Background: an optimization exercise with open tools, aiming at small area and a short achievable clock period. Do not read the settings as production practice.
At most, simulation tests tie the RTL to the original design; equivalence was not proved.
The series may have gaps, and a smaller design here may also do less where the tests do not look.
Function not checked in run 2: the RTL went through the layout flow alone.
The flow treats the clock pin as an ideal source, which a real chip does not have.
Power and IR drop assume default switching activity.

==> flow/run.sh <==
#!/bin/bash
# synth_recipe.tcl (not shown) runs the flow's synth.tcl, then flattens the netlist and writes it again
# the make line also repeats each setting of config.mk as NAME=value (left out here)
make -C /OpenROAD-flow-scripts/flow DESIGN_CONFIG=/design/flow/config.mk WORK_HOME=/design/flow/orfs CLKGATE_MAP_FILE= SYNTH_SCRIPT=/design/flow/synth_recipe.tcl finish
==> flow/config.mk <==
export PLATFORM = sky130hd
export DESIGN_NAME = CPU_TOP
export DESIGN_NICKNAME = CPU_TOP
export VERILOG_FILES = /design/flow/design.v
export SDC_FILE = /design/flow/constraint.sdc
export NUM_CORES = 4
export LEC_CHECK = 0
export CAP_MARGIN = 20
export CELL_PAD_IN_SITES_DETAIL_PLACEMENT = 1
export CELL_PAD_IN_SITES_GLOBAL_PLACEMENT = 2
export CORE_MARGIN = 2
export CORE_UTILIZATION = 25
export PLACE_DENSITY = 0.3
export SLEW_MARGIN = 20
==> flow/constraint.sdc <==
create_clock -name core_clock -period 20.0 [get_ports {clk}]
set_input_delay 4.0000 -clock core_clock [delete_from_list [all_inputs] [get_ports {clk}]]
set_output_delay 4.0000 -clock core_clock [all_outputs]
set_load 0.01 [all_outputs]
==> flow/design.v <==
`timescale 1ns / 1ps
module CPU_TOP(clk, reset, switches, leds,
               imem_addr, imem_data,
               dmem_addr, dmem_wdata, dmem_we, dmem_rdata);
    input clk, reset;
    input[23:0] switches;
    output wire [23:0] leds;
    output wire [13:0] imem_addr;
    input  wire [31:0] imem_data;
    output wire [13:0] dmem_addr;
    output wire [31:0] dmem_wdata;
    output wire        dmem_we;
    input  wire [31:0] dmem_rdata;
    wire cpu_clock;
    wire Branch, nBranch, Jmp, Jal, Jr, Zero, RegWrite, RegDst;
    wire [31:0] Instruction; 
    wire [31:0] Addr_Result; 
    wire [31:0] Read_data_1;     
    wire [31:0] Read_data_2; 
    wire [31:0] read_data;
    wire [31:0] link_addr;
    wire [31:0] branch_base_addr;
    wire [31:0] pco;
    wire [31:0] Imme_extend;
    wire        ALUSrc;  
    wire        MemorIOtoReg; 
    wire        MemRead; 
    wire        MemWrite;
    wire        IORead;
    wire        IOWrite;
    wire        I_format;
    wire        Sftmd;
    wire [1:0]  ALUOp;
    wire [31:0] ALU_Result; 
    wire [31:0] read_data_from_memory; 
    wire [31:0] address; 
    wire [31:0] write_data; 
    wire [15:0] ioread_data;
    wire        switchcs;
    wire [15:0] switchrdata; 
    wire        ledcs;
    assign cpu_clock = clk;
    ControllerIO controller(
        .Opcode(Instruction[31:26]), 
        .Function_opcode(Instruction[5:0]), 
        .Jr(Jr), 
        .Jmp(Jmp), 
        .Jal(Jal), 
        .Branch(Branch), 
        .nBranch(nBranch),
        .RegDST(RegDst), 
        .Alu_resultHigh(ALU_Result[31:10]), 
        .MemorIOtoReg(MemorIOtoReg), 
        .RegWrite(RegWrite), 
        .MemRead(MemRead), 
        .MemWrite(MemWrite), 
        .IORead(IORead), 
        .IOWrite(IOWrite), 
        .ALUSrc(ALUSrc), 
        .I_format(I_format), 
        .Sftmd(Sftmd), 
        .ALUOp(ALUOp)
    );
    assign dmem_addr = address[15:2];
    assign dmem_wdata = write_data;
    assign dmem_we = MemWrite;
    assign read_data_from_memory = dmem_rdata;
    ALU alu(
        .Read_data_1(Read_data_1), 
        .Read_data_2(Read_data_2), 
        .Imme_extend(Imme_extend), 
        .Function_opcode(Instruction[5:0]), 
        .opcode(Instruction[31:26]), 
        .ALUOp(ALUOp), 
        .Shamt(Instruction[10:6]), 
        .Sftmd(Sftmd), 
        .ALUSrc(ALUSrc), 
        .I_format(I_format), 
        .Jr(Jr), 
        .PC_plus_4(branch_base_addr),
        .Zero(Zero), 
        .ALU_Result(ALU_Result), 
        .Addr_Result(Addr_Result)
    );
    Decoder decoder(
        .read_data_1(Read_data_1),
        .read_data_2(Read_data_2),
        .Instruction(Instruction),
        .read_data(read_data),
        .ALU_result(ALU_Result),
        .Jal(Jal),
        .RegWrite(RegWrite),
        .MemtoReg(MemorIOtoReg),
        .RegDst(RegDst),
        .imme_extend(Imme_extend),
        .clock(cpu_clock),
        .reset(reset),
        .opcplus4(link_addr)
    );
    IFetch fetchInstru(
        .Instruction(Instruction), 
        .branch_base_addr(branch_base_addr),
        .Addr_result(Addr_Result),
        .Read_data_1(Read_data_1),
        .Branch(Branch),
        .nBranch(nBranch),
        .Jmp(Jmp),
        .Jal(Jal),
        .Jr(Jr),
        .Zero(Zero),
        .clock(cpu_clock),
        .reset(reset),
        .link_addr(link_addr),
        .pco(pco),
        .imem_addr(imem_addr),
        .imem_data(imem_data)
    );
    Switch in_put(
        .switclk(cpu_clock),
        .switrst(reset), 
        .switchread(IORead), 
        .switchcs(switchcs),
        .switchaddr(address[1:0]), 
        .switchrdata(switchrdata), 
        .switch_i(switches)
    );
    LED out_put(
        .led_clk(cpu_clock), 
        .ledrst(reset), 
        .ledwrite(IOWrite), 
        .ledcs(ledcs), 
        .ledaddr(address[1:0]),
        .ledwdata(write_data[15:0]), 
        .ledout(leds)
    );
    assign ioread_data = switchrdata;
    MemOrIO muxx(
        .mRead(MemRead), 
        .mWrite(MemWrite), 
        .ioRead(IORead), 
        .ioWrite(IOWrite),
        .addr_in(ALU_Result), 
        .addr_out(address), 
        .m_rdata(read_data_from_memory), 
        .io_rdata(ioread_data), 
        .r_wdata(read_data), 
        .r_rdata(Read_data_2), 
        .write_data(write_data), 
        .LEDCtrl(ledcs), 
        .SwitchCtrl(switchcs)
    );
endmodule
`timescale 1ns / 1ps
module ControllerIO(Opcode, Function_opcode, Jr, Jmp, Jal, Branch, nBranch, RegDST, 
    Alu_resultHigh, 
    MemorIOtoReg, RegWrite, 
    MemRead, MemWrite, 
    IORead, IOWrite, 
    ALUSrc, I_format, Sftmd, ALUOp);
    input[5:0]   Opcode;     
    input[5:0]   Function_opcode;   
    input[21:0]  Alu_resultHigh;  
    output       Jr;         
    output       Jmp;        
    output       Jal;        
    output       Branch;     
    output       nBranch;    
    output       RegDST;     
    output       RegWrite;   
    output       MemWrite;   
    output       MemorIOtoReg;  
    output       MemRead;  
    output       IORead;  
    output       IOWrite;  
    output       ALUSrc;     
    output       I_format;   
    output       Sftmd;      
    output[1:0]  ALUOp;
    wire R_format, sw, lw;
    assign Jr = ((Function_opcode == 6'b001000) && (Opcode == 6'b000000)) ? 1'b1 : 1'b0;
    assign Jmp = (Opcode == 6'b000010) ? 1'b1 : 1'b0;
    assign Jal =  (Opcode == 6'b000011) ? 1'b1 : 1'b0;
    assign Branch =  (Opcode == 6'b000100) ? 1'b1 : 1'b0;
    assign nBranch = (Opcode == 6'b000101) ? 1'b1 : 1'b0;
    assign R_format = (Opcode == 6'b000000) ? 1'b1 : 1'b0;
    assign I_format = (Opcode[5:3] == 3'b001) ? 1'b1 : 1'b0;
    assign RegDST = R_format && (~I_format && ~lw);
    assign RegWrite = ((R_format || Jal || I_format || lw) && !(Jr)) ? 1'b1 : 1'b0;
    assign sw = (Opcode == 6'b101011) ? 1'b1 : 1'b0;
    assign lw = (Opcode == 6'b100011) ? 1'b1 : 1'b0;
    assign MemWrite = (sw  == 1'b1 && (Alu_resultHigh[21:0] != 22'h3FFFFF)) ? 1'b1 : 1'b0;
    assign MemRead = (lw  == 1'b1 && (Alu_resultHigh[21:0] != 22'h3FFFFF)) ? 1'b1 : 1'b0;
    assign IORead = (lw  == 1'b1 && (Alu_resultHigh[21:0] == 22'h3FFFFF)) ? 1'b1 : 1'b0;
    assign IOWrite = (sw  == 1'b1 && (Alu_resultHigh[21:0] == 22'h3FFFFF)) ? 1'b1 : 1'b0;
    assign MemorIOtoReg = IORead || MemRead;
    assign ALUOp = {(R_format || I_format), (Branch || nBranch)};
    assign Sftmd =  ((Function_opcode[5:3] == 3'b000) && R_format)? 1'b1:1'b0;
    assign ALUSrc = (I_format || lw || sw) ? 1'b1:1'b0;
endmodule
`timescale 1ns / 1ps
module ALU(
    Read_data_1, Read_data_2, Imme_extend, Function_opcode, opcode, ALUOp, Shamt, Sftmd, ALUSrc, I_format, Jr, PC_plus_4,
    Zero, ALU_Result, Addr_Result
);
    input [31:0] Read_data_1;            
    input [31:0] Read_data_2;            
    input [31:0] Imme_extend;            
    input [5:0] Function_opcode;         
    input [5:0] opcode;                  
    input [4:0] Shamt;                   
    input [31:0] PC_plus_4;              
    input [1:0] ALUOp;                   
    input ALUSrc;                        
    input I_format;                      
    input Sftmd;                         
    input Jr;                            
    output Zero;                         
    output reg [31:0] ALU_Result;        
    output [31:0] Addr_Result;           
    wire[31:0] Ainput,Binput;            
    wire[5:0] Exe_code;                  
    wire[2:0] ALU_ctl;                   
    wire[2:0] Sftm;                      
    reg[31:0] Shift_Result;              
    wire[32:0] Branch_Addr;              
    assign Sftm = Function_opcode[2:0];
    assign Ainput = Read_data_1;
    assign Binput = (ALUSrc == 1'b0) ? Read_data_2 : Imme_extend;
    assign Exe_code = (I_format == 1'b0) ? Function_opcode : { 3'b000 , opcode[2:0] };
    assign ALU_ctl[0] = (Exe_code[0] | Exe_code[3]) & ALUOp[1];
    assign ALU_ctl[1] = ( (!Exe_code[2]) | (!ALUOp[1]) );
    assign ALU_ctl[2] = (Exe_code[1] & ALUOp[1]) | ALUOp[0];
    assign Zero = ALU_output_mux == 32'd0 ? 1'b1 : 1'b0;
    assign Branch_Addr = PC_plus_4[31:2] + Imme_extend;
    assign Addr_Result = Branch_Addr;
    always @* begin  
        if(Sftmd) begin
            case(Sftm[2:0]) 
                3'b000:Shift_Result = Binput << Shamt;  
                3'b010:Shift_Result = Binput >> Shamt;  
                3'b100:Shift_Result = Binput << Ainput;  
                3'b110:Shift_Result = Binput >> Ainput;  
                3'b011:Shift_Result = $signed(Binput) >>> Shamt;  
                3'b111:Shift_Result = $signed(Binput) >>> Ainput;  
                default:Shift_Result = Binput; 
            endcase 
        end
        else begin
            Shift_Result = Binput; 
        end
    end
    reg[31:0] ALU_output_mux;            
    always @(ALU_ctl or Ainput or Binput) begin
        case (ALU_ctl)
            3'b000 : ALU_output_mux = Ainput & Binput;
            3'b001 : ALU_output_mux = Ainput | Binput;
            3'b010 : ALU_output_mux = Ainput + Binput;
            3'b011 : ALU_output_mux = Ainput + Binput; 
            3'b100 : ALU_output_mux = Ainput ^ Binput; 
            3'b101 : ALU_output_mux = ~(Ainput | Binput); 
            3'b110 : ALU_output_mux = Ainput - Binput;
            3'b111 : ALU_output_mux = Ainput - Binput; 
            default: ALU_output_mux = 32'h00000000;
        endcase
    end
    always @* begin 
        if(((ALU_ctl==3'b111) && (Exe_code[3]==1))||((ALU_ctl[2:1]==2'b11) && (I_format==1))) begin 
            ALU_Result =  ($signed(Ainput) < $signed(Binput)) ? 32'd1 : 32'd0; 
        end
        else if((ALU_ctl==3'b101) && (I_format==1)) begin 
            ALU_Result[31:0]={Binput[15:0],{16{1'b0}}}; 
        end
        else if(Sftmd==1) begin
            ALU_Result = Shift_Result; 
        end
        else begin
            ALU_Result = ALU_output_mux[31:0]; 
        end 
    end
endmodule
`timescale 1ns / 1ps
module Decoder(read_data_1,
                read_data_2, 
                Instruction, 
                read_data, 
                ALU_result, 
                Jal, 
                RegWrite, 
                MemtoReg, 
                RegDst, 
                imme_extend, 
                clock, 
                reset, 
                opcplus4);
    input[31:0]  Instruction;
    input[31:0]  read_data;  
    input[31:0]  ALU_result;
    input        Jal; 
    input        RegWrite;
    input        MemtoReg;
    input        RegDst;
    input        clock, reset;
    input[31:0]  opcplus4;       
    output[31:0] read_data_1;
    output[31:0] read_data_2;
    output[31:0] imme_extend;
    reg   [31:0] register_bud [0:31];
    wire  [4:0] rs, rt, rd;
    wire  [4:0] writereg;
    wire  [15:0] imm = {16{Instruction[15]}};
    wire  rst;
    assign rs = Instruction[25:21];
    assign rt = Instruction[20:16];
    assign rd = Instruction[15:11];
    assign read_data_1 = (rs == 0) ? 32'b0 : register_bud[rs];
    assign read_data_2 = (rt == 0) ? 32'b0 : register_bud[rt];
    assign imme_extend = {imm, Instruction[15:0]};
    assign rst = ~reset;
    always @(posedge clock or negedge rst) begin
        if (rst == 1'b0) begin
            register_bud[1] <= 32'b0;
            register_bud[2] <= 32'b0;
            register_bud[3] <= 32'b0;
            register_bud[4] <= 32'b0;
            register_bud[5] <= 32'b0;
            register_bud[6] <= 32'b0;
            register_bud[7] <= 32'b0;
            register_bud[8] <= 32'b0;
            register_bud[9] <= 32'b0;
            register_bud[10]<= 32'b0;
            register_bud[11]<= 32'b0;
            register_bud[12]<= 32'b0;
            register_bud[13]<= 32'b0;
            register_bud[14]<= 32'b0;
            register_bud[15]<= 32'b0;
            register_bud[16]<= 32'b0;
            register_bud[17]<= 32'b0;
            register_bud[18]<= 32'b0;
            register_bud[19]<= 32'b0;
            register_bud[20]<= 32'b0;
            register_bud[21]<= 32'b0;
            register_bud[22]<= 32'b0;
            register_bud[23]<= 32'b0;
            register_bud[24]<= 32'b0;
            register_bud[25]<= 32'b0;
            register_bud[26]<= 32'b0;
            register_bud[27]<= 32'b0;
            register_bud[28]<= 32'b0;
            register_bud[29]<= 32'b0;
            register_bud[30]<= 32'b0;
            register_bud[31]<= 32'b0;
        end
        else begin
            if (Jal == 1'b1) begin
                register_bud[31] <= opcplus4;
            end
            else if (RegWrite == 1'b1) begin
                if (MemtoReg == 1'b1) begin
                    if (RegDst == 1'b1 && rd != 0) begin
                        register_bud[rd] <= read_data;
                    end 
                    else if (rt != 0) begin
                        register_bud[rt] <= read_data;
                    end
                end 
                else begin
                    if (RegDst == 1'b1 && rd != 0) begin
                        register_bud[rd] <= ALU_result;
                    end 
                    else if (rt != 0) begin
                        register_bud[rt] <= ALU_result;
                    end
                end
            end
        end
    end
endmodule
`timescale 1ns / 1ps
module IFetch(
    Instruction, 
    branch_base_addr,
    Addr_result,
    Read_data_1,
    Branch,
    nBranch,
    Jmp,
    Jal,
    Jr,
    Zero,
    clock,
    reset,
    link_addr,
    pco,
    imem_addr,
    imem_data
    );
    input[31:0]  Addr_result;
    input[31:0]  Read_data_1;
    input        Branch;
    input        nBranch;
    input        Jmp;
    input        Jal;
    input        Jr;
    input        Zero;
    input        clock;
    input        reset;    
    input [31:0] imem_data;
    output     [31:0] Instruction;            
    output     [31:0] branch_base_addr;
    output     [31:0] link_addr;
    output reg [31:0] pco;       
    output     [13:0] imem_addr;
    reg [31:0] next_pc;
    wire [31:0] pc_plus4;
    assign pc_plus4[31:2] = pco[31:2] + 1'b1;
    assign pc_plus4[1:0] = pco[1:0];
    assign branch_base_addr = pc_plus4;
    assign imem_addr = pco[15:2];
    assign Instruction = imem_data;
    assign link_addr = next_pc / 4;
    always @(*) begin
         if(Jr == 1'b1)begin
            next_pc = Read_data_1 * 4;
         end
         else if((Branch == 1'b1 && Zero == 1'b1) || (nBranch == 1'b1 && Zero == 1'b0)) begin
            next_pc = Addr_result * 4;
         end
         else begin
            next_pc = branch_base_addr;
         end
    end
    always @(posedge clock or posedge reset) begin
        if (reset) begin
            pco <= 32'h0000_0000;
        end 
        else if (Jal == 1'b1 || Jmp == 1'b1) begin
            pco <= {4'b0000, Instruction[27:2], 2'b0};
        end
        else begin
            pco <= next_pc;
        end
    end
endmodule
`timescale 1ns / 1ps
module MemOrIO( mRead, mWrite, ioRead, ioWrite,addr_in, addr_out, m_rdata, io_rdata, r_wdata, r_rdata, write_data, LEDCtrl, SwitchCtrl); 
    input mRead;  
    input mWrite;  
    input ioRead;  
    input ioWrite;  
    input[31:0] addr_in;  
    output[31:0] addr_out;  
    input[31:0] m_rdata;  
    input[15:0] io_rdata;  
    output[31:0] r_wdata;  
    input[31:0] r_rdata;  
    output reg[31:0] write_data;  
    output LEDCtrl;  
    output SwitchCtrl;  
    assign addr_out = addr_in;
    assign r_wdata = (ioRead == 1'b1) ? {16'h0000, io_rdata} : m_rdata;
    assign LEDCtrl = (ioWrite == 1'b1) ? 1'b1 : 1'b0;
    assign SwitchCtrl = (ioRead == 1'b1) ? 1'b1 : 1'b0;
    always @(*) begin
        if ((mWrite==1)||(ioWrite==1)) begin
            write_data = ((mWrite == 1'b1) ? r_rdata : {16'b0000000000000000, r_rdata[15:0]});
        end
        else begin
            write_data = 32'h00000000; 
        end
    end
endmodule
`timescale 1ns / 1ps
module Switch(switclk, switrst, switchread, switchcs,switchaddr, switchrdata, switch_i);
    input switclk;
    input switrst;
    input switchcs;
    input[1:0] switchaddr;
    input switchread;
    output reg [15:0] switchrdata;
    input [23:0] switch_i;
    reg [15:0] switchreg;
    always @(*) begin
        if(switchcs && switchread) begin
            if(switchaddr==2'b00)
                switchrdata = switch_i[15:0];    
            else if(switchaddr==2'b10)
                switchrdata = { 8'h00, switch_i[23:16] };  
            else 
                switchrdata = switchreg;
        end
        else begin
            switchrdata = switchreg;
        end
    end
    always@(posedge switclk or posedge switrst) begin
        if(switrst) begin
            switchreg <= 0;
        end
        else begin
            switchreg <= switchrdata;
        end
    end
endmodule
`timescale 1ns / 1ps
`timescale 1ns / 1ps
module LED(led_clk, ledrst, ledwrite, ledcs, ledaddr,ledwdata, ledout);
    input led_clk;    		     
    input ledrst; 		         
    input ledwrite;		       	 
    input ledcs;		      	 
    input[1:0] ledaddr;	         
    input[15:0] ledwdata;	  	 
    output[23:0] ledout;		 
    reg [23:0] ledout;
    always@(posedge led_clk or posedge ledrst) begin
        if(ledrst) begin
            ledout <= 24'h000000;
        end
		else if(ledcs && ledwrite) begin
			if(ledaddr == 2'b00)
				ledout[23:0] <= { ledout[23:16], ledwdata[15:0] };
			else if(ledaddr == 2'b10 )
				ledout[23:0] <= { ledwdata[7:0], ledout[15:0] };
			else
				ledout <= ledout;
        end
		else begin
            ledout <= ledout;
        end
    end
endmodule
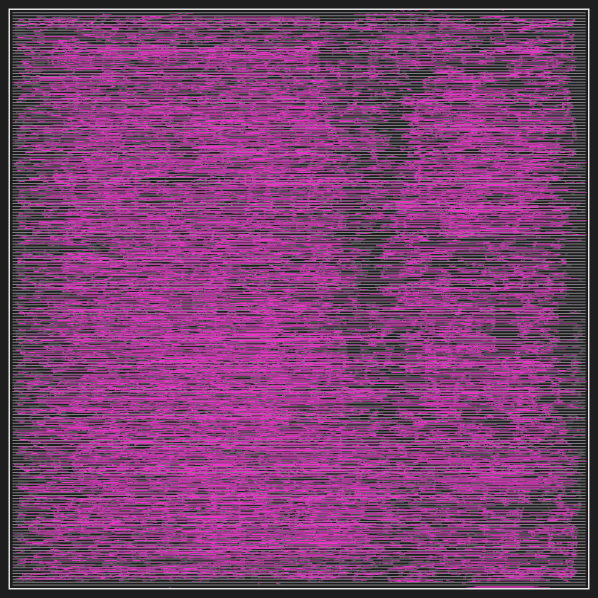
run_1/m1.png
Supply wires on this layer in gray. Cells faint in the background.
The layer carries 248 mm of wire. The layer holds 40% of the routed length. The longest straight run is 195 um.

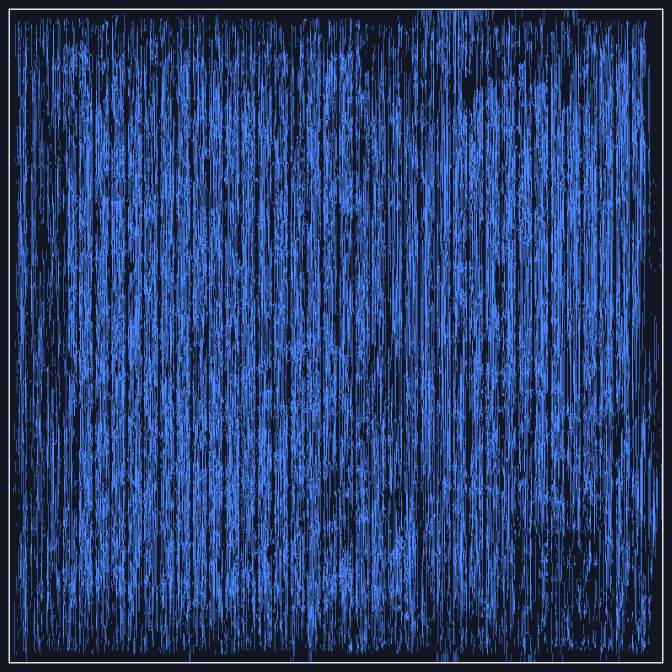
run_1/m2.png
The longest straight run is 202 um. 7454 nets have wire on it. The layer holds 43% of the routed length.

==> summary.txt, run 1 <==
Clock tree
  • Num CTS Buffers: 148
  • Reg clk slew, reported paths: ~0.060 ns
  • Sink Count: around 1100
  • Post_cts resized: 0

Route
  • Routed via count: just over 80000
  • Vias per std cell: 6.39
  • Final wirelength: 614000 um
  • Final antenna-violating net count: 0

Die
  • Die area: 296000 um2
  • Core footprint: between 200000 and 300000 um2
  • Num rows: 198
  • Starting Density: between 20% and 30%

Synthesis
  • Synth Warn #: 7
  • Number of flops mapped to enable cells by yosys: 0
  • Synth cell types: 135
  • Synth Cell Area: 72900 um2
  • Mean post-synth cell area: ~8.4 um2

Worst setup path
  • Max stage delay on crit path: around 1.1 ns
  • Worst r2r src: decoder.register_bud[7][8]
  • CP required: 16.00 ns
  • R2R Setup Slk: between 8 and 9 ns
  • Crit path kind: in2out

Global routing
  • Largest net degree at the start of global routing: between 100 and 150
  • Initial antenna violation count: just over 80
  • GR Util All Layers: slightly above 40%

Status
  • Status: timing/DRC/antenna clean

Final layout
  • Multi-input combinational area share: between 50% and 60%
  • FF/Latch Area: around 27000 um2
  • Inverters: roughly 140

Timing
  • Maximum clock rate: 52.6 MHz

Pwr
  • Net Switching: between 3000 and 4000 uW
  • Combinational Power Share: 35.3%
  • Int Pwr: around 5000 uW
  • Clock power frac: a little under a third
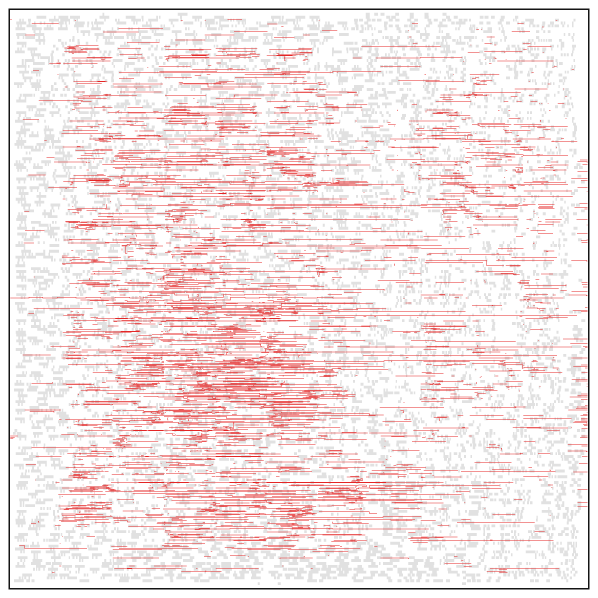
run_1/m3.png
Cells faint in the background.
The layer holds 8.0% of the routed length. The layer carries 49.2 mm of wire. The wires run mostly horizontal. The longest straight run is 289 um.

run 1: synthesized netlist by cell type (169+ instances only):
| cell | n | area [um2] |
|---|---|---|
| clkbuf_1 | 653 | 2450 |
| nand4_1 | 169 | 1060 |
| nor2_1 | 688 | 2580 |
| mux2i_1 | 200 | 2000 |
| a22oi_1 | 183 | 1370 |
| a2111oi_0 | 216 | 1890 |
| dfrtp_1 | 1062 | 26600 |
| nand3_1 | 329 | 1650 |
| o21ai_0 | 685 | 3430 |
| mux2_2 | 307 | 3460 |
| a21oi_1 | 595 | 2980 |
| and3_1 | 719 | 4500 |
| nand2_1 | 886 | 3330 |
run 1: power by group through the flow:
stage               combinational, uW  sequential [uW]  clock (uW)
floorplan                        1550             2680           0
global route                     3220             2930        2910
finish                           3110             2910        2800
detailed placement               3010             2930           0
CTS                              3030             2900        2840
global placement                 3000             2930           0
run 1: stage by stage:
stage | instances | setup slack, ns | area, um2 | total power (uW) | utilization, %
4_1_cts | 12659 | 1.40 | 85900 | 8760 | 29.5
3_3_place_gp | 12402 | 1.18 | 80800 | 5930 | 27.8
2_1_floorplan | 8692 | 1.35 | 72900 | 4230 | -
6_report | 12709 | 0.986 | 86100 | 8820 | 29.6
3_5_place_dp | 12410 | 1.42 | 81000 | 5940 | 27.9
5_1_grt | 12667 | 0.817 | 86000 | 9070 | 29.6
run 1: cell families after synthesis:
group	synth area share, %
adder cells (fa/ha/maj)	2.25
multiplexers	8.11
AO/OA/AOI/OAI	23.4
buffers and inverters	6.07
AND/OR/NAND/NOR	22.9
flip-flops	36.5
XOR/XNOR	0.769
run 1: flip-flops by register name, indices dropped and copies added (netlist names):
name	count
out_put.ledout	24
fetchInstru.pco	30
in_put.switchreg	16
decoder.register_bud	992
run 1: routing by layer:
layer  up-vias  GRT usage [%]  share of wire, %
li1      32348              -                 -
met1     42652           50.9                40
met2      4711           61.8                43
met3      1423           8.67               8.0
met4        24           27.6               8.0
met5         -              0             0.024
run 1: worst max-delay path: cells and delay by family:
kind                       cells  cell delay (ns)
buffers and inverters          6             1.71
adders and majority gates      1             0.38
muxes                          1             0.06
and+or+nand+nor               11             4.40
AOI/OAI and AO/OA             12             4.35
==> run 2: a larger rewrite; changed files in full <==
==> flow/design.v <==
`timescale 1ns / 1ps
module CPU_TOP(clk, reset, switches, leds,
               imem_addr, imem_data,
               dmem_addr, dmem_wdata, dmem_we, dmem_rdata);
    input clk, reset;
    input[23:0] switches;
    output wire [23:0] leds;
    output wire [13:0] imem_addr;
    input  wire [31:0] imem_data;
    output wire [13:0] dmem_addr;
    output wire [31:0] dmem_wdata;
    output wire        dmem_we;
    input  wire [31:0] dmem_rdata;
    wire [31:0] instr = imem_data;
    wire [5:0]  op    = instr[31:26];
    wire [4:0]  rs    = instr[25:21];
    wire [4:0]  rt    = instr[20:16];
    wire [4:0]  rd    = instr[15:11];
    wire [5:0]  f     = instr[5:0];
    wire r_fmt  = (op == 6'b000000);
    wire i_fmt  = (op[5:3] == 3'b001);
    wire is_lw  = (op == 6'b100011);
    wire is_sw  = (op == 6'b101011);
    wire is_jal = (op == 6'b000011);
    wire is_jr  = r_fmt & (f == 6'b001000);
    reg  [31:2] pc;
    reg  [31:1] valid;
    reg  [23:0] led_r;
    reg  [15:0] sh_r;
    wire [32*32-1:0] rf;                       
    assign rf[31:0] = 32'b0;
    wire [31:0] sel_a, sel_b;
    assign sel_a[0] = 1'b0;
    assign sel_b[0] = 1'b0;
    genvar g, h;
    generate
        for (g = 1; g < 32; g = g + 1) begin : sel
            assign sel_a[g] = valid[g] & (rs == g);
            assign sel_b[g] = valid[g] & (rt == g);
        end
    endgenerate
    wire [31:0] A, B;
    generate
        for (g = 0; g < 32; g = g + 1) begin : rd_
            wire [31:1] col;
            for (h = 1; h < 32; h = h + 1) begin : c
                assign col[h] = rf[32*h + g];
            end
            rdbit ra (.s(sel_a[31:1]), .d(col), .y(A[g]));
            rdbit rb (.s(sel_b[31:1]), .d(col), .y(B[g]));
        end
    endgenerate
    wire [15:0] addr_lo;
    wire        is_io;
    agu u_agu (.a(A), .imm(instr[15:0]), .addr(addr_lo), .io(is_io));
    wire [31:0] alu_y;
    alu u_alu (.a(A), .b(B), .instr(instr), .y(alu_y));
    wire [31:2] pc_inc, pc_nxt;
    pcu u_pcu (.pc(pc), .a(A), .b(B), .instr(instr), .pc_inc(pc_inc), .pc_nxt(pc_nxt));
    wire [1:0]  a10 = addr_lo[1:0];
    wire [15:0] sw_val = (a10 == 2'b00) ? switches[15:0] :
                         (a10 == 2'b10) ? {8'b0, switches[23:16]} : sh_r;
    wire [31:0] ldata  = is_io ? {16'b0, sw_val} : dmem_rdata;
    wire        wen   = (r_fmt & ~is_jr) | i_fmt | is_lw | is_jal;
    wire [4:0]  waddr = is_jal ? 5'd31 : ((r_fmt & (rd != 5'd0)) ? rd : rt);
    wire [31:0] wd    = is_jal ? {2'b00, pc_inc} : (is_lw ? ldata : alu_y);
    generate
        for (g = 1; g < 32; g = g + 1) begin : regs
            reg  [31:0] q;
            wire [31:0] d;
            wire we   = wen & (waddr == g);
            wire we_n = ~we;
            for (h = 0; h < 32; h = h + 1) begin : b
                wrbit w (.we(we), .we_n(we_n), .wd(wd[h]), .q(q[h]), .d(d[h]));
            end
            always @(posedge clk)
                q <= d;
            always @(posedge clk or posedge reset)
                if (reset) valid[g] <= 1'b0;
                else if (we) valid[g] <= 1'b1;
            assign rf[32*g +: 32] = q;
        end
    endgenerate
    always @(posedge clk or posedge reset) begin
        if (reset) pc <= 30'b0;
        else       pc <= pc_nxt;
    end
    always @(posedge clk or posedge reset) begin
        if (reset) begin
            led_r <= 24'b0;
        end else if (is_sw & is_io) begin
            if (a10 == 2'b00)      led_r[15:0]  <= B[15:0];
            else if (a10 == 2'b10) led_r[23:16] <= B[7:0];
        end
    end
    always @(posedge clk or posedge reset) begin
        if (reset)                         sh_r <= 16'b0;
        else if (is_lw & is_io & ~a10[0])  sh_r <= sw_val;
    end
    assign leds       = led_r;
    assign imem_addr  = pc[15:2];
    assign dmem_addr  = addr_lo[15:2];
    assign dmem_wdata = B;
    assign dmem_we    = is_sw & ~is_io;
endmodule
module wrbit(we, we_n, wd, q, d);
    input  we, we_n, wd, q;
    output d;
    assign d = (we & wd) | (we_n & q);
endmodule
module rdbit(s, d, y);
    input  [31:1] s;
    input  [31:1] d;
    output        y;
    assign y = |(s & d);
endmodule
module agu(a, imm, addr, io);
    input  [31:0] a;
    input  [15:0] imm;
    output [15:0] addr;
    output        io;
    wire [31:0] se = {{16{imm[15]}}, imm};
    assign addr = a[15:0] + imm;
    wire [10:0] lo10 = {1'b0, a[9:0]} + {1'b0, imm[9:0]};
    wire [21:0] hx = a[31:10];
    wire [21:0] hy = se[31:10];
    wire [21:0] ht = hx ^ hy;
    wire [21:0] hg = hx & hy;
    assign io = (ht[0] ^ lo10[10]) & (&(ht[21:1] ^ hg[20:0]));
endmodule
module alu(a, b, instr, y);
    input  [31:0] a, b;
    input  [31:0] instr;
    output [31:0] y;
    wire [5:0]  op    = instr[31:26];
    wire [4:0]  shamt = instr[10:6];
    wire [5:0]  f     = instr[5:0];
    wire        i_fmt = (op[5:3] == 3'b001);
    wire [31:0] se    = {{16{instr[15]}}, instr[15:0]};
    wire [31:0] b2  = i_fmt ? se : b;
    wire [2:0]  ctl = i_fmt ? {op[1], ~op[2], op[0]} : {f[1], ~f[2], f[0] | f[3]};
    wire        sub = ctl[2] & ctl[1];
    wire [32:0] as1 = {a, 1'b1} + {b2 ^ {32{sub}}, sub};
    wire [31:0] addsub = as1[32:1];
    wire        lt  = (a[31] ^ b2[31]) ? a[31] : addsub[31];
    reg [31:0] logic_r;
    always @* begin
        case ({ctl[2], ctl[0]})
            2'b00:   logic_r = a & b2;
            2'b01:   logic_r = a | b2;
            2'b10:   logic_r = a ^ b2;
            default: logic_r = ~(a | b2);
        endcase
    end
    wire        sh_left = ~f[1];
    wire        fill    = f[1] & f[0] & b[31];
    wire [4:0]  amt     = f[2] ? a[4:0] : shamt;
    wire        big     = f[2] & (|a[31:5]);
    reg  [31:0] b_rev, r_rev;
    integer m;
    always @* for (m = 0; m < 32; m = m + 1) b_rev[m] = b[31-m];
    wire [31:0] sh_in  = sh_left ? b_rev : b;
    wire [63:0] sh_ext = {{32{fill}}, sh_in} >> amt;
    wire [31:0] sh_r0  = big ? {32{fill}} : sh_ext[31:0];
    always @* for (m = 0; m < 32; m = m + 1) r_rev[m] = sh_r0[31-m];
    wire [31:0] sh_out = (f[0] & ~f[1]) ? b : (sh_left ? r_rev : sh_r0);
    wire is_slt   = i_fmt ? (op[1] & ~op[2]) : ((ctl == 3'b111) & f[3]);
    wire is_lui   = i_fmt & (op[2:0] == 3'b111);
    wire is_shift = ~i_fmt & (f[5:3] == 3'b000);
    assign y = is_slt   ? {31'b0, lt} :
               is_lui   ? {instr[15:0], 16'b0} :
               is_shift ? sh_out :
               ctl[1]   ? addsub : logic_r;
endmodule
module pcu(pc, a, b, instr, pc_inc, pc_nxt);
    input  [31:2] pc;
    input  [31:0] a, b;
    input  [31:0] instr;
    output [31:2] pc_inc;
    output [31:2] pc_nxt;
    wire [5:0]  op     = instr[31:26];
    wire        is_beq = (op == 6'b000100);
    wire        is_bne = (op == 6'b000101);
    wire        is_jmp = (op[5:1] == 5'b00001);
    wire        is_jr  = (op == 6'b000000) & (instr[5:0] == 6'b001000);
    wire [29:0] se     = {{14{instr[15]}}, instr[15:0]};
    assign pc_inc = pc + 30'd1;
    wire [30:0] bt = {pc, 1'b1} + {se, 1'b1};
    wire [31:2] br_tgt = bt[30:1];
    wire        eq     = (a == b);
    wire        take   = (is_beq & eq) | (is_bne & ~eq);
    assign pc_nxt = is_jmp ? {4'b0000, instr[27:2]} :
                    is_jr  ? a[29:0] :
                    take   ? br_tgt : pc_inc;
endmodule
==> flow/config.mk <==
export PLATFORM = sky130hd
export DESIGN_NAME = CPU_TOP
export DESIGN_NICKNAME = CPU_TOP
export VERILOG_FILES = /design/flow/design.v
export SDC_FILE = /design/flow/constraint.sdc
export NUM_CORES = 4
export LEC_CHECK = 0
export CAP_MARGIN = 20
export CELL_PAD_IN_SITES_DETAIL_PLACEMENT = 1
export CELL_PAD_IN_SITES_GLOBAL_PLACEMENT = 2
export CORE_MARGIN = 2
export CORE_UTILIZATION = 45
export PLACE_DENSITY = 0.55
export SLEW_MARGIN = 20
export SYNTH_HIERARCHICAL = 1
==> run 2 against run 1 <==
Global-route usage increased by 6.8 points. Clock skew decreased by 0.0023 ns. Cell count decreased by 37%. Flip-flop and latch count increased by 31. Clock-buffer cell count decreased by 37. Register-to-register slack improved by 3.3 ns. Die area decreased by 56%. Sequential share of layout area increased by 2.3 points. Synthesized cell count decreased by 33%. Critical path type unchanged.
==> summary.txt, run 2 <==
Status
  • Status: timing/DRC/antenna clean

Synthesis
  • Mean post-synth cell area: slightly below 10 um2
  • Synth Warn #: 8
  • Most frequent cell after synthesis: a22o_1
  • Post-synth top area cell: dfxtp_1
  • Synth cell types: 99
  • Number of flops mapped to enable cells by yosys: 0
  • Share of Yosys cell area claimed by the top area cell type: between 30% and 40%
  • Commonest cells in the netlist: 1059 x a22o_1, 992 x dfxtp_1, 784 x a22oi_1, 236 x nand2_1, 205 x nand3_1
  • Top post-synthesis cells by area: dfxtp_1 34%, a22o_1 16%, a22oi_1 10%
  • Synth Cell Area: 57700 um2

Pwr
  • Clock-net power: approximately 2400 uW
  • Comb power: 2150 uW
  • Net Switching: 2670 uW
  • Int Pwr: ~4600 uW
  • Combinational Power Share: about 29%
  • Switching Share: approximately 37%
  • Top power group: registers
  • Seq pwr: 2750 uW
  • Clock power frac: between 30% and 40%

Route
  • Final wirelength: about 320000 um
  • Routed WL per cell: between 40 and 50 um
  • Vias per std cell: 7.58
  • Final antenna-violating net count: 0
  • Routed via count: slightly above 60000

Timing
  • Final period util: 73.1%
  • Min cycle time layout: approximately 15 ns
  • Maximum clock rate: 68.4 MHz
  • Setup ws final: about 5.4 ns

Final layout
  • Largest regs: regs.q (992), valid (31), pc (30)
  • Max reg flops: 992
  • Share of cells above drive strength 1: 11.8%
  • Most common cell after layout, fill and taps aside: a22o_1
  • Final design utilization: a little over half
  • Most flops, register: regs.q

Die
  • Starting Density: between 40 and 50%
  • Num rows: 131
  • Die area: between 100000 and 150000 um2
  • Core footprint: 127000 um2

Worst setup path
  • R2R Setup Slk: around 12 ns
  • CP required: between 15 and 20 ns
  • Crit path kind: in2out

Global routing
  • GR Util All Layers: a little under half
  • Largest net degree at the start of global routing: 68
  • Initial antenna violation count: between 70 and 80

Clock tree
  • Reg clk slew, reported paths: ~0.060 ns
  • Hold_buf cts: 0
  • Num CTS Buffers: 118
  • Sink Count: 1093
  • Post_cts resized: 0
run 2: routing by layer:
metal  share of wire (%)  global-route usage (%)  vias up
met5                0.11                       0        -
met4                 9.7                    39.7       46
met3                  11                    13.6     1149
met2                  42                    69.2     4076
met1                  37                    57.1    30607
li1                    -                       -    24784
run 2: area by class of cell:
class	count	area (um2)
diodes	38	95.1
clock buffers	171	3490
clock inverters	52	790
fillers	13988	59800
inverters	146	551
multi-input cells	4404	34300
flip-flops and latches	1093	22400
well taps	1662	2080
repair buffers	434	3780
run 2: kinds of logic (layout without fill, tap and decap cells):
| group | count (synthesis) | count (layout) | synth area share [%] |
|---|---|---|---|
| xor gates and xnor gates | 201 | 201 | 3.05 |
| muxes | 188 | 188 | 4.18 |
| DFF | 1093 | 1093 | 38.8 |
| adders and majority gates | 170 | 170 | 3.77 |
| and+or+nand+nor | 1156 | 1156 | 10.5 |
| other | 0 | 38 | 0 |
| AOI/OAI and AO/OA | 2689 | 2689 | 37.2 |
| buffers and inverters | 328 | 803 | 2.55 |
run 2: through the flow:
stage	instance area [um2]	instances	total power, uW	hold slack [ns]
3_5_place_dp	63000	7735	4810	0.467
6_report	67500	8000	7310	0.484
2_1_floorplan	57700	5825	3910	0.436
3_3_place_gp	63000	7734	4770	0.461
4_1_cts	67300	7958	7200	0.482
5_1_grt	67400	7975	7510	0.505
run 2: path summary, 6_finish.rpt:
| check | from | end | cells after the start |
|---|---|---|---|
| worst max-delay path | imem_data[21] | dmem_we | 17 |
| worst min-delay path | valid[19] | valid[19] | 2 |
| worst max register to register | valid[9] | regs[13].q[22] | 22 |
| worst min register to register | valid[19] | valid[19] | 2 |
| max in group asynchronous | reset | led_r[11] | 3 |
| min in group asynchronous | reset | sh_r[13] | 2 |
run 2: modules after synthesis (local to each module, per instance):
module / flops+latches / cells inside / times used
rdbit: 0 / 20 / 64
CPU_TOP: 1093 / 1659 / 1
pcu: 0 / 487 / 1
wrbit: 0 / 1 / 992
agu: 0 / 152 / 1
alu: 0 / 1255 / 1
run 2: critical path: stages:
cell,delay (ns)
clkdlybuf4s50_1,1.07
nor3b_1,0.28
and3_1,0.25
buf_4,0.28
a222oi_1,0.45
nand3_1,0.34
or4_1,0.89
ha_1,0.37
fa_1,0.40
a21oi_1,0.25
o21ai_1,0.18
a211oi_2,0.30
xnor2_1,0.18
and3_1,0.19
buf_4,0.24
nor4_1,0.31
clkdlybuf4s50_1,0.58
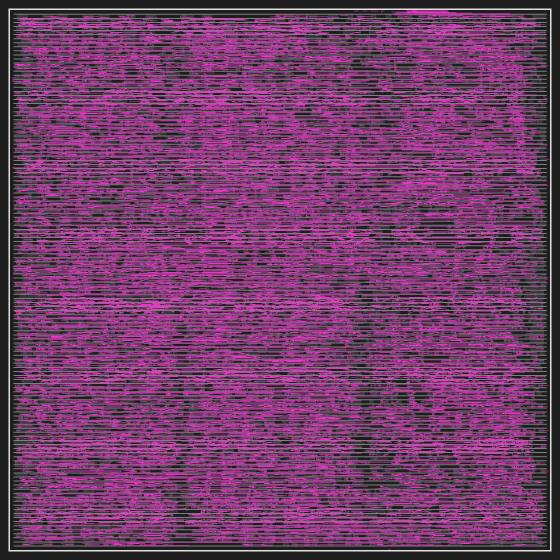
run_2/m1.png
Supply wires on this layer in gray. Cells faint in the background.
The wires run mostly horizontal. The longest straight run is 185 um. The layer holds 37% of the routed length.

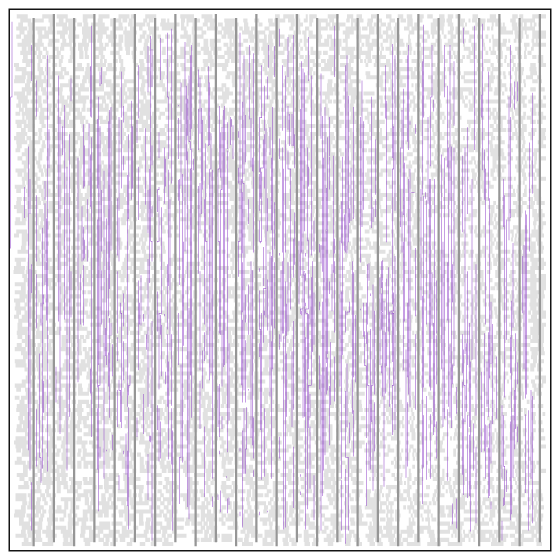
run_2/m4.png
Supply wires on this layer in gray. Cells faint in the background.
357 nets have wire on it. The wires run mostly vertical.

--- run 3 (changed files replaced; the others as in run 2) ---
removed: flow/run.sh
==> flow/design.v <==
`timescale 1ns / 1ps
module CPU_TOP(clk, reset, switches, leds,
               imem_addr, imem_data,
               dmem_addr, dmem_wdata, dmem_we, dmem_rdata);
    input clk, reset;
    input[23:0] switches;
    output wire [23:0] leds;
    output wire [13:0] imem_addr;
    input  wire [31:0] imem_data;
    output wire [13:0] dmem_addr;
    output wire [31:0] dmem_wdata;
    output wire        dmem_we;
    input  wire [31:0] dmem_rdata;
    wire [31:0] instr = imem_data;
    wire [5:0]  op    = instr[31:26];
    wire [4:0]  rs    = instr[25:21];
    wire [4:0]  rt    = instr[20:16];
    wire [4:0]  rd    = instr[15:11];
    wire [5:0]  f     = instr[5:0];
    wire r_fmt  = (op == 6'b000000);
    wire i_fmt  = (op[5:3] == 3'b001);
    wire is_lw  = (op == 6'b100011);
    wire is_sw  = (op == 6'b101011);
    wire is_jal = (op == 6'b000011);
    wire is_jr  = r_fmt & (f == 6'b001000);
    reg  [31:2] pc;
    reg  [31:1] valid;
    reg  [23:0] led_r;
    reg  [15:0] sh_r;
    wire [32*32-1:0] rf;                       
    assign rf[31:0] = 32'b0;
    wire [31:0] sel_a, sel_b;
    assign sel_a[0] = 1'b0;
    assign sel_b[0] = 1'b0;
    genvar g, h;
    regsel u_sela (.r(rs), .v(valid), .s(sel_a[31:1]));
    regsel u_selb (.r(rt), .v(valid), .s(sel_b[31:1]));
    wire [31:0] A, B;
    generate
        for (g = 0; g < 32; g = g + 1) begin : rd_
            wire [31:1] col;
            for (h = 1; h < 32; h = h + 1) begin : c
                assign col[h] = rf[32*h + g];
            end
            rdbit ra (.s(sel_a[31:1]), .d(col), .y(A[g]));
            rdbit rb (.s(sel_b[31:1]), .d(col), .y(B[g]));
        end
    endgenerate
    wire [15:0] addr_lo;
    agu u_agu (.a(A[15:0]), .imm(instr[15:0]), .addr(addr_lo));
    wire [20:0] io_zh;
    wire        io_t0, io_c10, rest_n, io_xn, is_io, we_o;
    iocond u_ioc (.a(A), .imm(instr[15:0]), .zh(io_zh), .t0(io_t0), .c10(io_c10));
    nand21 u_rst (.z(io_zh), .y(rest_n));
    g_xnor2 u_ix (.a(io_t0), .b(io_c10), .y(io_xn));      
    g_nor2  u_io (.a(rest_n), .b(io_xn), .y(is_io));
    g_o21a  u_we (.a1(rest_n), .a2(io_xn), .b1(is_sw), .y(we_o));
    wire [31:0] alu_y;
    wire        eq;
    alu u_alu (.a(A), .b(B), .instr(instr), .y(alu_y), .eq(eq));
    wire [31:2] pc_inc, pc_nxt;
    pcu u_pcu (.pc(pc), .a(A), .eq(eq), .instr(instr), .pc_inc(pc_inc), .pc_nxt(pc_nxt));
    wire [1:0]  a10 = addr_lo[1:0];
    wire [15:0] sw_val = (a10 == 2'b00) ? switches[15:0] :
                         (a10 == 2'b10) ? {8'b0, switches[23:16]} : sh_r;
    wire [31:0] ldata  = is_io ? {16'b0, sw_val} : dmem_rdata;
    wire        wen   = (r_fmt & ~is_jr) | i_fmt | is_lw | is_jal;
    wire [4:0]  waddr = is_jal ? 5'd31 : ((r_fmt & (rd != 5'd0)) ? rd : rt);
    wire [31:0] wd    = is_jal ? {2'b00, pc_inc} : (is_lw ? ldata : alu_y);
    generate
        for (g = 1; g < 32; g = g + 1) begin : regs
            reg  [31:0] q;
            wire [31:0] d;
            wire we   = wen & (waddr == g);
            wire we_n = ~we;
            for (h = 0; h < 32; h = h + 1) begin : b
                wrbit w (.we(we), .we_n(we_n), .wd(wd[h]), .q(q[h]), .d(d[h]));
            end
            always @(posedge clk)
                q <= d;
            always @(posedge clk or posedge reset)
                if (reset) valid[g] <= 1'b0;
                else if (we) valid[g] <= 1'b1;
            assign rf[32*g +: 32] = q;
        end
    endgenerate
    always @(posedge clk or posedge reset) begin
        if (reset) pc <= 30'b0;
        else       pc <= pc_nxt;
    end
    always @(posedge clk or posedge reset) begin
        if (reset) begin
            led_r <= 24'b0;
        end else if (is_sw & is_io) begin
            if (a10 == 2'b00)      led_r[15:0]  <= B[15:0];
            else if (a10 == 2'b10) led_r[23:16] <= B[7:0];
        end
    end
    always @(posedge clk or posedge reset) begin
        if (reset)                         sh_r <= 16'b0;
        else if (is_lw & is_io & ~a10[0])  sh_r <= sw_val;
    end
    assign leds       = led_r;
    assign imem_addr  = pc[15:2];
    assign dmem_addr  = addr_lo[15:2];
    assign dmem_wdata = B;
    assign dmem_we    = we_o;
endmodule
module g_aoi222(input a1, b1, a2, b2, a3, b3, output y);
    assign y = ~((a1 & b1) | (a2 & b2) | (a3 & b3));
endmodule
module g_nand2(input a, b, output y);
    assign y = ~(a & b);
endmodule
module g_nand3(input a, b, c, output y);
    assign y = ~(a & b & c);
endmodule
module g_nand4(input a, b, c, d, output y);
    assign y = ~(a & b & c & d);
endmodule
module g_or3(input a, b, c, output y);
    assign y = a | b | c;
endmodule
module g_mux2i(input s, a1, a0, output y);
    assign y = ~(s ? a1 : a0);
endmodule
module regsel(r, v, s);
    input  [4:0]  r;
    input  [31:1] v;
    output [31:1] s;
    wire [3:0] hi;
    wire [7:0] lo;
    predec2 ph (.r(r[4:3]), .y(hi));
    predec3 pl (.r(r[2:0]), .y(lo));
    genvar k;
    generate
        for (k = 1; k < 32; k = k + 1) begin : d
            g_and3 a (.a(v[k]), .b(hi[k >> 3]), .c(lo[k & 7]), .y(s[k]));
        end
    endgenerate
endmodule
module predec2(r, y);
    input  [1:0] r;
    output [3:0] y;
    assign y = 4'b1 << r;
endmodule
module predec3(r, y);
    input  [2:0] r;
    output [7:0] y;
    assign y = 8'b1 << r;
endmodule
module g_and3(input a, b, c, output y);
    assign y = a & b & c;
endmodule
module wrbit(we, we_n, wd, q, d);
    input  we, we_n, wd, q;
    output d;
    assign d = (we & wd) | (we_n & q);
endmodule
module rdbit(s, d, y);
    input  [31:1] s;
    input  [31:1] d;
    output        y;
    wire [10:0] t;
    wire [2:0]  u;
    genvar i;
    generate
        for (i = 0; i < 10; i = i + 1) begin : g
            g_aoi222 a (.a1(s[3*i+1]), .b1(d[3*i+1]), .a2(s[3*i+2]), .b2(d[3*i+2]),
                        .a3(s[3*i+3]), .b3(d[3*i+3]), .y(t[i]));
        end
    endgenerate
    g_nand2 n0 (.a(s[31]), .b(d[31]), .y(t[10]));
    g_nand4 n1 (.a(t[0]), .b(t[1]), .c(t[2]), .d(t[3]), .y(u[0]));
    g_nand4 n2 (.a(t[4]), .b(t[5]), .c(t[6]), .d(t[7]), .y(u[1]));
    g_nand3 n3 (.a(t[8]), .b(t[9]), .c(t[10]), .y(u[2]));
    g_or3   o1 (.a(u[0]), .b(u[1]), .c(u[2]), .y(y));
endmodule
module agu(a, imm, addr);
    input  [15:0] a;
    input  [15:0] imm;
    output [15:0] addr;
    assign addr = a + imm;
endmodule
module iocond(a, imm, zh, t0, c10);
    input  [31:0] a;
    input  [15:0] imm;
    output [20:0] zh;
    output        t0, c10;
    wire [31:0] se = {{16{imm[15]}}, imm};
    wire [10:0] lo10 = {1'b0, a[9:0]} + {1'b0, imm[9:0]};
    wire [21:0] hx = a[31:10];
    wire [21:0] hy = se[31:10];
    wire [21:0] ht = hx ^ hy;
    wire [21:0] hg = hx & hy;
    assign zh  = ht[21:1] ^ hg[20:0];
    assign t0  = ht[0];
    assign c10 = lo10[10];
endmodule
module nand21(z, y);
    input  [20:0] z;
    output        y;
    assign y = ~(&z);
endmodule
module g_o21a(input a1, a2, b1, output y);
    assign y = (a1 | a2) & b1;
endmodule
module alu(a, b, instr, y, eq);
    input  [31:0] a, b;
    input  [31:0] instr;
    output [31:0] y;
    output        eq;                       
    wire [5:0]  op    = instr[31:26];
    wire [4:0]  shamt = instr[10:6];
    wire [5:0]  f     = instr[5:0];
    wire        i_fmt = (op[5:3] == 3'b001);
    wire [31:0] se    = {{16{instr[15]}}, instr[15:0]};
    wire [2:0]  ctl = i_fmt ? {op[1], ~op[2], op[0]} : {f[1], ~f[2], f[0] | f[3]};
    wire        is_br = (op[5:1] == 5'b00010);
    wire        sub = is_br | (ctl[2] & ctl[1]);
    wire        i_fmt_n = ~i_fmt;
    wire [31:0] bx;
    genvar i;
    generate
        for (i = 0; i < 32; i = i + 1) begin : ob
            wire b2;
            g_ao22 m (.a1(i_fmt), .b1(se[i]), .a2(i_fmt_n), .b2(b[i]), .y(b2));
            g_xor2 x (.a(b2), .b(sub), .y(bx[i]));
        end
    endgenerate
    wire [31:0] p, g, sum;
    wire [32:0] c;
    generate
        for (i = 0; i < 32; i = i + 1) begin : pg
            g_ha h (.a(a[i]), .b(bx[i]), .s(p[i]), .c(g[i]));
        end
    endgenerate
    carries u_c (.p(p), .g(g), .cin(sub), .c(c));
    and32 u_eq (.z(p), .y(eq));
    generate
        for (i = 0; i < 32; i = i + 1) begin : sm
            g_xor2 x (.a(p[i]), .b(c[i]), .y(sum[i]));
        end
    endgenerate
    wire        lt = (a[31] ^ ~bx[31]) ? a[31] : sum[31];
    wire [31:0] sh;
    wire        fill = f[1] & f[0] & b[31];
    shifter u_sh (.b(b), .a(a[4:0]), .f(f), .shamt(shamt), .fill(fill), .y(sh));
    wire is_slt   = i_fmt ? (op[1] & ~op[2]) : ((ctl == 3'b111) & f[3]);
    wire is_lui   = i_fmt & (op[2:0] == 3'b111);
    wire is_shift = ~i_fmt & (f[5:3] == 3'b000);
    wire pass     = f[0] & ~f[1];
    wire big      = f[2] & (|a[31:5]);
    wire other    = ~is_slt & ~is_lui & ~is_shift;
    wire e_sh   = is_shift & ~pass & ~big;
    wire e_pass = is_shift & pass;
    wire e_fill = is_shift & ~pass & big & fill;
    wire e_ar   = other & ctl[1];
    wire e_lg   = other & ~ctl[1];
    wire e_and  = e_lg & ~ctl[2] & ~ctl[0];
    wire e_or   = e_lg & ~ctl[2] &  ctl[0];
    wire e_xor  = e_lg &  ctl[2] & ~ctl[0];
    wire e_nor  = e_lg &  ctl[2] &  ctl[0];
    wire k_g    = e_and | e_or;                 
    wire k_p    = e_or | e_xor;                 
    wire e_lui  = is_lui;
    wire e_slt  = is_slt;
    wire e_fill_n = ~e_fill;
    generate
        for (i = 0; i < 32; i = i + 1) begin : rb
            wire xn;
            if (i == 0)       g_nand2 xo (.a(e_slt), .b(lt), .y(xn));
            else if (i >= 16) g_nand2 xo (.a(e_lui), .b(instr[i-16]), .y(xn));
            else              assign xn = 1'b1;
            resbit u (.sh(sh[i]), .sum(sum[i]), .p(p[i]), .g(g[i]), .b(b[i]), .xn(xn),
                      .fn(e_fill_n), .e_sh(e_sh), .e_ar(e_ar), .k_g(k_g), .k_p(k_p),
                      .e_nor(e_nor), .e_pass(e_pass), .y(y[i]));
        end
    endgenerate
endmodule
module resbit(sh, sum, p, g, b, xn, fn, e_sh, e_ar, k_g, k_p, e_nor, e_pass, y);
    input sh, sum, p, g, b, xn, fn, e_sh, e_ar, k_g, k_p, e_nor, e_pass;
    output y;
    wire t1, t2, npg;
    g_nor2   n  (.a(p), .b(g), .y(npg));
    g_aoi222 a1 (.a1(e_sh), .b1(sh), .a2(e_ar), .b2(sum), .a3(k_g), .b3(g), .y(t1));
    g_aoi222 a2 (.a1(k_p), .b1(p), .a2(e_nor), .b2(npg), .a3(e_pass), .b3(b), .y(t2));
    g_nand4  o  (.a(t1), .b(t2), .c(xn), .d(fn), .y(y));
endmodule
module and32(z, y);
    input  [31:0] z;
    output        y;
    assign y = &z;
endmodule
module carries(p, g, cin, c);
    input  [31:0] p, g;
    input         cin;
    output [32:0] c;
    reg [31:0] G, P;
    reg [31:0] gg [0:5];
    reg [31:0] pp [0:5];
    integer l, j;
    always @* begin
        gg[0] = g;
        pp[0] = p;
        gg[0][0] = g[0] | (p[0] & cin);
        for (l = 0; l < 5; l = l + 1) begin
            gg[l+1] = gg[l];
            pp[l+1] = pp[l];
            for (j = 0; j < 32; j = j + 1)
                if (((j + 1) % (1 << (l + 1))) == 0) begin
                    gg[l+1][j] = gg[l][j] | (pp[l][j] & gg[l][j - (1 << l)]);
                    pp[l+1][j] = pp[l][j] & pp[l][j - (1 << l)];
                end
        end
        G = gg[5];
        P = pp[5];
        for (l = 3; l >= 0; l = l - 1)
            for (j = 0; j < 32; j = j + 1)
                if (((j + 1) % (1 << (l + 1))) == (1 << l) && j >= (1 << (l + 1))) begin
                    G[j] = G[j] | (P[j] & G[j - (1 << l)]);
                    P[j] = P[j] & P[j - (1 << l)];
                end
    end
    assign c = {G, cin};
endmodule
module carries16(p, g, cin, c);
    input  [15:0] p, g;
    input         cin;
    output [16:0] c;
    reg [15:0] G, P;
    reg [15:0] gg [0:4];
    reg [15:0] pp [0:4];
    integer l, j;
    always @* begin
        gg[0] = g;
        pp[0] = p;
        gg[0][0] = g[0] | (p[0] & cin);
        for (l = 0; l < 4; l = l + 1) begin
            gg[l+1] = gg[l];
            pp[l+1] = pp[l];
            for (j = 0; j < 16; j = j + 1)
                if (((j + 1) % (1 << (l + 1))) == 0) begin
                    gg[l+1][j] = gg[l][j] | (pp[l][j] & gg[l][j - (1 << l)]);
                    pp[l+1][j] = pp[l][j] & pp[l][j - (1 << l)];
                end
        end
        G = gg[4];
        P = pp[4];
        for (l = 2; l >= 0; l = l - 1)
            for (j = 0; j < 16; j = j + 1)
                if (((j + 1) % (1 << (l + 1))) == (1 << l) && j >= (1 << (l + 1))) begin
                    G[j] = G[j] | (P[j] & G[j - (1 << l)]);
                    P[j] = P[j] & P[j - (1 << l)];
                end
    end
    assign c = {G, cin};
endmodule
module g_ao22(input a1, b1, a2, b2, output y);
    assign y = (a1 & b1) | (a2 & b2);
endmodule
module g_xor2(input a, b, output y);
    assign y = a ^ b;
endmodule
module g_ha(input a, b, output s, c);
    assign s = a ^ b;
    assign c = a & b;
endmodule
module g_xnor2(input a, b, output y);
    assign y = ~(a ^ b);
endmodule
module g_or2(input a, b, output y);
    assign y = a | b;
endmodule
module g_nor2(input a, b, output y);
    assign y = ~(a | b);
endmodule
module g_inv(input a, output y);
    assign y = ~a;
endmodule
module shifter(b, a, f, shamt, fill, y);
    input  [31:0] b;
    input  [4:0]  a;
    input  [5:0]  f;
    input  [4:0]  shamt;
    input         fill;
    output [31:0] y;
    wire       left = ~f[1];
    wire       right = f[1];
    wire [4:0] amt  = f[2] ? a : shamt;
    wire [31:0] x0, x1, x2, x3, x4, x5;
    genvar i;
    generate
        for (i = 0; i < 32; i = i + 1) begin : st
            g_ao22 m0 (.a1(left), .b1(b[31-i]), .a2(right), .b2(b[i]), .y(x0[i]));
            if (i + 1 < 32)  g_mux2i m1 (.s(amt[0]), .a1(x0[i+1]),  .a0(x0[i]), .y(x1[i]));
            else             g_mux2i m1 (.s(amt[0]), .a1(fill),     .a0(x0[i]), .y(x1[i]));
            if (i + 2 < 32)  g_mux2i m2 (.s(amt[1]), .a1(x1[i+2]),  .a0(x1[i]), .y(x2[i]));
            else             g_mux2i m2 (.s(amt[1]), .a1(~fill),    .a0(x1[i]), .y(x2[i]));
            if (i + 4 < 32)  g_mux2i m3 (.s(amt[2]), .a1(x2[i+4]),  .a0(x2[i]), .y(x3[i]));
            else             g_mux2i m3 (.s(amt[2]), .a1(fill),     .a0(x2[i]), .y(x3[i]));
            if (i + 8 < 32)  g_mux2i m4 (.s(amt[3]), .a1(x3[i+8]),  .a0(x3[i]), .y(x4[i]));
            else             g_mux2i m4 (.s(amt[3]), .a1(~fill),    .a0(x3[i]), .y(x4[i]));
            if (i + 16 < 32) g_mux2i m5 (.s(amt[4]), .a1(x4[i+16]), .a0(x4[i]), .y(x5[i]));
            else             g_mux2i m5 (.s(amt[4]), .a1(fill),     .a0(x4[i]), .y(x5[i]));
            g_mux2i mo (.s(left), .a1(x5[31-i]), .a0(x5[i]), .y(y[i]));
        end
    endgenerate
endmodule
module pcu(pc, a, eq, instr, pc_inc, pc_nxt);
    input  [31:2] pc;
    input  [31:0] a;
    input         eq;
    input  [31:0] instr;
    output [31:2] pc_inc;
    output [31:2] pc_nxt;
    wire [5:0]  op     = instr[31:26];
    wire        is_beq = (op == 6'b000100);
    wire        is_bne = (op == 6'b000101);
    wire        is_jmp = (op[5:1] == 5'b00001);
    wire        is_jr  = (op == 6'b000000) & (instr[5:0] == 6'b001000);
    wire        s      = instr[15];
    wire [13:0] hi   = pc[31:18];
    wire [13:0] hi_p, hi_m;
    wire [16:0] lo_i;
    wire [30:0] ic;                       
    wire [14:0] hc;                       
    wire [14:0] nb;                       
    assign ic[0] = 1'b1;
    assign hc[0] = 1'b1;
    assign nb[0] = 1'b0;
    genvar k;
    generate
        for (k = 0; k < 16; k = k + 1) begin : inc_lo
            g_ha h (.a(pc[k+2]), .b(ic[k]), .s(lo_i[k]), .c(ic[k+1]));
        end
        for (k = 0; k < 14; k = k + 1) begin : inc_hi
            g_ha h (.a(hi[k]), .b(hc[k]), .s(hi_p[k]), .c(hc[k+1]));
            g_xnor2 x (.a(hi[k]), .b(nb[k]), .y(hi_m[k]));
            g_or2   o (.a(hi[k]), .b(nb[k]), .y(nb[k+1]));
        end
    endgenerate
    assign lo_i[16] = ic[16];
    assign pc_inc = {lo_i[16] ? hi_p : hi, lo_i[15:0]};
    wire [15:0] bp, bg, bs;
    wire [16:0] bc;
    generate
        for (k = 0; k < 16; k = k + 1) begin : bpg
            g_ha h (.a(pc[k+2]), .b(instr[k]), .s(bp[k]), .c(bg[k]));
            g_xor2 x (.a(bp[k]), .b(bc[k]), .y(bs[k]));
        end
    endgenerate
    carries16 u_bc (.p(bp), .g(bg), .cin(1'b1), .c(bc));
    wire [17:0] lo_b = {bc[16], bs, 1'b1};
    wire        c16  = lo_b[17];
    wire take  = (is_beq & eq) | (is_bne & ~eq);
    wire e_j   = is_jmp;
    wire e_jr  = is_jr;
    wire e_bt  = take;
    wire e_inc = ~is_jmp & ~is_jr & ~take;
    wire k_p   = (e_bt & c16 & ~s) | (e_inc & lo_i[16]);
    wire k_m   = e_bt & s & ~c16;
    wire k_0   = (e_bt & (c16 == s)) | (e_inc & ~lo_i[16]);
    wire [29:0] tgt = {4'b0000, instr[27:2]};
    genvar i;
    generate
        for (i = 0; i < 16; i = i + 1) begin : lo
            wire t1, t2;
            g_aoi222 ua (.a1(e_j), .b1(tgt[i]), .a2(e_jr), .b2(a[i]), .a3(e_bt), .b3(lo_b[i+1]), .y(t1));
            g_nand2  un (.a(e_inc), .b(lo_i[i]), .y(t2));
            g_nand2  uo (.a(t1), .b(t2), .y(pc_nxt[i+2]));
        end
        for (i = 16; i < 30; i = i + 1) begin : hi_
            wire t1, t2, t3;
            g_aoi222 ua (.a1(e_j), .b1(tgt[i]), .a2(e_jr), .b2(a[i]), .a3(k_p), .b3(hi_p[i-16]), .y(t1));
            g_nand2  un (.a(k_m), .b(hi_m[i-16]), .y(t2));
            g_nand2  um (.a(k_0), .b(hi[i-16]), .y(t3));
            g_nand3  uo (.a(t1), .b(t2), .c(t3), .y(pc_nxt[i+2]));
        end
    endgenerate
endmodule
==> flow/flow/run.sh <==
#!/bin/bash
# Own flow: the standard layout (standard.sh) with
#  - ports buffered with buf_4 instead of the default delay-buffer choice,
#  - timing repair aiming below the clock period (setup margin).
# Each tool's full output is in orfs/logs/; standard.sh's own output in standard.log.
set -uo pipefail
here=$(pwd)
export BUFFER_PORTS_ARGS="-buffer_cell sky130_fd_sc_hd__buf_4"
export SETUP_SLACK_MARGIN=9
bash standard.sh > $here/standard.log 2>&1
==> flow/standard.sh <==
#!/bin/bash
# synth_recipe.tcl (not shown) runs the flow's synth.tcl, then flattens the netlist and writes it again
# the make line also repeats each setting of config.mk as NAME=value (left out here)
make -C /OpenROAD-flow-scripts/flow DESIGN_CONFIG=/design/flow/config.mk WORK_HOME=/design/flow/orfs CLKGATE_MAP_FILE= SYNTH_SCRIPT=/design/flow/synth_recipe.tcl "${@:-finish}"
==> flow/config.mk <==
export PLATFORM = sky130hd
export DESIGN_NAME = CPU_TOP
export DESIGN_NICKNAME = CPU_TOP
export VERILOG_FILES = /design/flow/design.v
export SDC_FILE = /design/flow/constraint.sdc
export NUM_CORES = 4
export LEC_CHECK = 0
export CAP_MARGIN = 20
export CELL_PAD_IN_SITES_DETAIL_PLACEMENT = 0
export CELL_PAD_IN_SITES_GLOBAL_PLACEMENT = 1
export CORE_MARGIN = 2
export CORE_UTILIZATION = 40
export CTS_BUF_LIST = sky130_fd_sc_hd__clkbuf_16
export CTS_CLUSTER_DIAMETER = 60
export CTS_CLUSTER_SIZE = 18
export PLACE_DENSITY = 0.5
export SLEW_MARGIN = 20
export SYNTH_HIERARCHICAL = 1
==> run 3 against run 2 <==
Design area down 7.8%. Die area up 0.98%. Cell count down 12%. Critical path type unchanged. Critical endpoint is now dmem_addr[7]. Largest power group unchanged.
==> summary.txt, run 3 <==
Status
  • Status: timing/DRC/antenna clean

Worst setup path
  • Most frequent CP cell: buf_4
  • Reg2Reg Depth: 25
  • CP required: around 16 ns
  • Crit path kind: in2out

Min path
  • Worst hold start: valid[27]
  • Min-Delay Path Depth: 2

Clock tree
  • Reg clk slew, reported paths: about 0.070 ns
  • Num CTS Buffers: about 110
  • Hold_buf cts: 0

Timing
  • Final period util: around 60%
  • Min cycle time layout: around 12 ns
  • Maximum clock rate: a little over 80 MHz

Route
  • Routed via count: 53786
  • Routed WL per cell: around 42 um
  • Final antenna-violating net count: 0
  • Vias per std cell: 7.67

Final layout
  • FF/Latch Area: 22400 um2
  • Most common cell after layout, fill and taps aside: a22o_1
  • Finished Layout Cells: between 7000 and 8000
  • Share of cells above drive strength 1: approximately 18%
  • FILL cells: 11807
  • Most flops, register: regs.q

Pwr
  • Int Pwr: around 4400 uW
  • Clock power frac: between 30% and 40%

Global routing
  • GR Util All Layers: between 40% and 50%
  • Initial antenna violation count: 20

Synthesis
  • Mean post-synth cell area: 11.0 um2

Placement
  • Post-Place Setup Slack: approximately 7.3 ns
run 3: repair_timing:
| item | CTS | global route |
|---|---|---|
| cloned | 5 | 8 |
| endpoints found under the setup margin | 29 | 22 |
| endpoints found under the hold margin | 0 | 0 |
| gates resized for setup | 111 | 53 |
| setup buffers | 17 | 22 |
| pin swaps | 46 | 62 |
run 3: final cells by class:
| type | count | area share [%] |
|---|---|---|
| Multi-Input combinational cell | 3489 | 48.1 |
| Sequential cell | 1093 | 35.9 |
| Timing Repair Buffer | 422 | 5.99 |
| Clock buffer | 110 | 4.42 |
| Tap cell | 1729 | 3.47 |
| Clock inverter | 93 | 1.70 |
| Inverter | 55 | 0.338 |
| Antenna cell | 17 | 0.0683 |
run 3: path summary, 6_finish.rpt:
path / endpoint / slack, ns
setup / recovery: dmem_addr[7] / 7.97
hold reg to reg: valid[27] / 0.49
max in group asynchronous: valid[21] / 15.32
min in group asynchronous: sh_r[13] / 3.41
hold / removal: valid[27] / 0.49
setup reg to reg: regs[2].q[0] / 12.60
run 3: per-stage QoR:
stage / power (uW) / hold WS, ns / util (%) / area, um2
after floorplan: 3790 / 0.442 / - / 51900
after global routing: 7100 / 0.508 / 48.6 / 62200
after detailed placement: 4560 / 0.470 / 44.4 / 56900
final: 6900 / 0.492 / 48.6 / 62300
after global placement: 4560 / 0.469 / 44.4 / 56900
after CTS: 6790 / 0.485 / 48.1 / 61600
run 3: worst register-to-register path, delay by kind of cell, from the launching register on:
kind                       cells  cell delay (ns)
AOI/OAI and AO/OA             12             2.93
xor gates and xnor gates       2             0.32
adders and majority gates      2             0.66
buffers and inverters          4             0.98
DFF                            1             0.41
and+or+nand+nor                5             1.97
run 3: power by group through the flow:
stage               Combinational [uW]  Clock [uW]  Sequential [uW]
finish                            1870        2230             2800
global route                      1950        2320             2830
CTS                               1780        2230             2780
detailed placement                1740           0             2820
global placement                  1730           0             2830
floorplan                         1050           0             2740
run 3: per-layer routing:
metal  vias up  track usage (%)  routed length [um]
met5         -            0.508                 214
met4        20             29.1               23100
met3       946             14.6               40600
met2      4477             59.3              119000
met1     26582             52.6              110000
li1      21761                -                   -
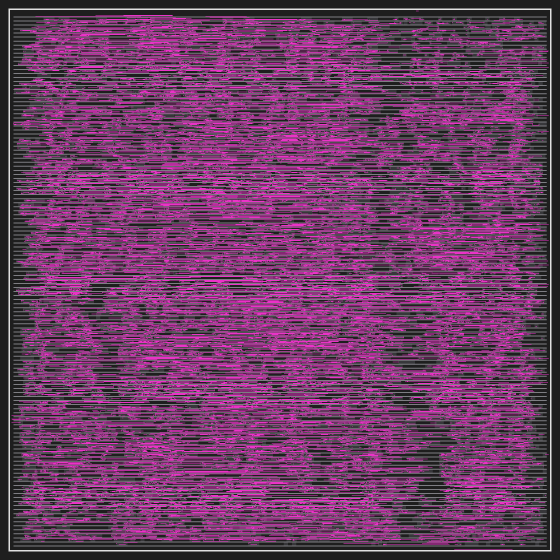
run_3/m1.png
Supply wires on this layer in gray. Cells faint in the background.
5158 nets have wire on it. The layer holds 38% of the routed length. The longest straight run is 156 um.

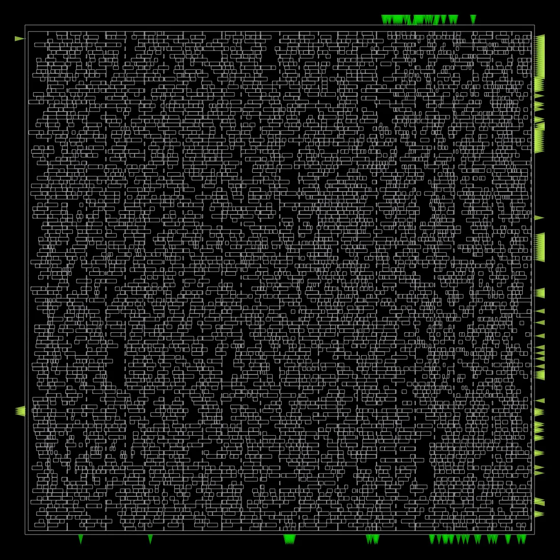
run_3/placed.png
core footprint: 128000 um2
Seq/total area: 35.9%
final design utilization: 48.6%
num rows: 131
Tap Count: 1729

## Run 4: what changed since run 3
==> flow/run.sh (new file) <==
#!/bin/bash
# synth_recipe.tcl (not shown) runs the flow's synth.tcl, then flattens the netlist and writes it again
# the make line also repeats each setting of config.mk as NAME=value (left out here)
make -C /OpenROAD-flow-scripts/flow DESIGN_CONFIG=/design/flow/config.mk WORK_HOME=/design/flow/orfs CLKGATE_MAP_FILE= SYNTH_SCRIPT=/design/flow/synth_recipe.tcl finish
removed: flow/flow/run.sh
removed: flow/standard.sh
==> run 4 against run 3 <==
Non-clock buffer count shrank 43. Die area is the same. Fmax shrank 13%. Setup slack lost 1.8 ns. Critical endpoint is now dmem_we. Largest power group unchanged.
==> summary.txt, run 4 <==
Die
  • Num rows: about 130
  • Die area: roughly 130000 um2
  • Starting Density: around two fifths
  • Core footprint: about 130000 um2

Worst setup path
  • Worst r2r src: valid[4]
  • Crit-path cells: clkdlybuf4s50_1, nor2_1, and3_2, a222oi_1, nand4_1, or3_1, ha_1, a21oi_1, o21ai_0, or3_1, xnor2_1, o21a_1, clkdlybuf4s50_1
  • Worst Path Buf+Inv: 2
  • Reg2Reg Depth: 15
  • Critical R2R Capture: regs[9].q[23]
  • Crit path kind: in2out
  • Max stage delay on crit path: ~0.82 ns
  • Slowest-stage cell, CP: clkdlybuf4s50_1
  • Critical path's top delay family: simple AND/OR/NAND/NOR gates
  • R2R Setup Slk: 12.66 ns
  • Setup crit start: imem_data[25]

Clock tree
  • Post_cts resized: 0
  • Num CTS Buffers: between 100 and 150
  • Sink Count: between 1000 and 1500
  • Reg clk slew, reported paths: around 0.07 ns
  • Postcts setup bufs: 0

Final layout
  • Most common cell after layout, fill and taps aside: a22o_1
  • FF/Latch Area: roughly 22000 um2
  • Share of cells above drive strength 1: approximately 12%
  • Max reg flops: roughly 990
  • Most flops, register: regs.q
  • Largest regs: regs.q (992), valid (31), pc (30)
  • Area of the multi-input gates: a little under 30000 um2

Placement
  • Placed cells: between 6000 and 7000

Route
  • Vias per std cell: around 7.6
  • Final antenna-violating net count: 0
  • Final wirelength: around 280000 um
  • Routed via count: roughly 53000

Min path
  • Min-Delay Path Depth: 1
  • Worst hold start: regs[8].q[29]

Synthesis
  • Synth Cell Area: slightly above 50000 um2
  • Synth Warn #: 13

Pwr
  • Clock power frac: about a third

Global routing
  • Initial antenna violation count: 41
  • Largest net degree at the start of global routing: 65

Timing
  • Final period util: between 60% and 70%

Status
  • Status: timing/DRC/antenna clean
[run 4: metrics by stage]
| step | worst slack (ns) | instance area (um2) | total power [uW] |
|---|---|---|---|
| 6_report | 6.21 | 61200 | 6760 |
| 5_1_grt | 6.14 | 61100 | 6970 |
| 4_1_cts | 6.44 | 61100 | 6690 |
| 3_5_place_dp | 6.47 | 57400 | 4550 |
| 3_3_place_gp | 6.42 | 57300 | 4530 |
| 2_1_floorplan | 8.01 | 51800 | 3790 |
[run 4: layer usage]
layer / global-route usage (%) / vias up / part of all wire, %
li1: - / 21667 / -
met1: 49.0 / 25996 / 38
met2: 60.7 / 4135 / 43
met3: 12.4 / 980 / 12
met4: 25.5 / 30 / 6.8
met5: 0 / - / 0.080
[run 4: power groups by stage]
stage | clock [uW] | sequential (uW) | combinational [uW]
after global routing | 2270 | 2830 | 1870
after global placement | 0 | 2830 | 1700
after detailed placement | 0 | 2830 | 1720
after floorplan | 0 | 2740 | 1050
final | 2170 | 2800 | 1780
after CTS | 2180 | 2780 | 1720
[run 4: area by class of cell]
cell class / instances / share of cell area, %
flip-flops and latches: 1093 / 36.6
clock inverters: 90 / 1.49
repair buffers: 379 / 5.49
inverters: 55 / 0.344
clock buffers: 111 / 4.54
well taps: 1729 / 3.54
multi-input cells: 3489 / 47.9
diodes: 15 / 0.0613
[run 4: worst max-delay path by stage]
stage                     end  depth (start not counted)  slack, ns
2_1_floorplan  regs[10].q[15]                         21       8.01
3_3_place_gp          dmem_we                         13       6.42
3_5_place_dp          dmem_we                         14       6.47
4_1_cts               dmem_we                         13       6.44
5_1_grt               dmem_we                         13       6.14
6_report              dmem_we                         13       6.21
[run 4: worst register-to-register path: cells and delay by family, from the launching register on]
| kind | cells | cell delay [ns] |
|---|---|---|
| AND/OR/NAND/NOR | 9 | 4.90 |
| AO/OA/AOI/OAI | 4 | 1.24 |
| buffers and inverters | 2 | 0.71 |
| flip-flops | 1 | 0.41 |
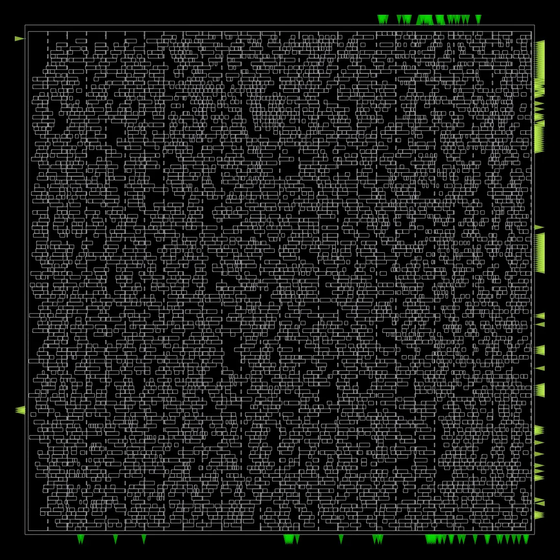
run_4/placed.png
final design utilization: 47.8%
Seq/total area: 36.6%
Finished Layout Cells: 6961
FFs & Latches: 1093
FILL cells: 11872

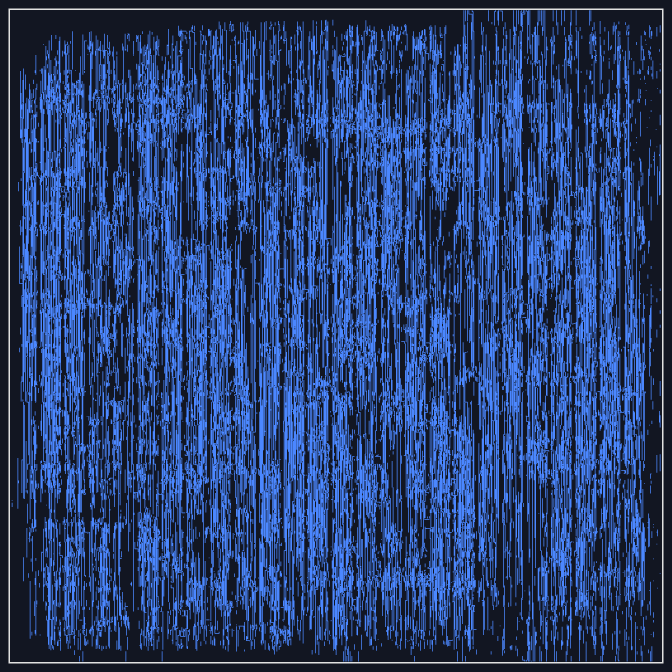
run_4/m2.png
The layer carries 120 mm of wire. The wires run mostly vertical. The longest straight run is 233 um. The layer holds 43% of the routed length. 4502 nets have wire on it.

## Run 5: what changed since run 4
--- a/flow/design.v
+++ b/flow/design.v
@@ -65,6 +65,23 @@
                          (a10 == 2'b10) ? {8'b0, switches[23:16]} : sh_r;
-    wire [31:0] ldata  = is_io ? {16'b0, sw_val} : dmem_rdata;
     wire        wen   = (r_fmt & ~is_jr) | i_fmt | is_lw | is_jal;
     wire [4:0]  waddr = is_jal ? 5'd31 : ((r_fmt & (rd != 5'd0)) ? rd : rt);
-    wire [31:0] wd    = is_jal ? {2'b00, pc_inc} : (is_lw ? ldata : alu_y);
+    wire [31:0] link  = {2'b00, pc_inc};
+    wire [31:0] wd;
+    wire e_jal = is_jal;
+    wire e_mem = is_lw & ~is_io;
+    wire e_sw  = is_lw & is_io;
+    wire e_alu = ~is_jal & ~is_lw;
+    generate
+        for (g = 0; g < 32; g = g + 1) begin : wdm
+            wire t1, t2;
+            g_aoi222 ua (.a1(e_jal), .b1(link[g]), .a2(e_mem), .b2(dmem_rdata[g]),
+                         .a3(e_alu), .b3(alu_y[g]), .y(t1));
+            if (g < 16) begin : s
+                g_nand2 un (.a(e_sw), .b(sw_val[g]), .y(t2));
+                g_nand2 uo (.a(t1), .b(t2), .y(wd[g]));
+            end else begin : n
+                g_inv   uo (.a(t1), .y(wd[g]));
+            end
+        end
+    endgenerate
     generate
@@ -374,5 +391,2 @@
 endmodule
-module g_nor2(input a, b, output y);
-    assign y = ~(a | b);
-endmodule
 module g_inv(input a, output y);
@@ -380,2 +394,5 @@
 endmodule
+module g_nor2(input a, b, output y);
+    assign y = ~(a | b);
+endmodule
 module shifter(b, a, f, shamt, fill, y);
==> flow/flow/run.sh (new file) <==
#!/bin/bash
# Own flow: the standard layout (standard.sh) with
#  - ports buffered with buf_4 instead of the default delay-buffer choice,
#  - timing repair aiming below the clock period (setup margin).
# Each tool's full output is in orfs/logs/; standard.sh's own output in standard.log.
set -uo pipefail
here=$(pwd)
export BUFFER_PORTS_ARGS="-buffer_cell sky130_fd_sc_hd__buf_4"
export SETUP_SLACK_MARGIN=9
bash standard.sh > $here/standard.log 2>&1
==> flow/standard.sh (new file) <==
#!/bin/bash
# synth_recipe.tcl (not shown) runs the flow's synth.tcl, then flattens the netlist and writes it again
# the make line also repeats each setting of config.mk as NAME=value (left out here)
make -C /OpenROAD-flow-scripts/flow DESIGN_CONFIG=/design/flow/config.mk WORK_HOME=/design/flow/orfs CLKGATE_MAP_FILE= SYNTH_SCRIPT=/design/flow/synth_recipe.tcl "${@:-finish}"
--- a/flow/config.mk
+++ b/flow/config.mk
@@ -7,3 +7,3 @@
 export LEC_CHECK = 0
-export CAP_MARGIN = 20
+export CAP_MARGIN = 10
 export CELL_PAD_IN_SITES_DETAIL_PLACEMENT = 0
@@ -13,6 +13,6 @@
 export CTS_BUF_LIST = sky130_fd_sc_hd__clkbuf_16
-export CTS_CLUSTER_DIAMETER = 60
-export CTS_CLUSTER_SIZE = 18
+export CTS_CLUSTER_DIAMETER = 120
+export CTS_CLUSTER_SIZE = 24
 export PLACE_DENSITY = 0.5
-export SLEW_MARGIN = 20
+export SLEW_MARGIN = 10
 export SYNTH_HIERARCHICAL = 1
removed: flow/run.sh
==> run 5 against run 4 <==
Critical endpoint is now dmem_addr[12]. Core utilization down 0.30 points. Hold slack worse by 0.012 ns. Critical path depth up 4. Clock power shrank 41%. Via count is 0.51% higher.
==> summary.txt, run 5 <==
Status
  • Status: timing/DRC/antenna clean

Worst setup path
  • CP required: 16.00 ns
  • Most frequent CP cell: buf_12
  • Crit path DAT: 8.00 ns
  • Crit-path cells: buf_12, nor3b_4, buf_6, and3_4, buf_4, buf_12, buf_12, a222oi_1, nand4_1, or3_4, ha_4, a211oi_2, o21ai_0, o311a_2, or4b_4, o311ai_4, buf_4
  • Worst Path Buf+Inv: 6
  • Critical path's top delay family: simple AND/OR/NAND/NOR gates
  • Max stage delay on crit path: 0.58 ns
  • Crit path kind: in2out
  • Slowest-stage cell, CP: or3_4

Clock tree
  • Hold_buf cts: 0
  • Reg clk slew, reported paths: 0.08 ns
  • Worst skew pair latency: ~0.73 ns
  • Num CTS Buffers: 53
  • Sink Count: between 1000 and 1500

Global routing
  • Initial antenna violation count: 24
  • Largest net degree at the start of global routing: 65
  • GR Util All Layers: ~42%

Route
  • Final antenna-violating net count: 0
  • Vias per std cell: 7.78
  • Final wirelength: between 200000 and 300000 um
  • Routed via count: around 53000
  • TritonRoute pass-1 iters: 14

Timing
  • Maximum clock rate: around 83 MHz
  • Final period util: around three fifths
  • Max-slew violation count: 0
  • Layout Skew: 0.0473 ns
  • Min cycle time layout: 12.00 ns

Final layout
  • Design Area, Final: 60600 um2
  • Most flops, register: regs.q
  • Most common cell after layout, fill and taps aside: a22o_1
  • Largest regs: regs.q (992), valid (31), pc (30)
  • Share of cells above drive strength 1: 17.9%
  • Max reg flops: 992

Synthesis
  • Synth Cell Area: ~51000 um2
  • Synth Warn #: 13
  • Mean post-synth cell area: ~11 um2

Die
  • Die area: 131000 um2
  • Core footprint: 128000 um2
  • Starting Density: roughly two fifths
  • Num rows: 131

Placement
  • PortBufs: 174
  • Post-DP Area: around 56000 um2
  • HPWL after detailed placement: around 160000 um
run 5: per-stage QoR:
step           std cells  setup slack [ns]  hold WS (ns)
2_1_floorplan       4614              9.00         0.442
3_3_place_gp        6565              7.56         0.464
3_5_place_dp        6565              7.53         0.464
4_1_cts             6792              8.14         0.495
5_1_grt             6813              8.05         0.510
6_report            6822              8.00         0.488
run 5: area by class of cell:
cell class              count  area, um2
fillers                 11865      67000
multi-input cells        3463      30200
flip-flops and latches   1093      22400
repair buffers            485       4220
well taps                1662       2080
clock buffers              55       1380
inverters                  39        150
clock inverters            15        118
diodes                     10       25.0
run 5: repair_timing:
item | CTS | global route
resized for setup | 167 | 52
gates cloned | 30 | 2
pin swaps | 122 | 55
buffers inserted | 127 | 17
endpoints found under the setup margin | 109 | 48
run 5: path summary, 6_finish.rpt:
kind | startpoint | end | cells after the start
setup / recovery | imem_data[21] | dmem_addr[12] | 17
min in group asynchronous | reset | sh_r[15] | 2
setup reg to reg | valid[24] | regs[7].q[0] | 26
hold / removal | sh_r[9] | sh_r[9] | 2
hold reg to reg | sh_r[9] | sh_r[9] | 2
max in group asynchronous | reset | led_r[23] | 3
run 5: layer usage:
metal	global-route usage, %	share of wire (%)	vias to the layer above	routed length, um
met5	0	0.030	-	88
met4	26.9	7.9	14	23300
met3	14.9	14	907	40600
met2	60.6	41	4441	119000
met1	53.5	38	26180	110000
li1	-	-	21533	-
run 5: tightest hold or removal path, cell delays in order (launching register included):
cell,delay [ns]
dfrtp_1,0.35
nand2_1,0.05
o21ai_0,0.06
run 5: report_power, final:
group	internal (uW)	leakage, uW	switching (uW)	total [uW]
clock	502	0.000765	791	1290
sequential	2480	0.00945	289	2760
combinational	466	0.0144	653	1120
total	3440	0.0246	1730	5180
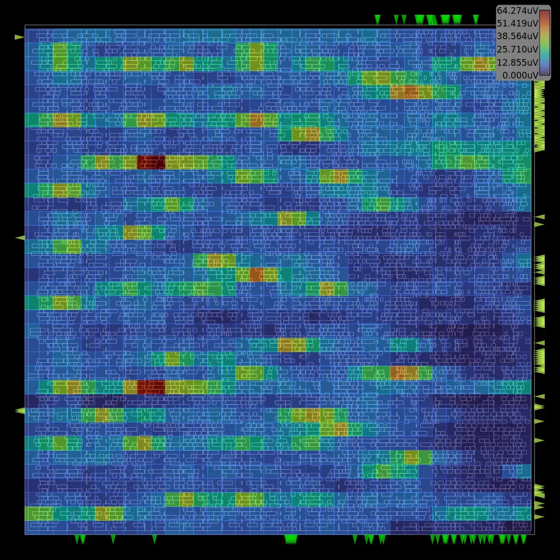
run_5/ir_map.png
Power Dens Cells: 85.5 nW/um2
Overall Power: 5180 uW
Int Pwr: 3440 uW
Net Switching: 1730 uW

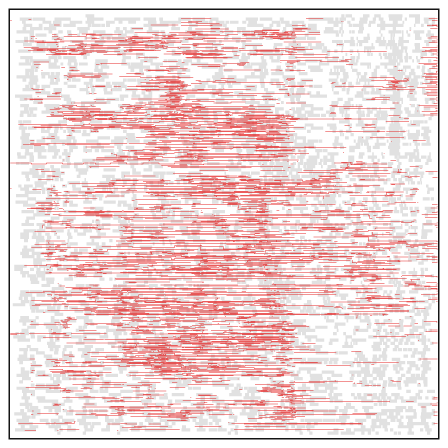
run_5/m3.png
Cells faint in the background.
The layer holds 14% of the routed length. The longest straight run is 257 um. 1072 nets have wire on it. The wires run mostly horizontal.

## Run 6: what changed since run 5
--- a/flow/flow/run.sh
+++ b/flow/flow/run.sh
@@ -3,3 +3,5 @@
 #  - ports buffered with buf_4 instead of the default delay-buffer choice,
-#  - timing repair aiming below the clock period (setup margin).
+#  - timing repair aiming below the clock period (setup margin),
+#  - after CTS, area recovery (downsizing) of cells whose paths stay within
+#    that same target (post_cts.tcl).
 # Each tool's full output is in orfs/logs/; standard.sh's own output in standard.log.
@@ -9,2 +11,3 @@
 export SETUP_SLACK_MARGIN=9
+export POST_CTS_TCL=$here/flow/post_cts.tcl
 bash standard.sh > $here/standard.log 2>&1
==> flow/flow/post_cts.tcl (new file) <==
# Area recovery: downsize cells off the critical paths. The setup margin is
# applied as clock uncertainty while it runs, so no path is made slower than
# the repair target; the uncertainty is removed again afterwards.
set margin $::env(SETUP_SLACK_MARGIN)
set_clock_uncertainty -setup $margin [all_clocks]
report_worst_slack
log_cmd repair_timing -recover_power 100
report_worst_slack
set_clock_uncertainty -setup 0 [all_clocks]
log_cmd detailed_placement
check_placement -verbose
report_design_area
==> run 6 against run 5 <==
Clock power hardly changed. Clock skew is 0.0012 ns lower. Clock-buffer cell count stayed put. Still clean. Hold slack barely moved. Sequential power is essentially flat. Power down 0.22%. Die area unchanged.
==> summary.txt, run 6 <==
Clock tree
  • Reg clk slew, reported paths: about 0.080 ns
  • Sink Count: between 1000 and 1500
  • Worst skew pair latency: about 0.73 ns

Timing
  • Final period util: between 60% and 70%
  • Layout Skew: approximately 0.046 ns
  • Min cycle time layout: between 10 and 15 ns
  • Maximum clock rate: slightly above 80 MHz
  • Final setup vio count: 0
  • Max-slew violation count: 0
  • Setup ws final: ~8.0 ns

Die
  • Core footprint: around 130000 um2
  • Num rows: roughly 130
  • Die area: approximately 130000 um2

Final layout
  • Most common cell after layout, fill and taps aside: a22o_1
  • Share of cells above drive strength 1: roughly 17%
  • Most flops, register: regs.q
  • Most frequent cells in the layout: 1057 x a22o_1, 992 x dfxtp_1, 766 x a222oi_1
  • Max reg flops: 992

Synthesis
  • Mean post-synth cell area: between 10 and 15 um2
  • Synth Warn #: 13
  • Synth Cell Area: 51400 um2

Min path
  • Min-Delay Path Class: reg2reg

Worst setup path
  • CP required: between 15 and 20 ns
  • Crit path DAT: 8.03 ns

Pwr
  • Switching Share: 33.5%
  • Combinational Power Share: about 22%
  • Clock power frac: about a quarter

Route
  • Routed via count: approximately 53000
  • Final wirelength: about 300000 um
  • TritonRoute pass-1 iters: 15
  • Routed WL per cell: approximately 43 um
  • Vias per std cell: between 7 and 8

Placement
  • PortBufs: roughly 170
  • HPWL after detailed placement: ~160000 um
  • Post-Place Setup Slack: 7.53 ns

Global routing
  • Met1 Use GR: between 50% and 60%
  • Initial antenna violation count: 23
  • Most Crowded Layer GR: met2
  • Met2 Track Usage GR: between 60% and 70%

Status
  • Status: timing/DRC/antenna clean
[run 6: routing by layer]
layer | vias to the layer above | wire length (um)
li1 | 21540 | -
met1 | 26132 | 110000
met2 | 4393 | 119000
met3 | 894 | 41200
met4 | 18 | 23400
met5 | - | 200
[run 6: worst paths after layout]
path	from	to	slack (ns)	depth (start not counted)
min in group asynchronous	reset	sh_r[15]	3.29	2
max in group asynchronous	reset	led_r[23]	15.53	5
max	imem_data[21]	dmem_addr[12]	7.97	17
min reg2reg	sh_r[9]	sh_r[9]	0.49	2
min	sh_r[9]	sh_r[9]	0.49	2
max reg2reg	valid[24]	regs[2].q[0]	12.01	26
[run 6: through the flow]
step	util (%)	cells	hold slack (ns)	cell area, um2
6_report	47.4	6822	0.488	60500
3_5_place_dp	44.2	6565	0.464	56400
5_1_grt	47.4	6813	0.510	60400
3_3_place_gp	44.2	6565	0.464	56400
2_1_floorplan	-	4614	0.442	51700
[run 6: power by group through the flow]
| stage | sequential [uW] | clock (uW) | combinational [uW] |
|---|---|---|---|
| 3_5_place_dp | 2760 | 0 | 1020 |
| 5_1_grt | 2790 | 1360 | 1170 |
| 2_1_floorplan | 2690 | 0 | 670 |
| 6_report | 2760 | 1290 | 1110 |
| 3_3_place_gp | 2770 | 0 | 1010 |
[run 6: cell type report]
type,count,area (um2)
antenna,10,25.0
multi-input combinational,3463,30200
fill,11908,67100
inverter,39,151
clock inverter,15,118
timing repair buffer,485,4120
tap,1662,2080
clock buffer,55,1380
sequential,1093,22400
[run 6: critical path: stages]
cell	delay, ns
buf_12	0.11
nor3b_4	0.14
buf_6	0.14
and3_4	0.22
buf_4	0.15
buf_12	0.14
buf_12	0.14
a222oi_1	0.38
nand4_1	0.34
or3_4	0.60
ha_4	0.23
a211oi_2	0.27
o21ai_0	0.16
o311a_2	0.18
or4b_4	0.53
o311ai_4	0.10
buf_4	0.17
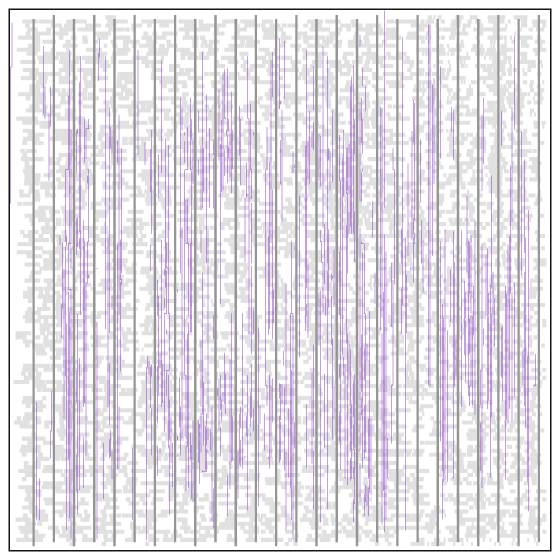
run_6/m4.png
Supply wires on this layer in gray. Cells faint in the background.
321 nets have wire on it. The layer holds 8.0% of the routed length. The longest straight run is 243 um.

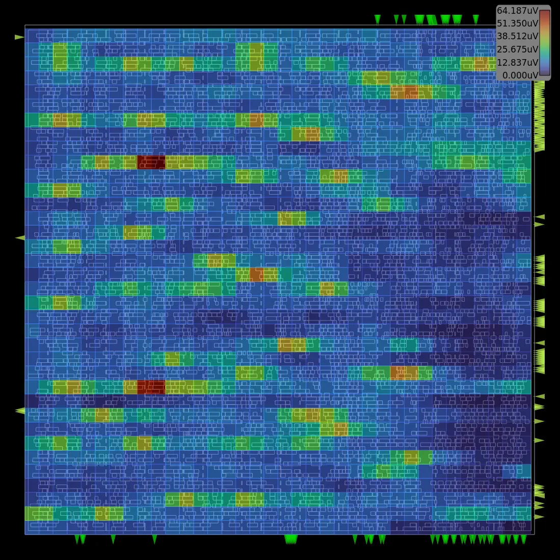
run_6/ir_map.png
Int Pwr: 3430 uW
Net Switching: 1730 uW
Power Dens Cells: 85.4 nW/um2
Overall Power: 5160 uW

## Run 7: what changed since run 6
--- a/flow/design.v
+++ b/flow/design.v
@@ -107,13 +107,24 @@
     end
-    always @(posedge clk or posedge reset) begin
-        if (reset) begin
-            led_r <= 24'b0;
-        end else if (is_sw & is_io) begin
-            if (a10 == 2'b00)      led_r[15:0]  <= B[15:0];
-            else if (a10 == 2'b10) led_r[23:16] <= B[7:0];
+    wire led_lo = is_sw & is_io & (a10 == 2'b00);
+    wire led_hi = is_sw & is_io & (a10 == 2'b10);
+    wire sh_en  = is_lw & is_io & ~a10[0];
+    wire led_lo_n = ~led_lo, led_hi_n = ~led_hi, sh_en_n = ~sh_en;
+    wire [23:0] led_d;
+    wire [15:0] sh_d;
+    generate
+        for (g = 0; g < 16; g = g + 1) begin : ledl
+            g_ao22 m (.a1(led_lo), .b1(B[g]), .a2(led_lo_n), .b2(led_r[g]), .y(led_d[g]));
+            g_ao22 s (.a1(sh_en), .b1(sw_val[g]), .a2(sh_en_n), .b2(sh_r[g]), .y(sh_d[g]));
         end
+        for (g = 16; g < 24; g = g + 1) begin : ledh
+            g_ao22 m (.a1(led_hi), .b1(B[g-16]), .a2(led_hi_n), .b2(led_r[g]), .y(led_d[g]));
+        end
+    endgenerate
+    always @(posedge clk or posedge reset) begin
+        if (reset) led_r <= 24'b0;
+        else       led_r <= led_d;
     end
     always @(posedge clk or posedge reset) begin
-        if (reset)                         sh_r <= 16'b0;
-        else if (is_lw & is_io & ~a10[0])  sh_r <= sw_val;
+        if (reset) sh_r <= 16'b0;
+        else       sh_r <= sh_d;
     end
@@ -291,5 +302,10 @@
             else              assign xn = 1'b1;
-            resbit u (.sh(sh[i]), .sum(sum[i]), .p(p[i]), .g(g[i]), .b(b[i]), .xn(xn),
-                      .fn(e_fill_n), .e_sh(e_sh), .e_ar(e_ar), .k_g(k_g), .k_p(k_p),
-                      .e_nor(e_nor), .e_pass(e_pass), .y(y[i]));
+            if (i == 0 || i >= 16)
+                resbit u (.sh(sh[i]), .sum(sum[i]), .p(p[i]), .g(g[i]), .b(b[i]), .xn(xn),
+                          .fn(e_fill_n), .e_sh(e_sh), .e_ar(e_ar), .k_g(k_g), .k_p(k_p),
+                          .e_nor(e_nor), .e_pass(e_pass), .y(y[i]));
+            else
+                resbit3 u (.sh(sh[i]), .sum(sum[i]), .p(p[i]), .g(g[i]), .b(b[i]),
+                           .fn(e_fill_n), .e_sh(e_sh), .e_ar(e_ar), .k_g(k_g), .k_p(k_p),
+                           .e_nor(e_nor), .e_pass(e_pass), .y(y[i]));
         end
@@ -306,2 +322,11 @@
 endmodule
+module resbit3(sh, sum, p, g, b, fn, e_sh, e_ar, k_g, k_p, e_nor, e_pass, y);
+    input sh, sum, p, g, b, fn, e_sh, e_ar, k_g, k_p, e_nor, e_pass;
+    output y;
+    wire t1, t2, npg;
+    g_nor2   n  (.a(p), .b(g), .y(npg));
+    g_aoi222 a1 (.a1(e_sh), .b1(sh), .a2(e_ar), .b2(sum), .a3(k_g), .b3(g), .y(t1));
+    g_aoi222 a2 (.a1(k_p), .b1(p), .a2(e_nor), .b2(npg), .a3(e_pass), .b3(b), .y(t2));
+    g_nand3  o  (.a(t1), .b(t2), .c(fn), .y(y));
+endmodule
 module and32(z, y);
@@ -460,3 +485,10 @@
     assign lo_i[16] = ic[16];
-    assign pc_inc = {lo_i[16] ? hi_p : hi, lo_i[15:0]};
+    wire        lc   = lo_i[16];
+    wire        lc_n = ~lc;
+    generate
+        for (k = 0; k < 14; k = k + 1) begin : incm
+            g_ao22 m (.a1(lc), .b1(hi_p[k]), .a2(lc_n), .b2(hi[k]), .y(pc_inc[k+18]));
+        end
+    endgenerate
+    assign pc_inc[17:2] = lo_i[15:0];
     wire [15:0] bp, bg, bs;
--- a/flow/config.mk
+++ b/flow/config.mk
@@ -13,4 +13,4 @@
 export CTS_BUF_LIST = sky130_fd_sc_hd__clkbuf_16
-export CTS_CLUSTER_DIAMETER = 120
-export CTS_CLUSTER_SIZE = 24
+export CTS_CLUSTER_DIAMETER = 100
+export CTS_CLUSTER_SIZE = 20
 export PLACE_DENSITY = 0.5
==> run 7 against run 6 <==
Still clean. Hold slack worse by 0.0017 ns. Fmax increased by 0.19%. Setup slack better by 0.023 ns. Wire length increased by 0.99%. Flip-flop and latch count did not move. Critical path depth unchanged. Die area down 0.32%. Synthesized area fell by 0.32%. Register-to-register slack better by 0.19 ns. Clock skew fell by 0.0064 ns. Critical path type unchanged. Largest cell class unchanged. Highest routed layer unchanged.
==> summary.txt, run 7 <==
Worst setup path
  • Most frequent CP cell: buf_12
  • Critical path's top delay family: simple AND/OR/NAND/NOR gates
  • Crit path DAT: 8.01 ns
  • Crit-path cells: buf_12, nor3b_4, buf_6, and3_4, buf_4, buf_12, buf_12, a222oi_1, nand4_1, or3_4, ha_4, a211oi_2, o21ai_0, o311a_2, or4b_4, o311ai_4, buf_4
  • Max stage delay on crit path: ~0.54 ns
  • CP required: roughly 16 ns
  • Slowest-stage cell, CP: or3_4

Timing
  • Final period util: between 60% and 70%
  • Min cycle time layout: 12.01 ns

Final layout
  • Most common cell after layout, fill and taps aside: a22o_1
  • Share of cells above drive strength 1: 17.3%
  • Max reg flops: a little under 1000
  • Most flops, register: regs.q

Global routing
  • GR Util All Layers: between 40 and 50%
  • Largest net degree at the start of global routing: between 60 and 70

Clock tree
  • Worst skew pair latency: around 0.71 ns
  • Sink Count: approximately 1100
  • Reg clk slew, reported paths: 0.09 ns

Min path
  • Min-Delay Path Class: reg2reg

Route
  • Routed WL per cell: around 43 um
  • Vias per std cell: slightly below 8

Placement
  • Post-Place Setup Slack: approximately 7.3 ns
  • HPWL after detailed placement: about 160000 um

Die
  • Die area: around 130000 um2
  • Core footprint: between 100000 and 150000 um2

Status
  • Status: timing/DRC/antenna clean

Synthesis
  • Mean post-synth cell area: 11.2 um2
  • Synth Warn #: 13
  • Synth Cell Area: 51300 um2
## run 7: layout make-up
class                           count  area [um2]
Antenna cell                        9        22.5
Clock buffer                       70        1750
Clock inverter                     19         165
Fill cell                       11791       66300
Inverter                           41         163
Multi-Input combinational cell   3450       30000
Sequential cell                  1093       22400
Tap cell                         1662        2080
Timing Repair Buffer              522        4490
## run 7: where the power goes
part	total (uW)	leakage, uW	switching (uW)	internal [uW]
clock network	1480	0.000972	836	642
logic	956	0.0141	582	374
registers	2630	0.00941	224	2410
total	5070	0.0245	1640	3430
## run 7: metrics by stage
stage          util (%)  instance area, um2  power [uW]  cells
2_1_floorplan         -               51400        3150   4600
3_3_place_gp       44.0               56100        3520   6545
3_5_place_dp       44.0               56100        3520   6545
5_1_grt            47.9               61100        5200   6857
6_report           48.0               61100        5070   6866
## run 7: path summary, 6_finish.rpt
check                         startpoint            end  slack, ns  cells after the start
max in group asynchronous          reset         pc[30]      15.51                      5
setup / recovery           imem_data[22]  dmem_addr[12]       7.99                     17
setup reg to reg               valid[24]  regs[15].q[0]      12.20                     24
hold / removal                 valid[26]      valid[26]       0.49                      1
min in group asynchronous          reset       sh_r[12]       3.31                      2
hold reg to reg                valid[26]      valid[26]       0.49                      1
## run 7: metal layers
layer	vias to the layer above	GRT usage (%)	part of all wire (%)
met1	26681	54.4	37
met2	4735	60.0	40
met4	12	30.5	8.2
met5	-	0	0.023
met3	944	15.2	14
li1	21696	-	-
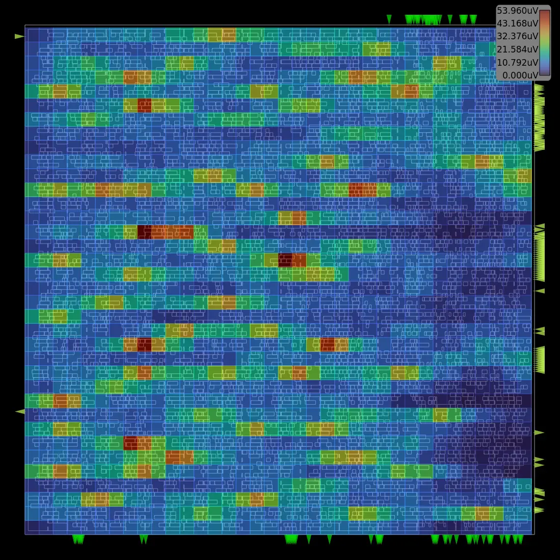
run_7/ir_map.png
Power Dens Cells: 83.0 nW/um2
Int Pwr: 3430 uW

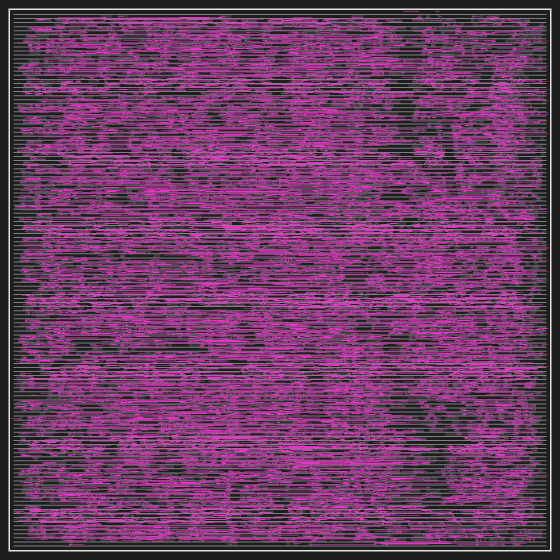
run_7/m1.png
Supply wires on this layer in gray. Cells faint in the background.
The layer carries 110 mm of wire. The longest straight run is 163 um. The wires run mostly horizontal.

## Run 8: what changed since run 7
--- a/flow/design.v
+++ b/flow/design.v
@@ -49,8 +49,9 @@
     wire [15:0] addr_lo;
-    agu u_agu (.a(A[15:0]), .imm(instr[15:0]), .addr(addr_lo));
+    wire        io_c10n;                    
+    agu u_agu (.a(A[15:0]), .imm(instr[15:0]), .addr(addr_lo), .c10n(io_c10n));
     wire [20:0] io_zh;
-    wire        io_t0, io_c10, rest_n, io_xn, is_io, we_o;
-    iocond u_ioc (.a(A), .imm(instr[15:0]), .zh(io_zh), .t0(io_t0), .c10(io_c10));
+    wire        io_t0, rest_n, io_xn, is_io, we_o;
+    iocond u_ioc (.a(A), .imm(instr[15:0]), .zh(io_zh), .t0(io_t0));
     nand21 u_rst (.z(io_zh), .y(rest_n));
-    g_xnor2 u_ix (.a(io_t0), .b(io_c10), .y(io_xn));      
+    g_xor2  u_ix (.a(io_t0), .b(io_c10n), .y(io_xn));     
     g_nor2  u_io (.a(rest_n), .b(io_xn), .y(is_io));
@@ -206,3 +207,3 @@
 endmodule
-module agu(a, imm, addr);
+module agu(a, imm, addr, c10n);
     input  [15:0] a;
@@ -210,5 +211,56 @@
     output [15:0] addr;
-    assign addr = a + imm;
+    output        c10n;
+    wire [15:0] gn0, tn0, p;
+    wire [15:0] g1, t1;                     
+    wire [15:0] gn2, tn2;                   
+    wire [15:0] g3, t3;                     
+    wire [15:0] gn4;                        
+    genvar i;
+    generate
+        for (i = 0; i < 16; i = i + 1) begin : b
+            g_nand2 l0g (.a(a[i]), .b(imm[i]), .y(gn0[i]));
+            g_nor2  l0t (.a(a[i]), .b(imm[i]), .y(tn0[i]));
+            g_xor2  l0p (.a(a[i]), .b(imm[i]), .y(p[i]));
+            if (i >= 1) begin : l1
+                g_o21ai ug (.a1(tn0[i]), .a2(gn0[i-1]), .b1(gn0[i]), .y(g1[i]));
+                g_nor2  ut (.a(tn0[i]), .b(tn0[i-1]), .y(t1[i]));
+            end else begin : l1c
+                g_inv   ug (.a(gn0[i]), .y(g1[i]));
+                assign t1[i] = 1'b0;
+            end
+            if (i >= 2) begin : l2
+                g_aoi21 ug (.a1(t1[i]), .a2(g1[i-2]), .b1(g1[i]), .y(gn2[i]));
+                g_nand2 ut (.a(t1[i]), .b(t1[i-2]), .y(tn2[i]));
+            end else begin : l2c
+                g_inv   ug (.a(g1[i]), .y(gn2[i]));
+                assign tn2[i] = 1'b1;
+            end
+            if (i >= 4) begin : l3
+                g_o21ai ug (.a1(tn2[i]), .a2(gn2[i-4]), .b1(gn2[i]), .y(g3[i]));
+                g_nor2  ut (.a(tn2[i]), .b(tn2[i-4]), .y(t3[i]));
+            end else begin : l3c
+                g_inv   ug (.a(gn2[i]), .y(g3[i]));
+                assign t3[i] = 1'b0;
+            end
+            if (i >= 8) begin : l4
+                g_aoi21 ug (.a1(t3[i]), .a2(g3[i-8]), .b1(g3[i]), .y(gn4[i]));
+            end else begin : l4c
+                g_inv   ug (.a(g3[i]), .y(gn4[i]));
+            end
+            if (i == 0) begin : s0
+                assign addr[i] = p[i];
+            end else begin : s
+                g_xnor2 us (.a(p[i]), .b(gn4[i-1]), .y(addr[i]));
+            end
+        end
+    endgenerate
+    assign c10n = gn4[9];
+endmodule
+module g_o21ai(input a1, a2, b1, output y);
+    assign y = ~((a1 | a2) & b1);
+endmodule
+module g_aoi21(input a1, a2, b1, output y);
+    assign y = ~((a1 & a2) | b1);
 endmodule
-module iocond(a, imm, zh, t0, c10);
+module iocond(a, imm, zh, t0);
     input  [31:0] a;
@@ -216,5 +268,4 @@
     output [20:0] zh;
-    output        t0, c10;
+    output        t0;
     wire [31:0] se = {{16{imm[15]}}, imm};
-    wire [10:0] lo10 = {1'b0, a[9:0]} + {1'b0, imm[9:0]};
     wire [21:0] hx = a[31:10];
@@ -225,3 +276,2 @@
     assign t0  = ht[0];
-    assign c10 = lo10[10];
 endmodule
==> run 8 against run 7 <==
Still clean on timing, DRC and antenna. Clock power hardly changed. Sequential power about the same. Die area fell by 0.30%. Power about the same. Via count is 1.5% lower. Synthesized cell count grew 0.48%. Hold slack improved by 0.012 ns. Non-clock buffer count is 44 lower. Register-to-register slack worse by 0.12 ns. Critical path type unchanged.
==> summary.txt, run 8 <==
Status
  • Status: timing/DRC/antenna clean

Timing
  • Final period util: ~58%
  • Max-slew violation count: 0

Worst setup path
  • CP required: between 15 and 20 ns
  • Worst Setup EP: dmem_we
  • R2R Setup Slk: 12.08 ns
  • Setup crit start: imem_data[23]
  • Crit path DAT: 7.65 ns
  • Crit path kind: in2out

Route
  • Vias per std cell: approximately 7.8
  • Routed WL per cell: 42.6 um
  • Final wirelength: 292000 um
  • Routed via count: approximately 53000
  • TritonRoute pass-1 iters: 15

Final layout
  • Most frequent cells in the layout: 1110 x a22o_1, 992 x dfxtp_1, 766 x a222oi_1
  • Largest regs: regs.q (992), valid (31), pc (30)
  • Most common cell after layout, fill and taps aside: a22o_1

Synthesis
  • Mean post-synth cell area: around 11 um2
  • Synth Warn #: 13

Die
  • Core footprint: ~130000 um2
  • Starting Density: ~40%
  • Die area: ~130000 um2
  • Num rows: around 130

Global routing
  • GR Util All Layers: 42.0%
  • Met3 usage: 13.1%

Placement
  • PortBufs: around 170
  • Post-DP Area: approximately 56000 um2
  • HPWL after detailed placement: ~170000 um

Min path
  • Min-Delay Path Class: reg2reg

Clock tree
  • Worst skew pair latency: 0.71 ns
## run 8: where the power goes
group          internal (uW)  total (uW)  switching [uW]
registers               2410        2620             208
clock network            653        1490             839
logic                    367         959             592
total                   3430        5070            1640
## run 8: worst max-delay path, stage by stage
cell and delay (ns):
buf_12 0.12, and3b_2 0.32, buf_6 0.16, and3_4 0.23, buf_8 0.17, buf_4 0.13
a222oi_1 0.33, nand4_1 0.37, or3_4 0.55, ha_4 0.28, xor2_1 0.15, nand4_1 0.15
nor2_2 0.21, nand2_4 0.12, o21a_1 0.21, buf_6 0.12
## run 8: metal layers
metal | vias up | routed length [um]
met4 | 2 | 22100
met5 | - | 9
met1 | 26468 | 112000
met2 | 4432 | 119000
met3 | 811 | 39100
li1 | 21569 | -
## run 8: layout make-up
type                            instances  area [um2]  share of cell area, %
Multi-Input combinational cell       3458       29800                   49.0
Sequential cell                      1093       22400                   36.8
Timing Repair Buffer                  478        4380                   7.21
Tap cell                             1662        2080                   3.42
Clock buffer                           71        1780                   2.92
Inverter                               49         191                  0.315
Clock inverter                         20         188                  0.309
Antenna cell                            6        15.0                 0.0247
## run 8: how the worst min path moves through the flow
| stage | slack (ns) | from | depth (start not counted) | end |
|---|---|---|---|---|
| 2_1_floorplan | 0.43 | valid[16] | 1 | valid[16] |
| 3_3_place_gp | 0.45 | valid[19] | 1 | valid[19] |
| 3_5_place_dp | 0.46 | valid[19] | 1 | valid[19] |
| 5_1_grt | 0.51 | sh_r[15] | 1 | sh_r[15] |
| 6_report | 0.50 | valid[27] | 1 | valid[27] |
## run 8: through the flow
| stage | hold slack (ns) | std cells | setup slack (ns) | util (%) |
|---|---|---|---|---|
| global route | 0.512 | 6831 | 8.39 | 47.8 |
| detailed placement | 0.460 | 6590 | 7.77 | 44.0 |
| floorplan | 0.434 | 4622 | 9.10 | - |
| global placement | 0.451 | 6590 | 7.82 | 44.0 |
| finish | 0.498 | 6837 | 8.35 | 47.8 |
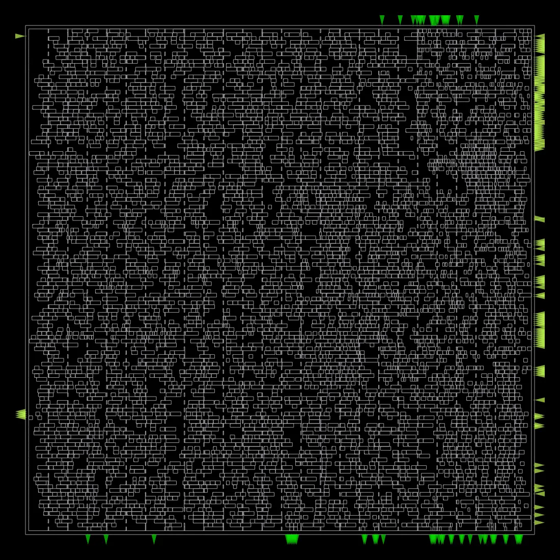
run_8/placed.png
Finished Layout Cells: 6837
final design utilization: 47.8%

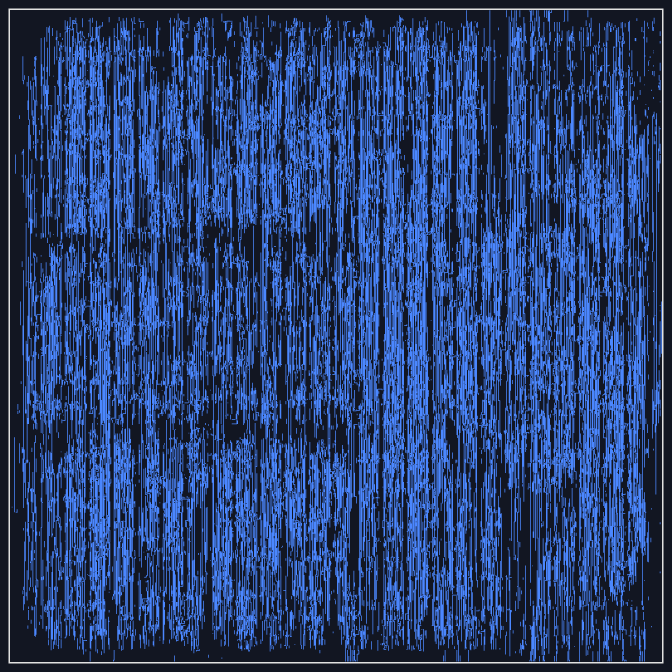
run_8/m2.png
The longest straight run is 175 um. The wires run mostly vertical. The layer carries 119 mm of wire. 4580 nets have wire on it.

## Run 9: what changed since run 8
--- a/flow/flow/run.sh
+++ b/flow/flow/run.sh
@@ -10,3 +10,3 @@
 export BUFFER_PORTS_ARGS="-buffer_cell sky130_fd_sc_hd__buf_4"
-export SETUP_SLACK_MARGIN=9
+export SETUP_SLACK_MARGIN=9.5
 export POST_CTS_TCL=$here/flow/post_cts.tcl
==> run 9 against run 8 <==
Cell count is 1.0% higher. Highest routed layer unchanged. Setup slack worse by 0.067 ns. Non-clock buffer count is 53 higher. Still clean on timing, DRC and antenna. Clock power hardly changed. Clock skew is 0.0024 ns lower. Largest power group unchanged. Hold slack better by 0.0042 ns.
==> summary.txt, run 9 <==
Status
  • Status: timing/DRC/antenna clean

Route
  • Final antenna-violating net count: 0
  • DRC viols: 0
  • Vias per std cell: between 7 and 8
  • TritonRoute pass-1 iters: 11
  • Routed via count: 54183
  • Routed WL per cell: between 40 and 50 um
  • Final wirelength: a little under 300000 um

Timing
  • Maximum clock rate: around 85 MHz
  • Setup ws final: slightly above 8 ns
  • Max-slew violation count: 0
  • Min cycle time layout: 11.71 ns
  • Slew HR: a little under an eighth
  • Final period util: between 50% and 60%
  • Layout Skew: 0.0402 ns
  • Final setup vio count: 0

Final layout
  • FILL cells: between 10000 and 15000
  • Max reg flops: between 900 and 1000
  • Share of cells above drive strength 1: 18.2%
  • Most frequent cells in the layout: 1110 x a22o_1, 992 x dfxtp_1, 766 x a222oi_1
  • Most common cell after layout, fill and taps aside: a22o_1
  • Most flops, register: regs.q
  • Finished Layout Cells: 6908
  • Largest regs: regs.q (992), valid (31), pc (30)
  • Design Area, Final: a little over 60000 um2
  • Final design utilization: 48.7%

Placement
  • PortBufs: roughly 170
  • Placed cells: between 6000 and 7000
  • Post-DP Area: roughly 56000 um2
  • Post-Place Setup Slack: approximately 7.8 ns
  • HPWL after detailed placement: approximately 160000 um

Global routing
  • GR Util All Layers: 42.4%
  • First-pass GRT wire length: between 300000 and 400000 um
  • Initial antenna violation count: 11
  • Largest net degree at the start of global routing: 65

Clock tree
  • Sink Count: about 1100
  • Worst skew pair latency: 0.69 ns
  • Reg clk slew, reported paths: ~0.080 ns

Worst setup path
  • CP required: between 15 and 20 ns
  • Crit path kind: in2out
  • Crit end category: output pin
  • Crit path DAT: a little under 8 ns
  • Startpoint type of the worst setup path: input port
  • CP max FO: 16

Die
  • Num rows: 131
  • Die H: between 300 and 400 um
  • Core footprint: 127000 um2
  • Starting Density: between 40 and 50%
  • Die area: between 100000 and 150000 um2

Synthesis
  • Synth Cell Area: about 50000 um2
  • Synth Warn #: 13
  • Mean post-synth cell area: roughly 11 um2

Pwr
  • Power Dens Cells: between 80 and 90 nW/um2

Min path
  • Min-Delay Path Class: reg2reg
==> run 9: power breakdown <==
group / switching (uW) / internal, uW
logic: 593 / 383
registers: 215 / 2410
clock network: 832 / 643
==> run 9: metrics by stage <==
stage,power [uW],hold WS (ns)
final,5070,0.502
after global routing,5210,0.512
after detailed placement,3510,0.456
after global placement,3510,0.450
after floorplan,3150,0.434
==> run 9: routing by layer <==
layer	part of all wire, %	wire [um]	vias up	GRT usage (%)
met5	0.0040	12	-	0.481
met4	7.8	23200	2	27.7
met1	38	113000	26981	54.6
met3	14	40400	875	14.1
li1	-	-	21744	-
met2	41	121000	4581	60.2
==> run 9: worst paths after layout <==
check,end,cells after the start,slack [ns],startpoint
worst max register to register,regs[20].q[0],28,12.44,valid[19]
worst min register to register,sh_r[2],1,0.50,sh_r[2]
min in group asynchronous,sh_r[12],2,3.34,reset
worst min-delay path,sh_r[2],1,0.50,sh_r[2]
worst max-delay path,dmem_we,14,8.29,imem_data[23]
max in group asynchronous,pc[30],5,15.50,reset
==> run 9: worst max-delay path, cell delays in order <==
cell	delay [ns]
clkbuf_16	0.13
nor3b_4	0.18
and3_4	0.22
buf_12	0.17
a222oi_1	0.82
nand4_1	0.48
or3_4	0.59
ha_4	0.29
xor2_1	0.13
nand4_1	0.10
nor2_1	0.12
nand2_2	0.11
o21a_1	0.22
buf_6	0.12
==> run 9: area by class of cell <==
class | instances | area, um2 | share of cell area [%]
sequential | 1093 | 22400 | 36.1
clock buffer | 70 | 1750 | 2.83
timing repair buffer | 531 | 5370 | 8.66
inverter | 49 | 190 | 0.307
clock inverter | 20 | 169 | 0.273
multi-input combinational | 3474 | 30000 | 48.4
antenna | 9 | 22.5 | 0.0364
tap | 1662 | 2080 | 3.36
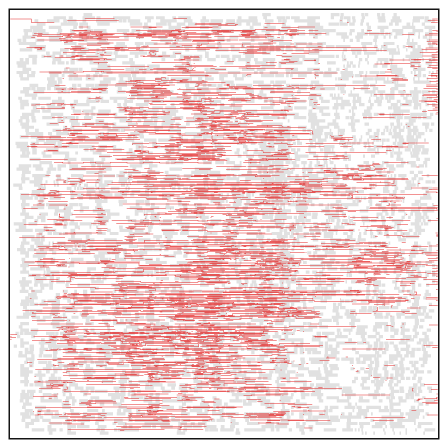
run_9/m3.png
Cells faint in the background.
The wires run mostly horizontal. The layer carries 40.4 mm of wire.

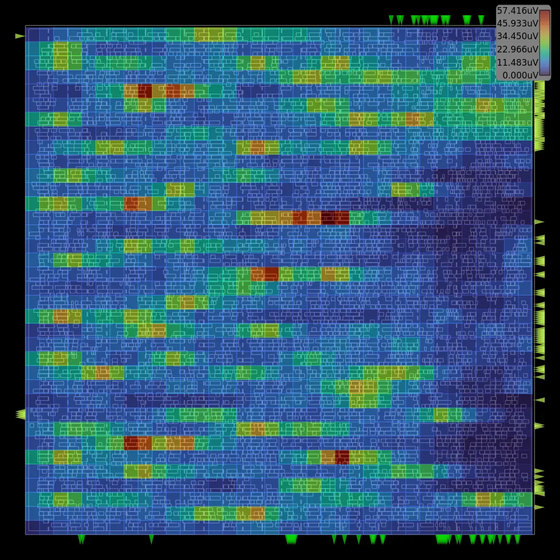
run_9/ir_map.png
Int Pwr: 3440 uW
Overall Power: 5070 uW

-- separate check: timing with driven ports --
How much do the figures lean on ideal ports? The routed layouts below were timed once more, with nothing changed but the port constraints.
Step 1 (the two cells are an assumption about what drives the block):
set clk [get_ports {clk}]
set_driving_cell -lib_cell sky130_fd_sc_hd__clkbuf_16 $clk
set_driving_cell -lib_cell sky130_fd_sc_hd__buf_2 [delete_from_list [all_inputs] $clk]
Step 2 adds t to the input delays and takes it off the output delays; t is the mean of the earliest and latest rising clock arrival at the registers after step 1. Input paths then give back, and output paths get back, about the clock's delay inside the block.
Three values: ideal ports, drivers, drivers and shift; two values: the first two.
run | shift t [ns] | slack for setup (ns) | hold WS [ns] | clock arrival spread, ns | cell pins on the clock port's net
run 1 | 0.933 | 0.986 / 0.957 / 0.957 | 0.476 / 0.476 / 0.476 | 0.100 / 0.100 | 1
run 2 | 0.867 | 5.378 / 5.354 / 5.354 | 0.484 / 0.484 / 0.484 | 0.098 / 0.098 | 1
run 3 | 0.805 | 7.965 / 7.815 / 7.815 | 0.492 / 0.492 / 0.492 | 0.059 / 0.058 | 1
run 4 | 0.805 | 6.208 / 6.176 / 6.176 | 0.500 / 0.500 / 0.500 | 0.044 / 0.045 | 1
run 5 | 0.776 | 7.995 / 7.786 / 7.786 | 0.488 / 0.488 / 0.488 | 0.048 / 0.048 | 1
run 6 | 0.775 | 7.971 / 7.763 / 7.763 | 0.488 / 0.488 / 0.488 | 0.046 / 0.046 | 1
run 7 | 0.772 | 7.994 / 7.793 / 7.793 | 0.486 / 0.486 / 0.486 | 0.040 / 0.039 | 1
run 8 | 0.774 | 8.352 / 8.194 / 8.074 | 0.498 / 0.498 / 0.498 | 0.043 / 0.043 | 1
run 9 | 0.758 | 8.285 / 8.122 / 8.122 | 0.502 / 0.502 / 0.502 | 0.041 / 0.041 | 1
After both steps every run listed still meets setup and hold. For run 8, which loses most, drivers alone change the setup slack by -0.158 ns; drivers and shift together by -0.278 ns.
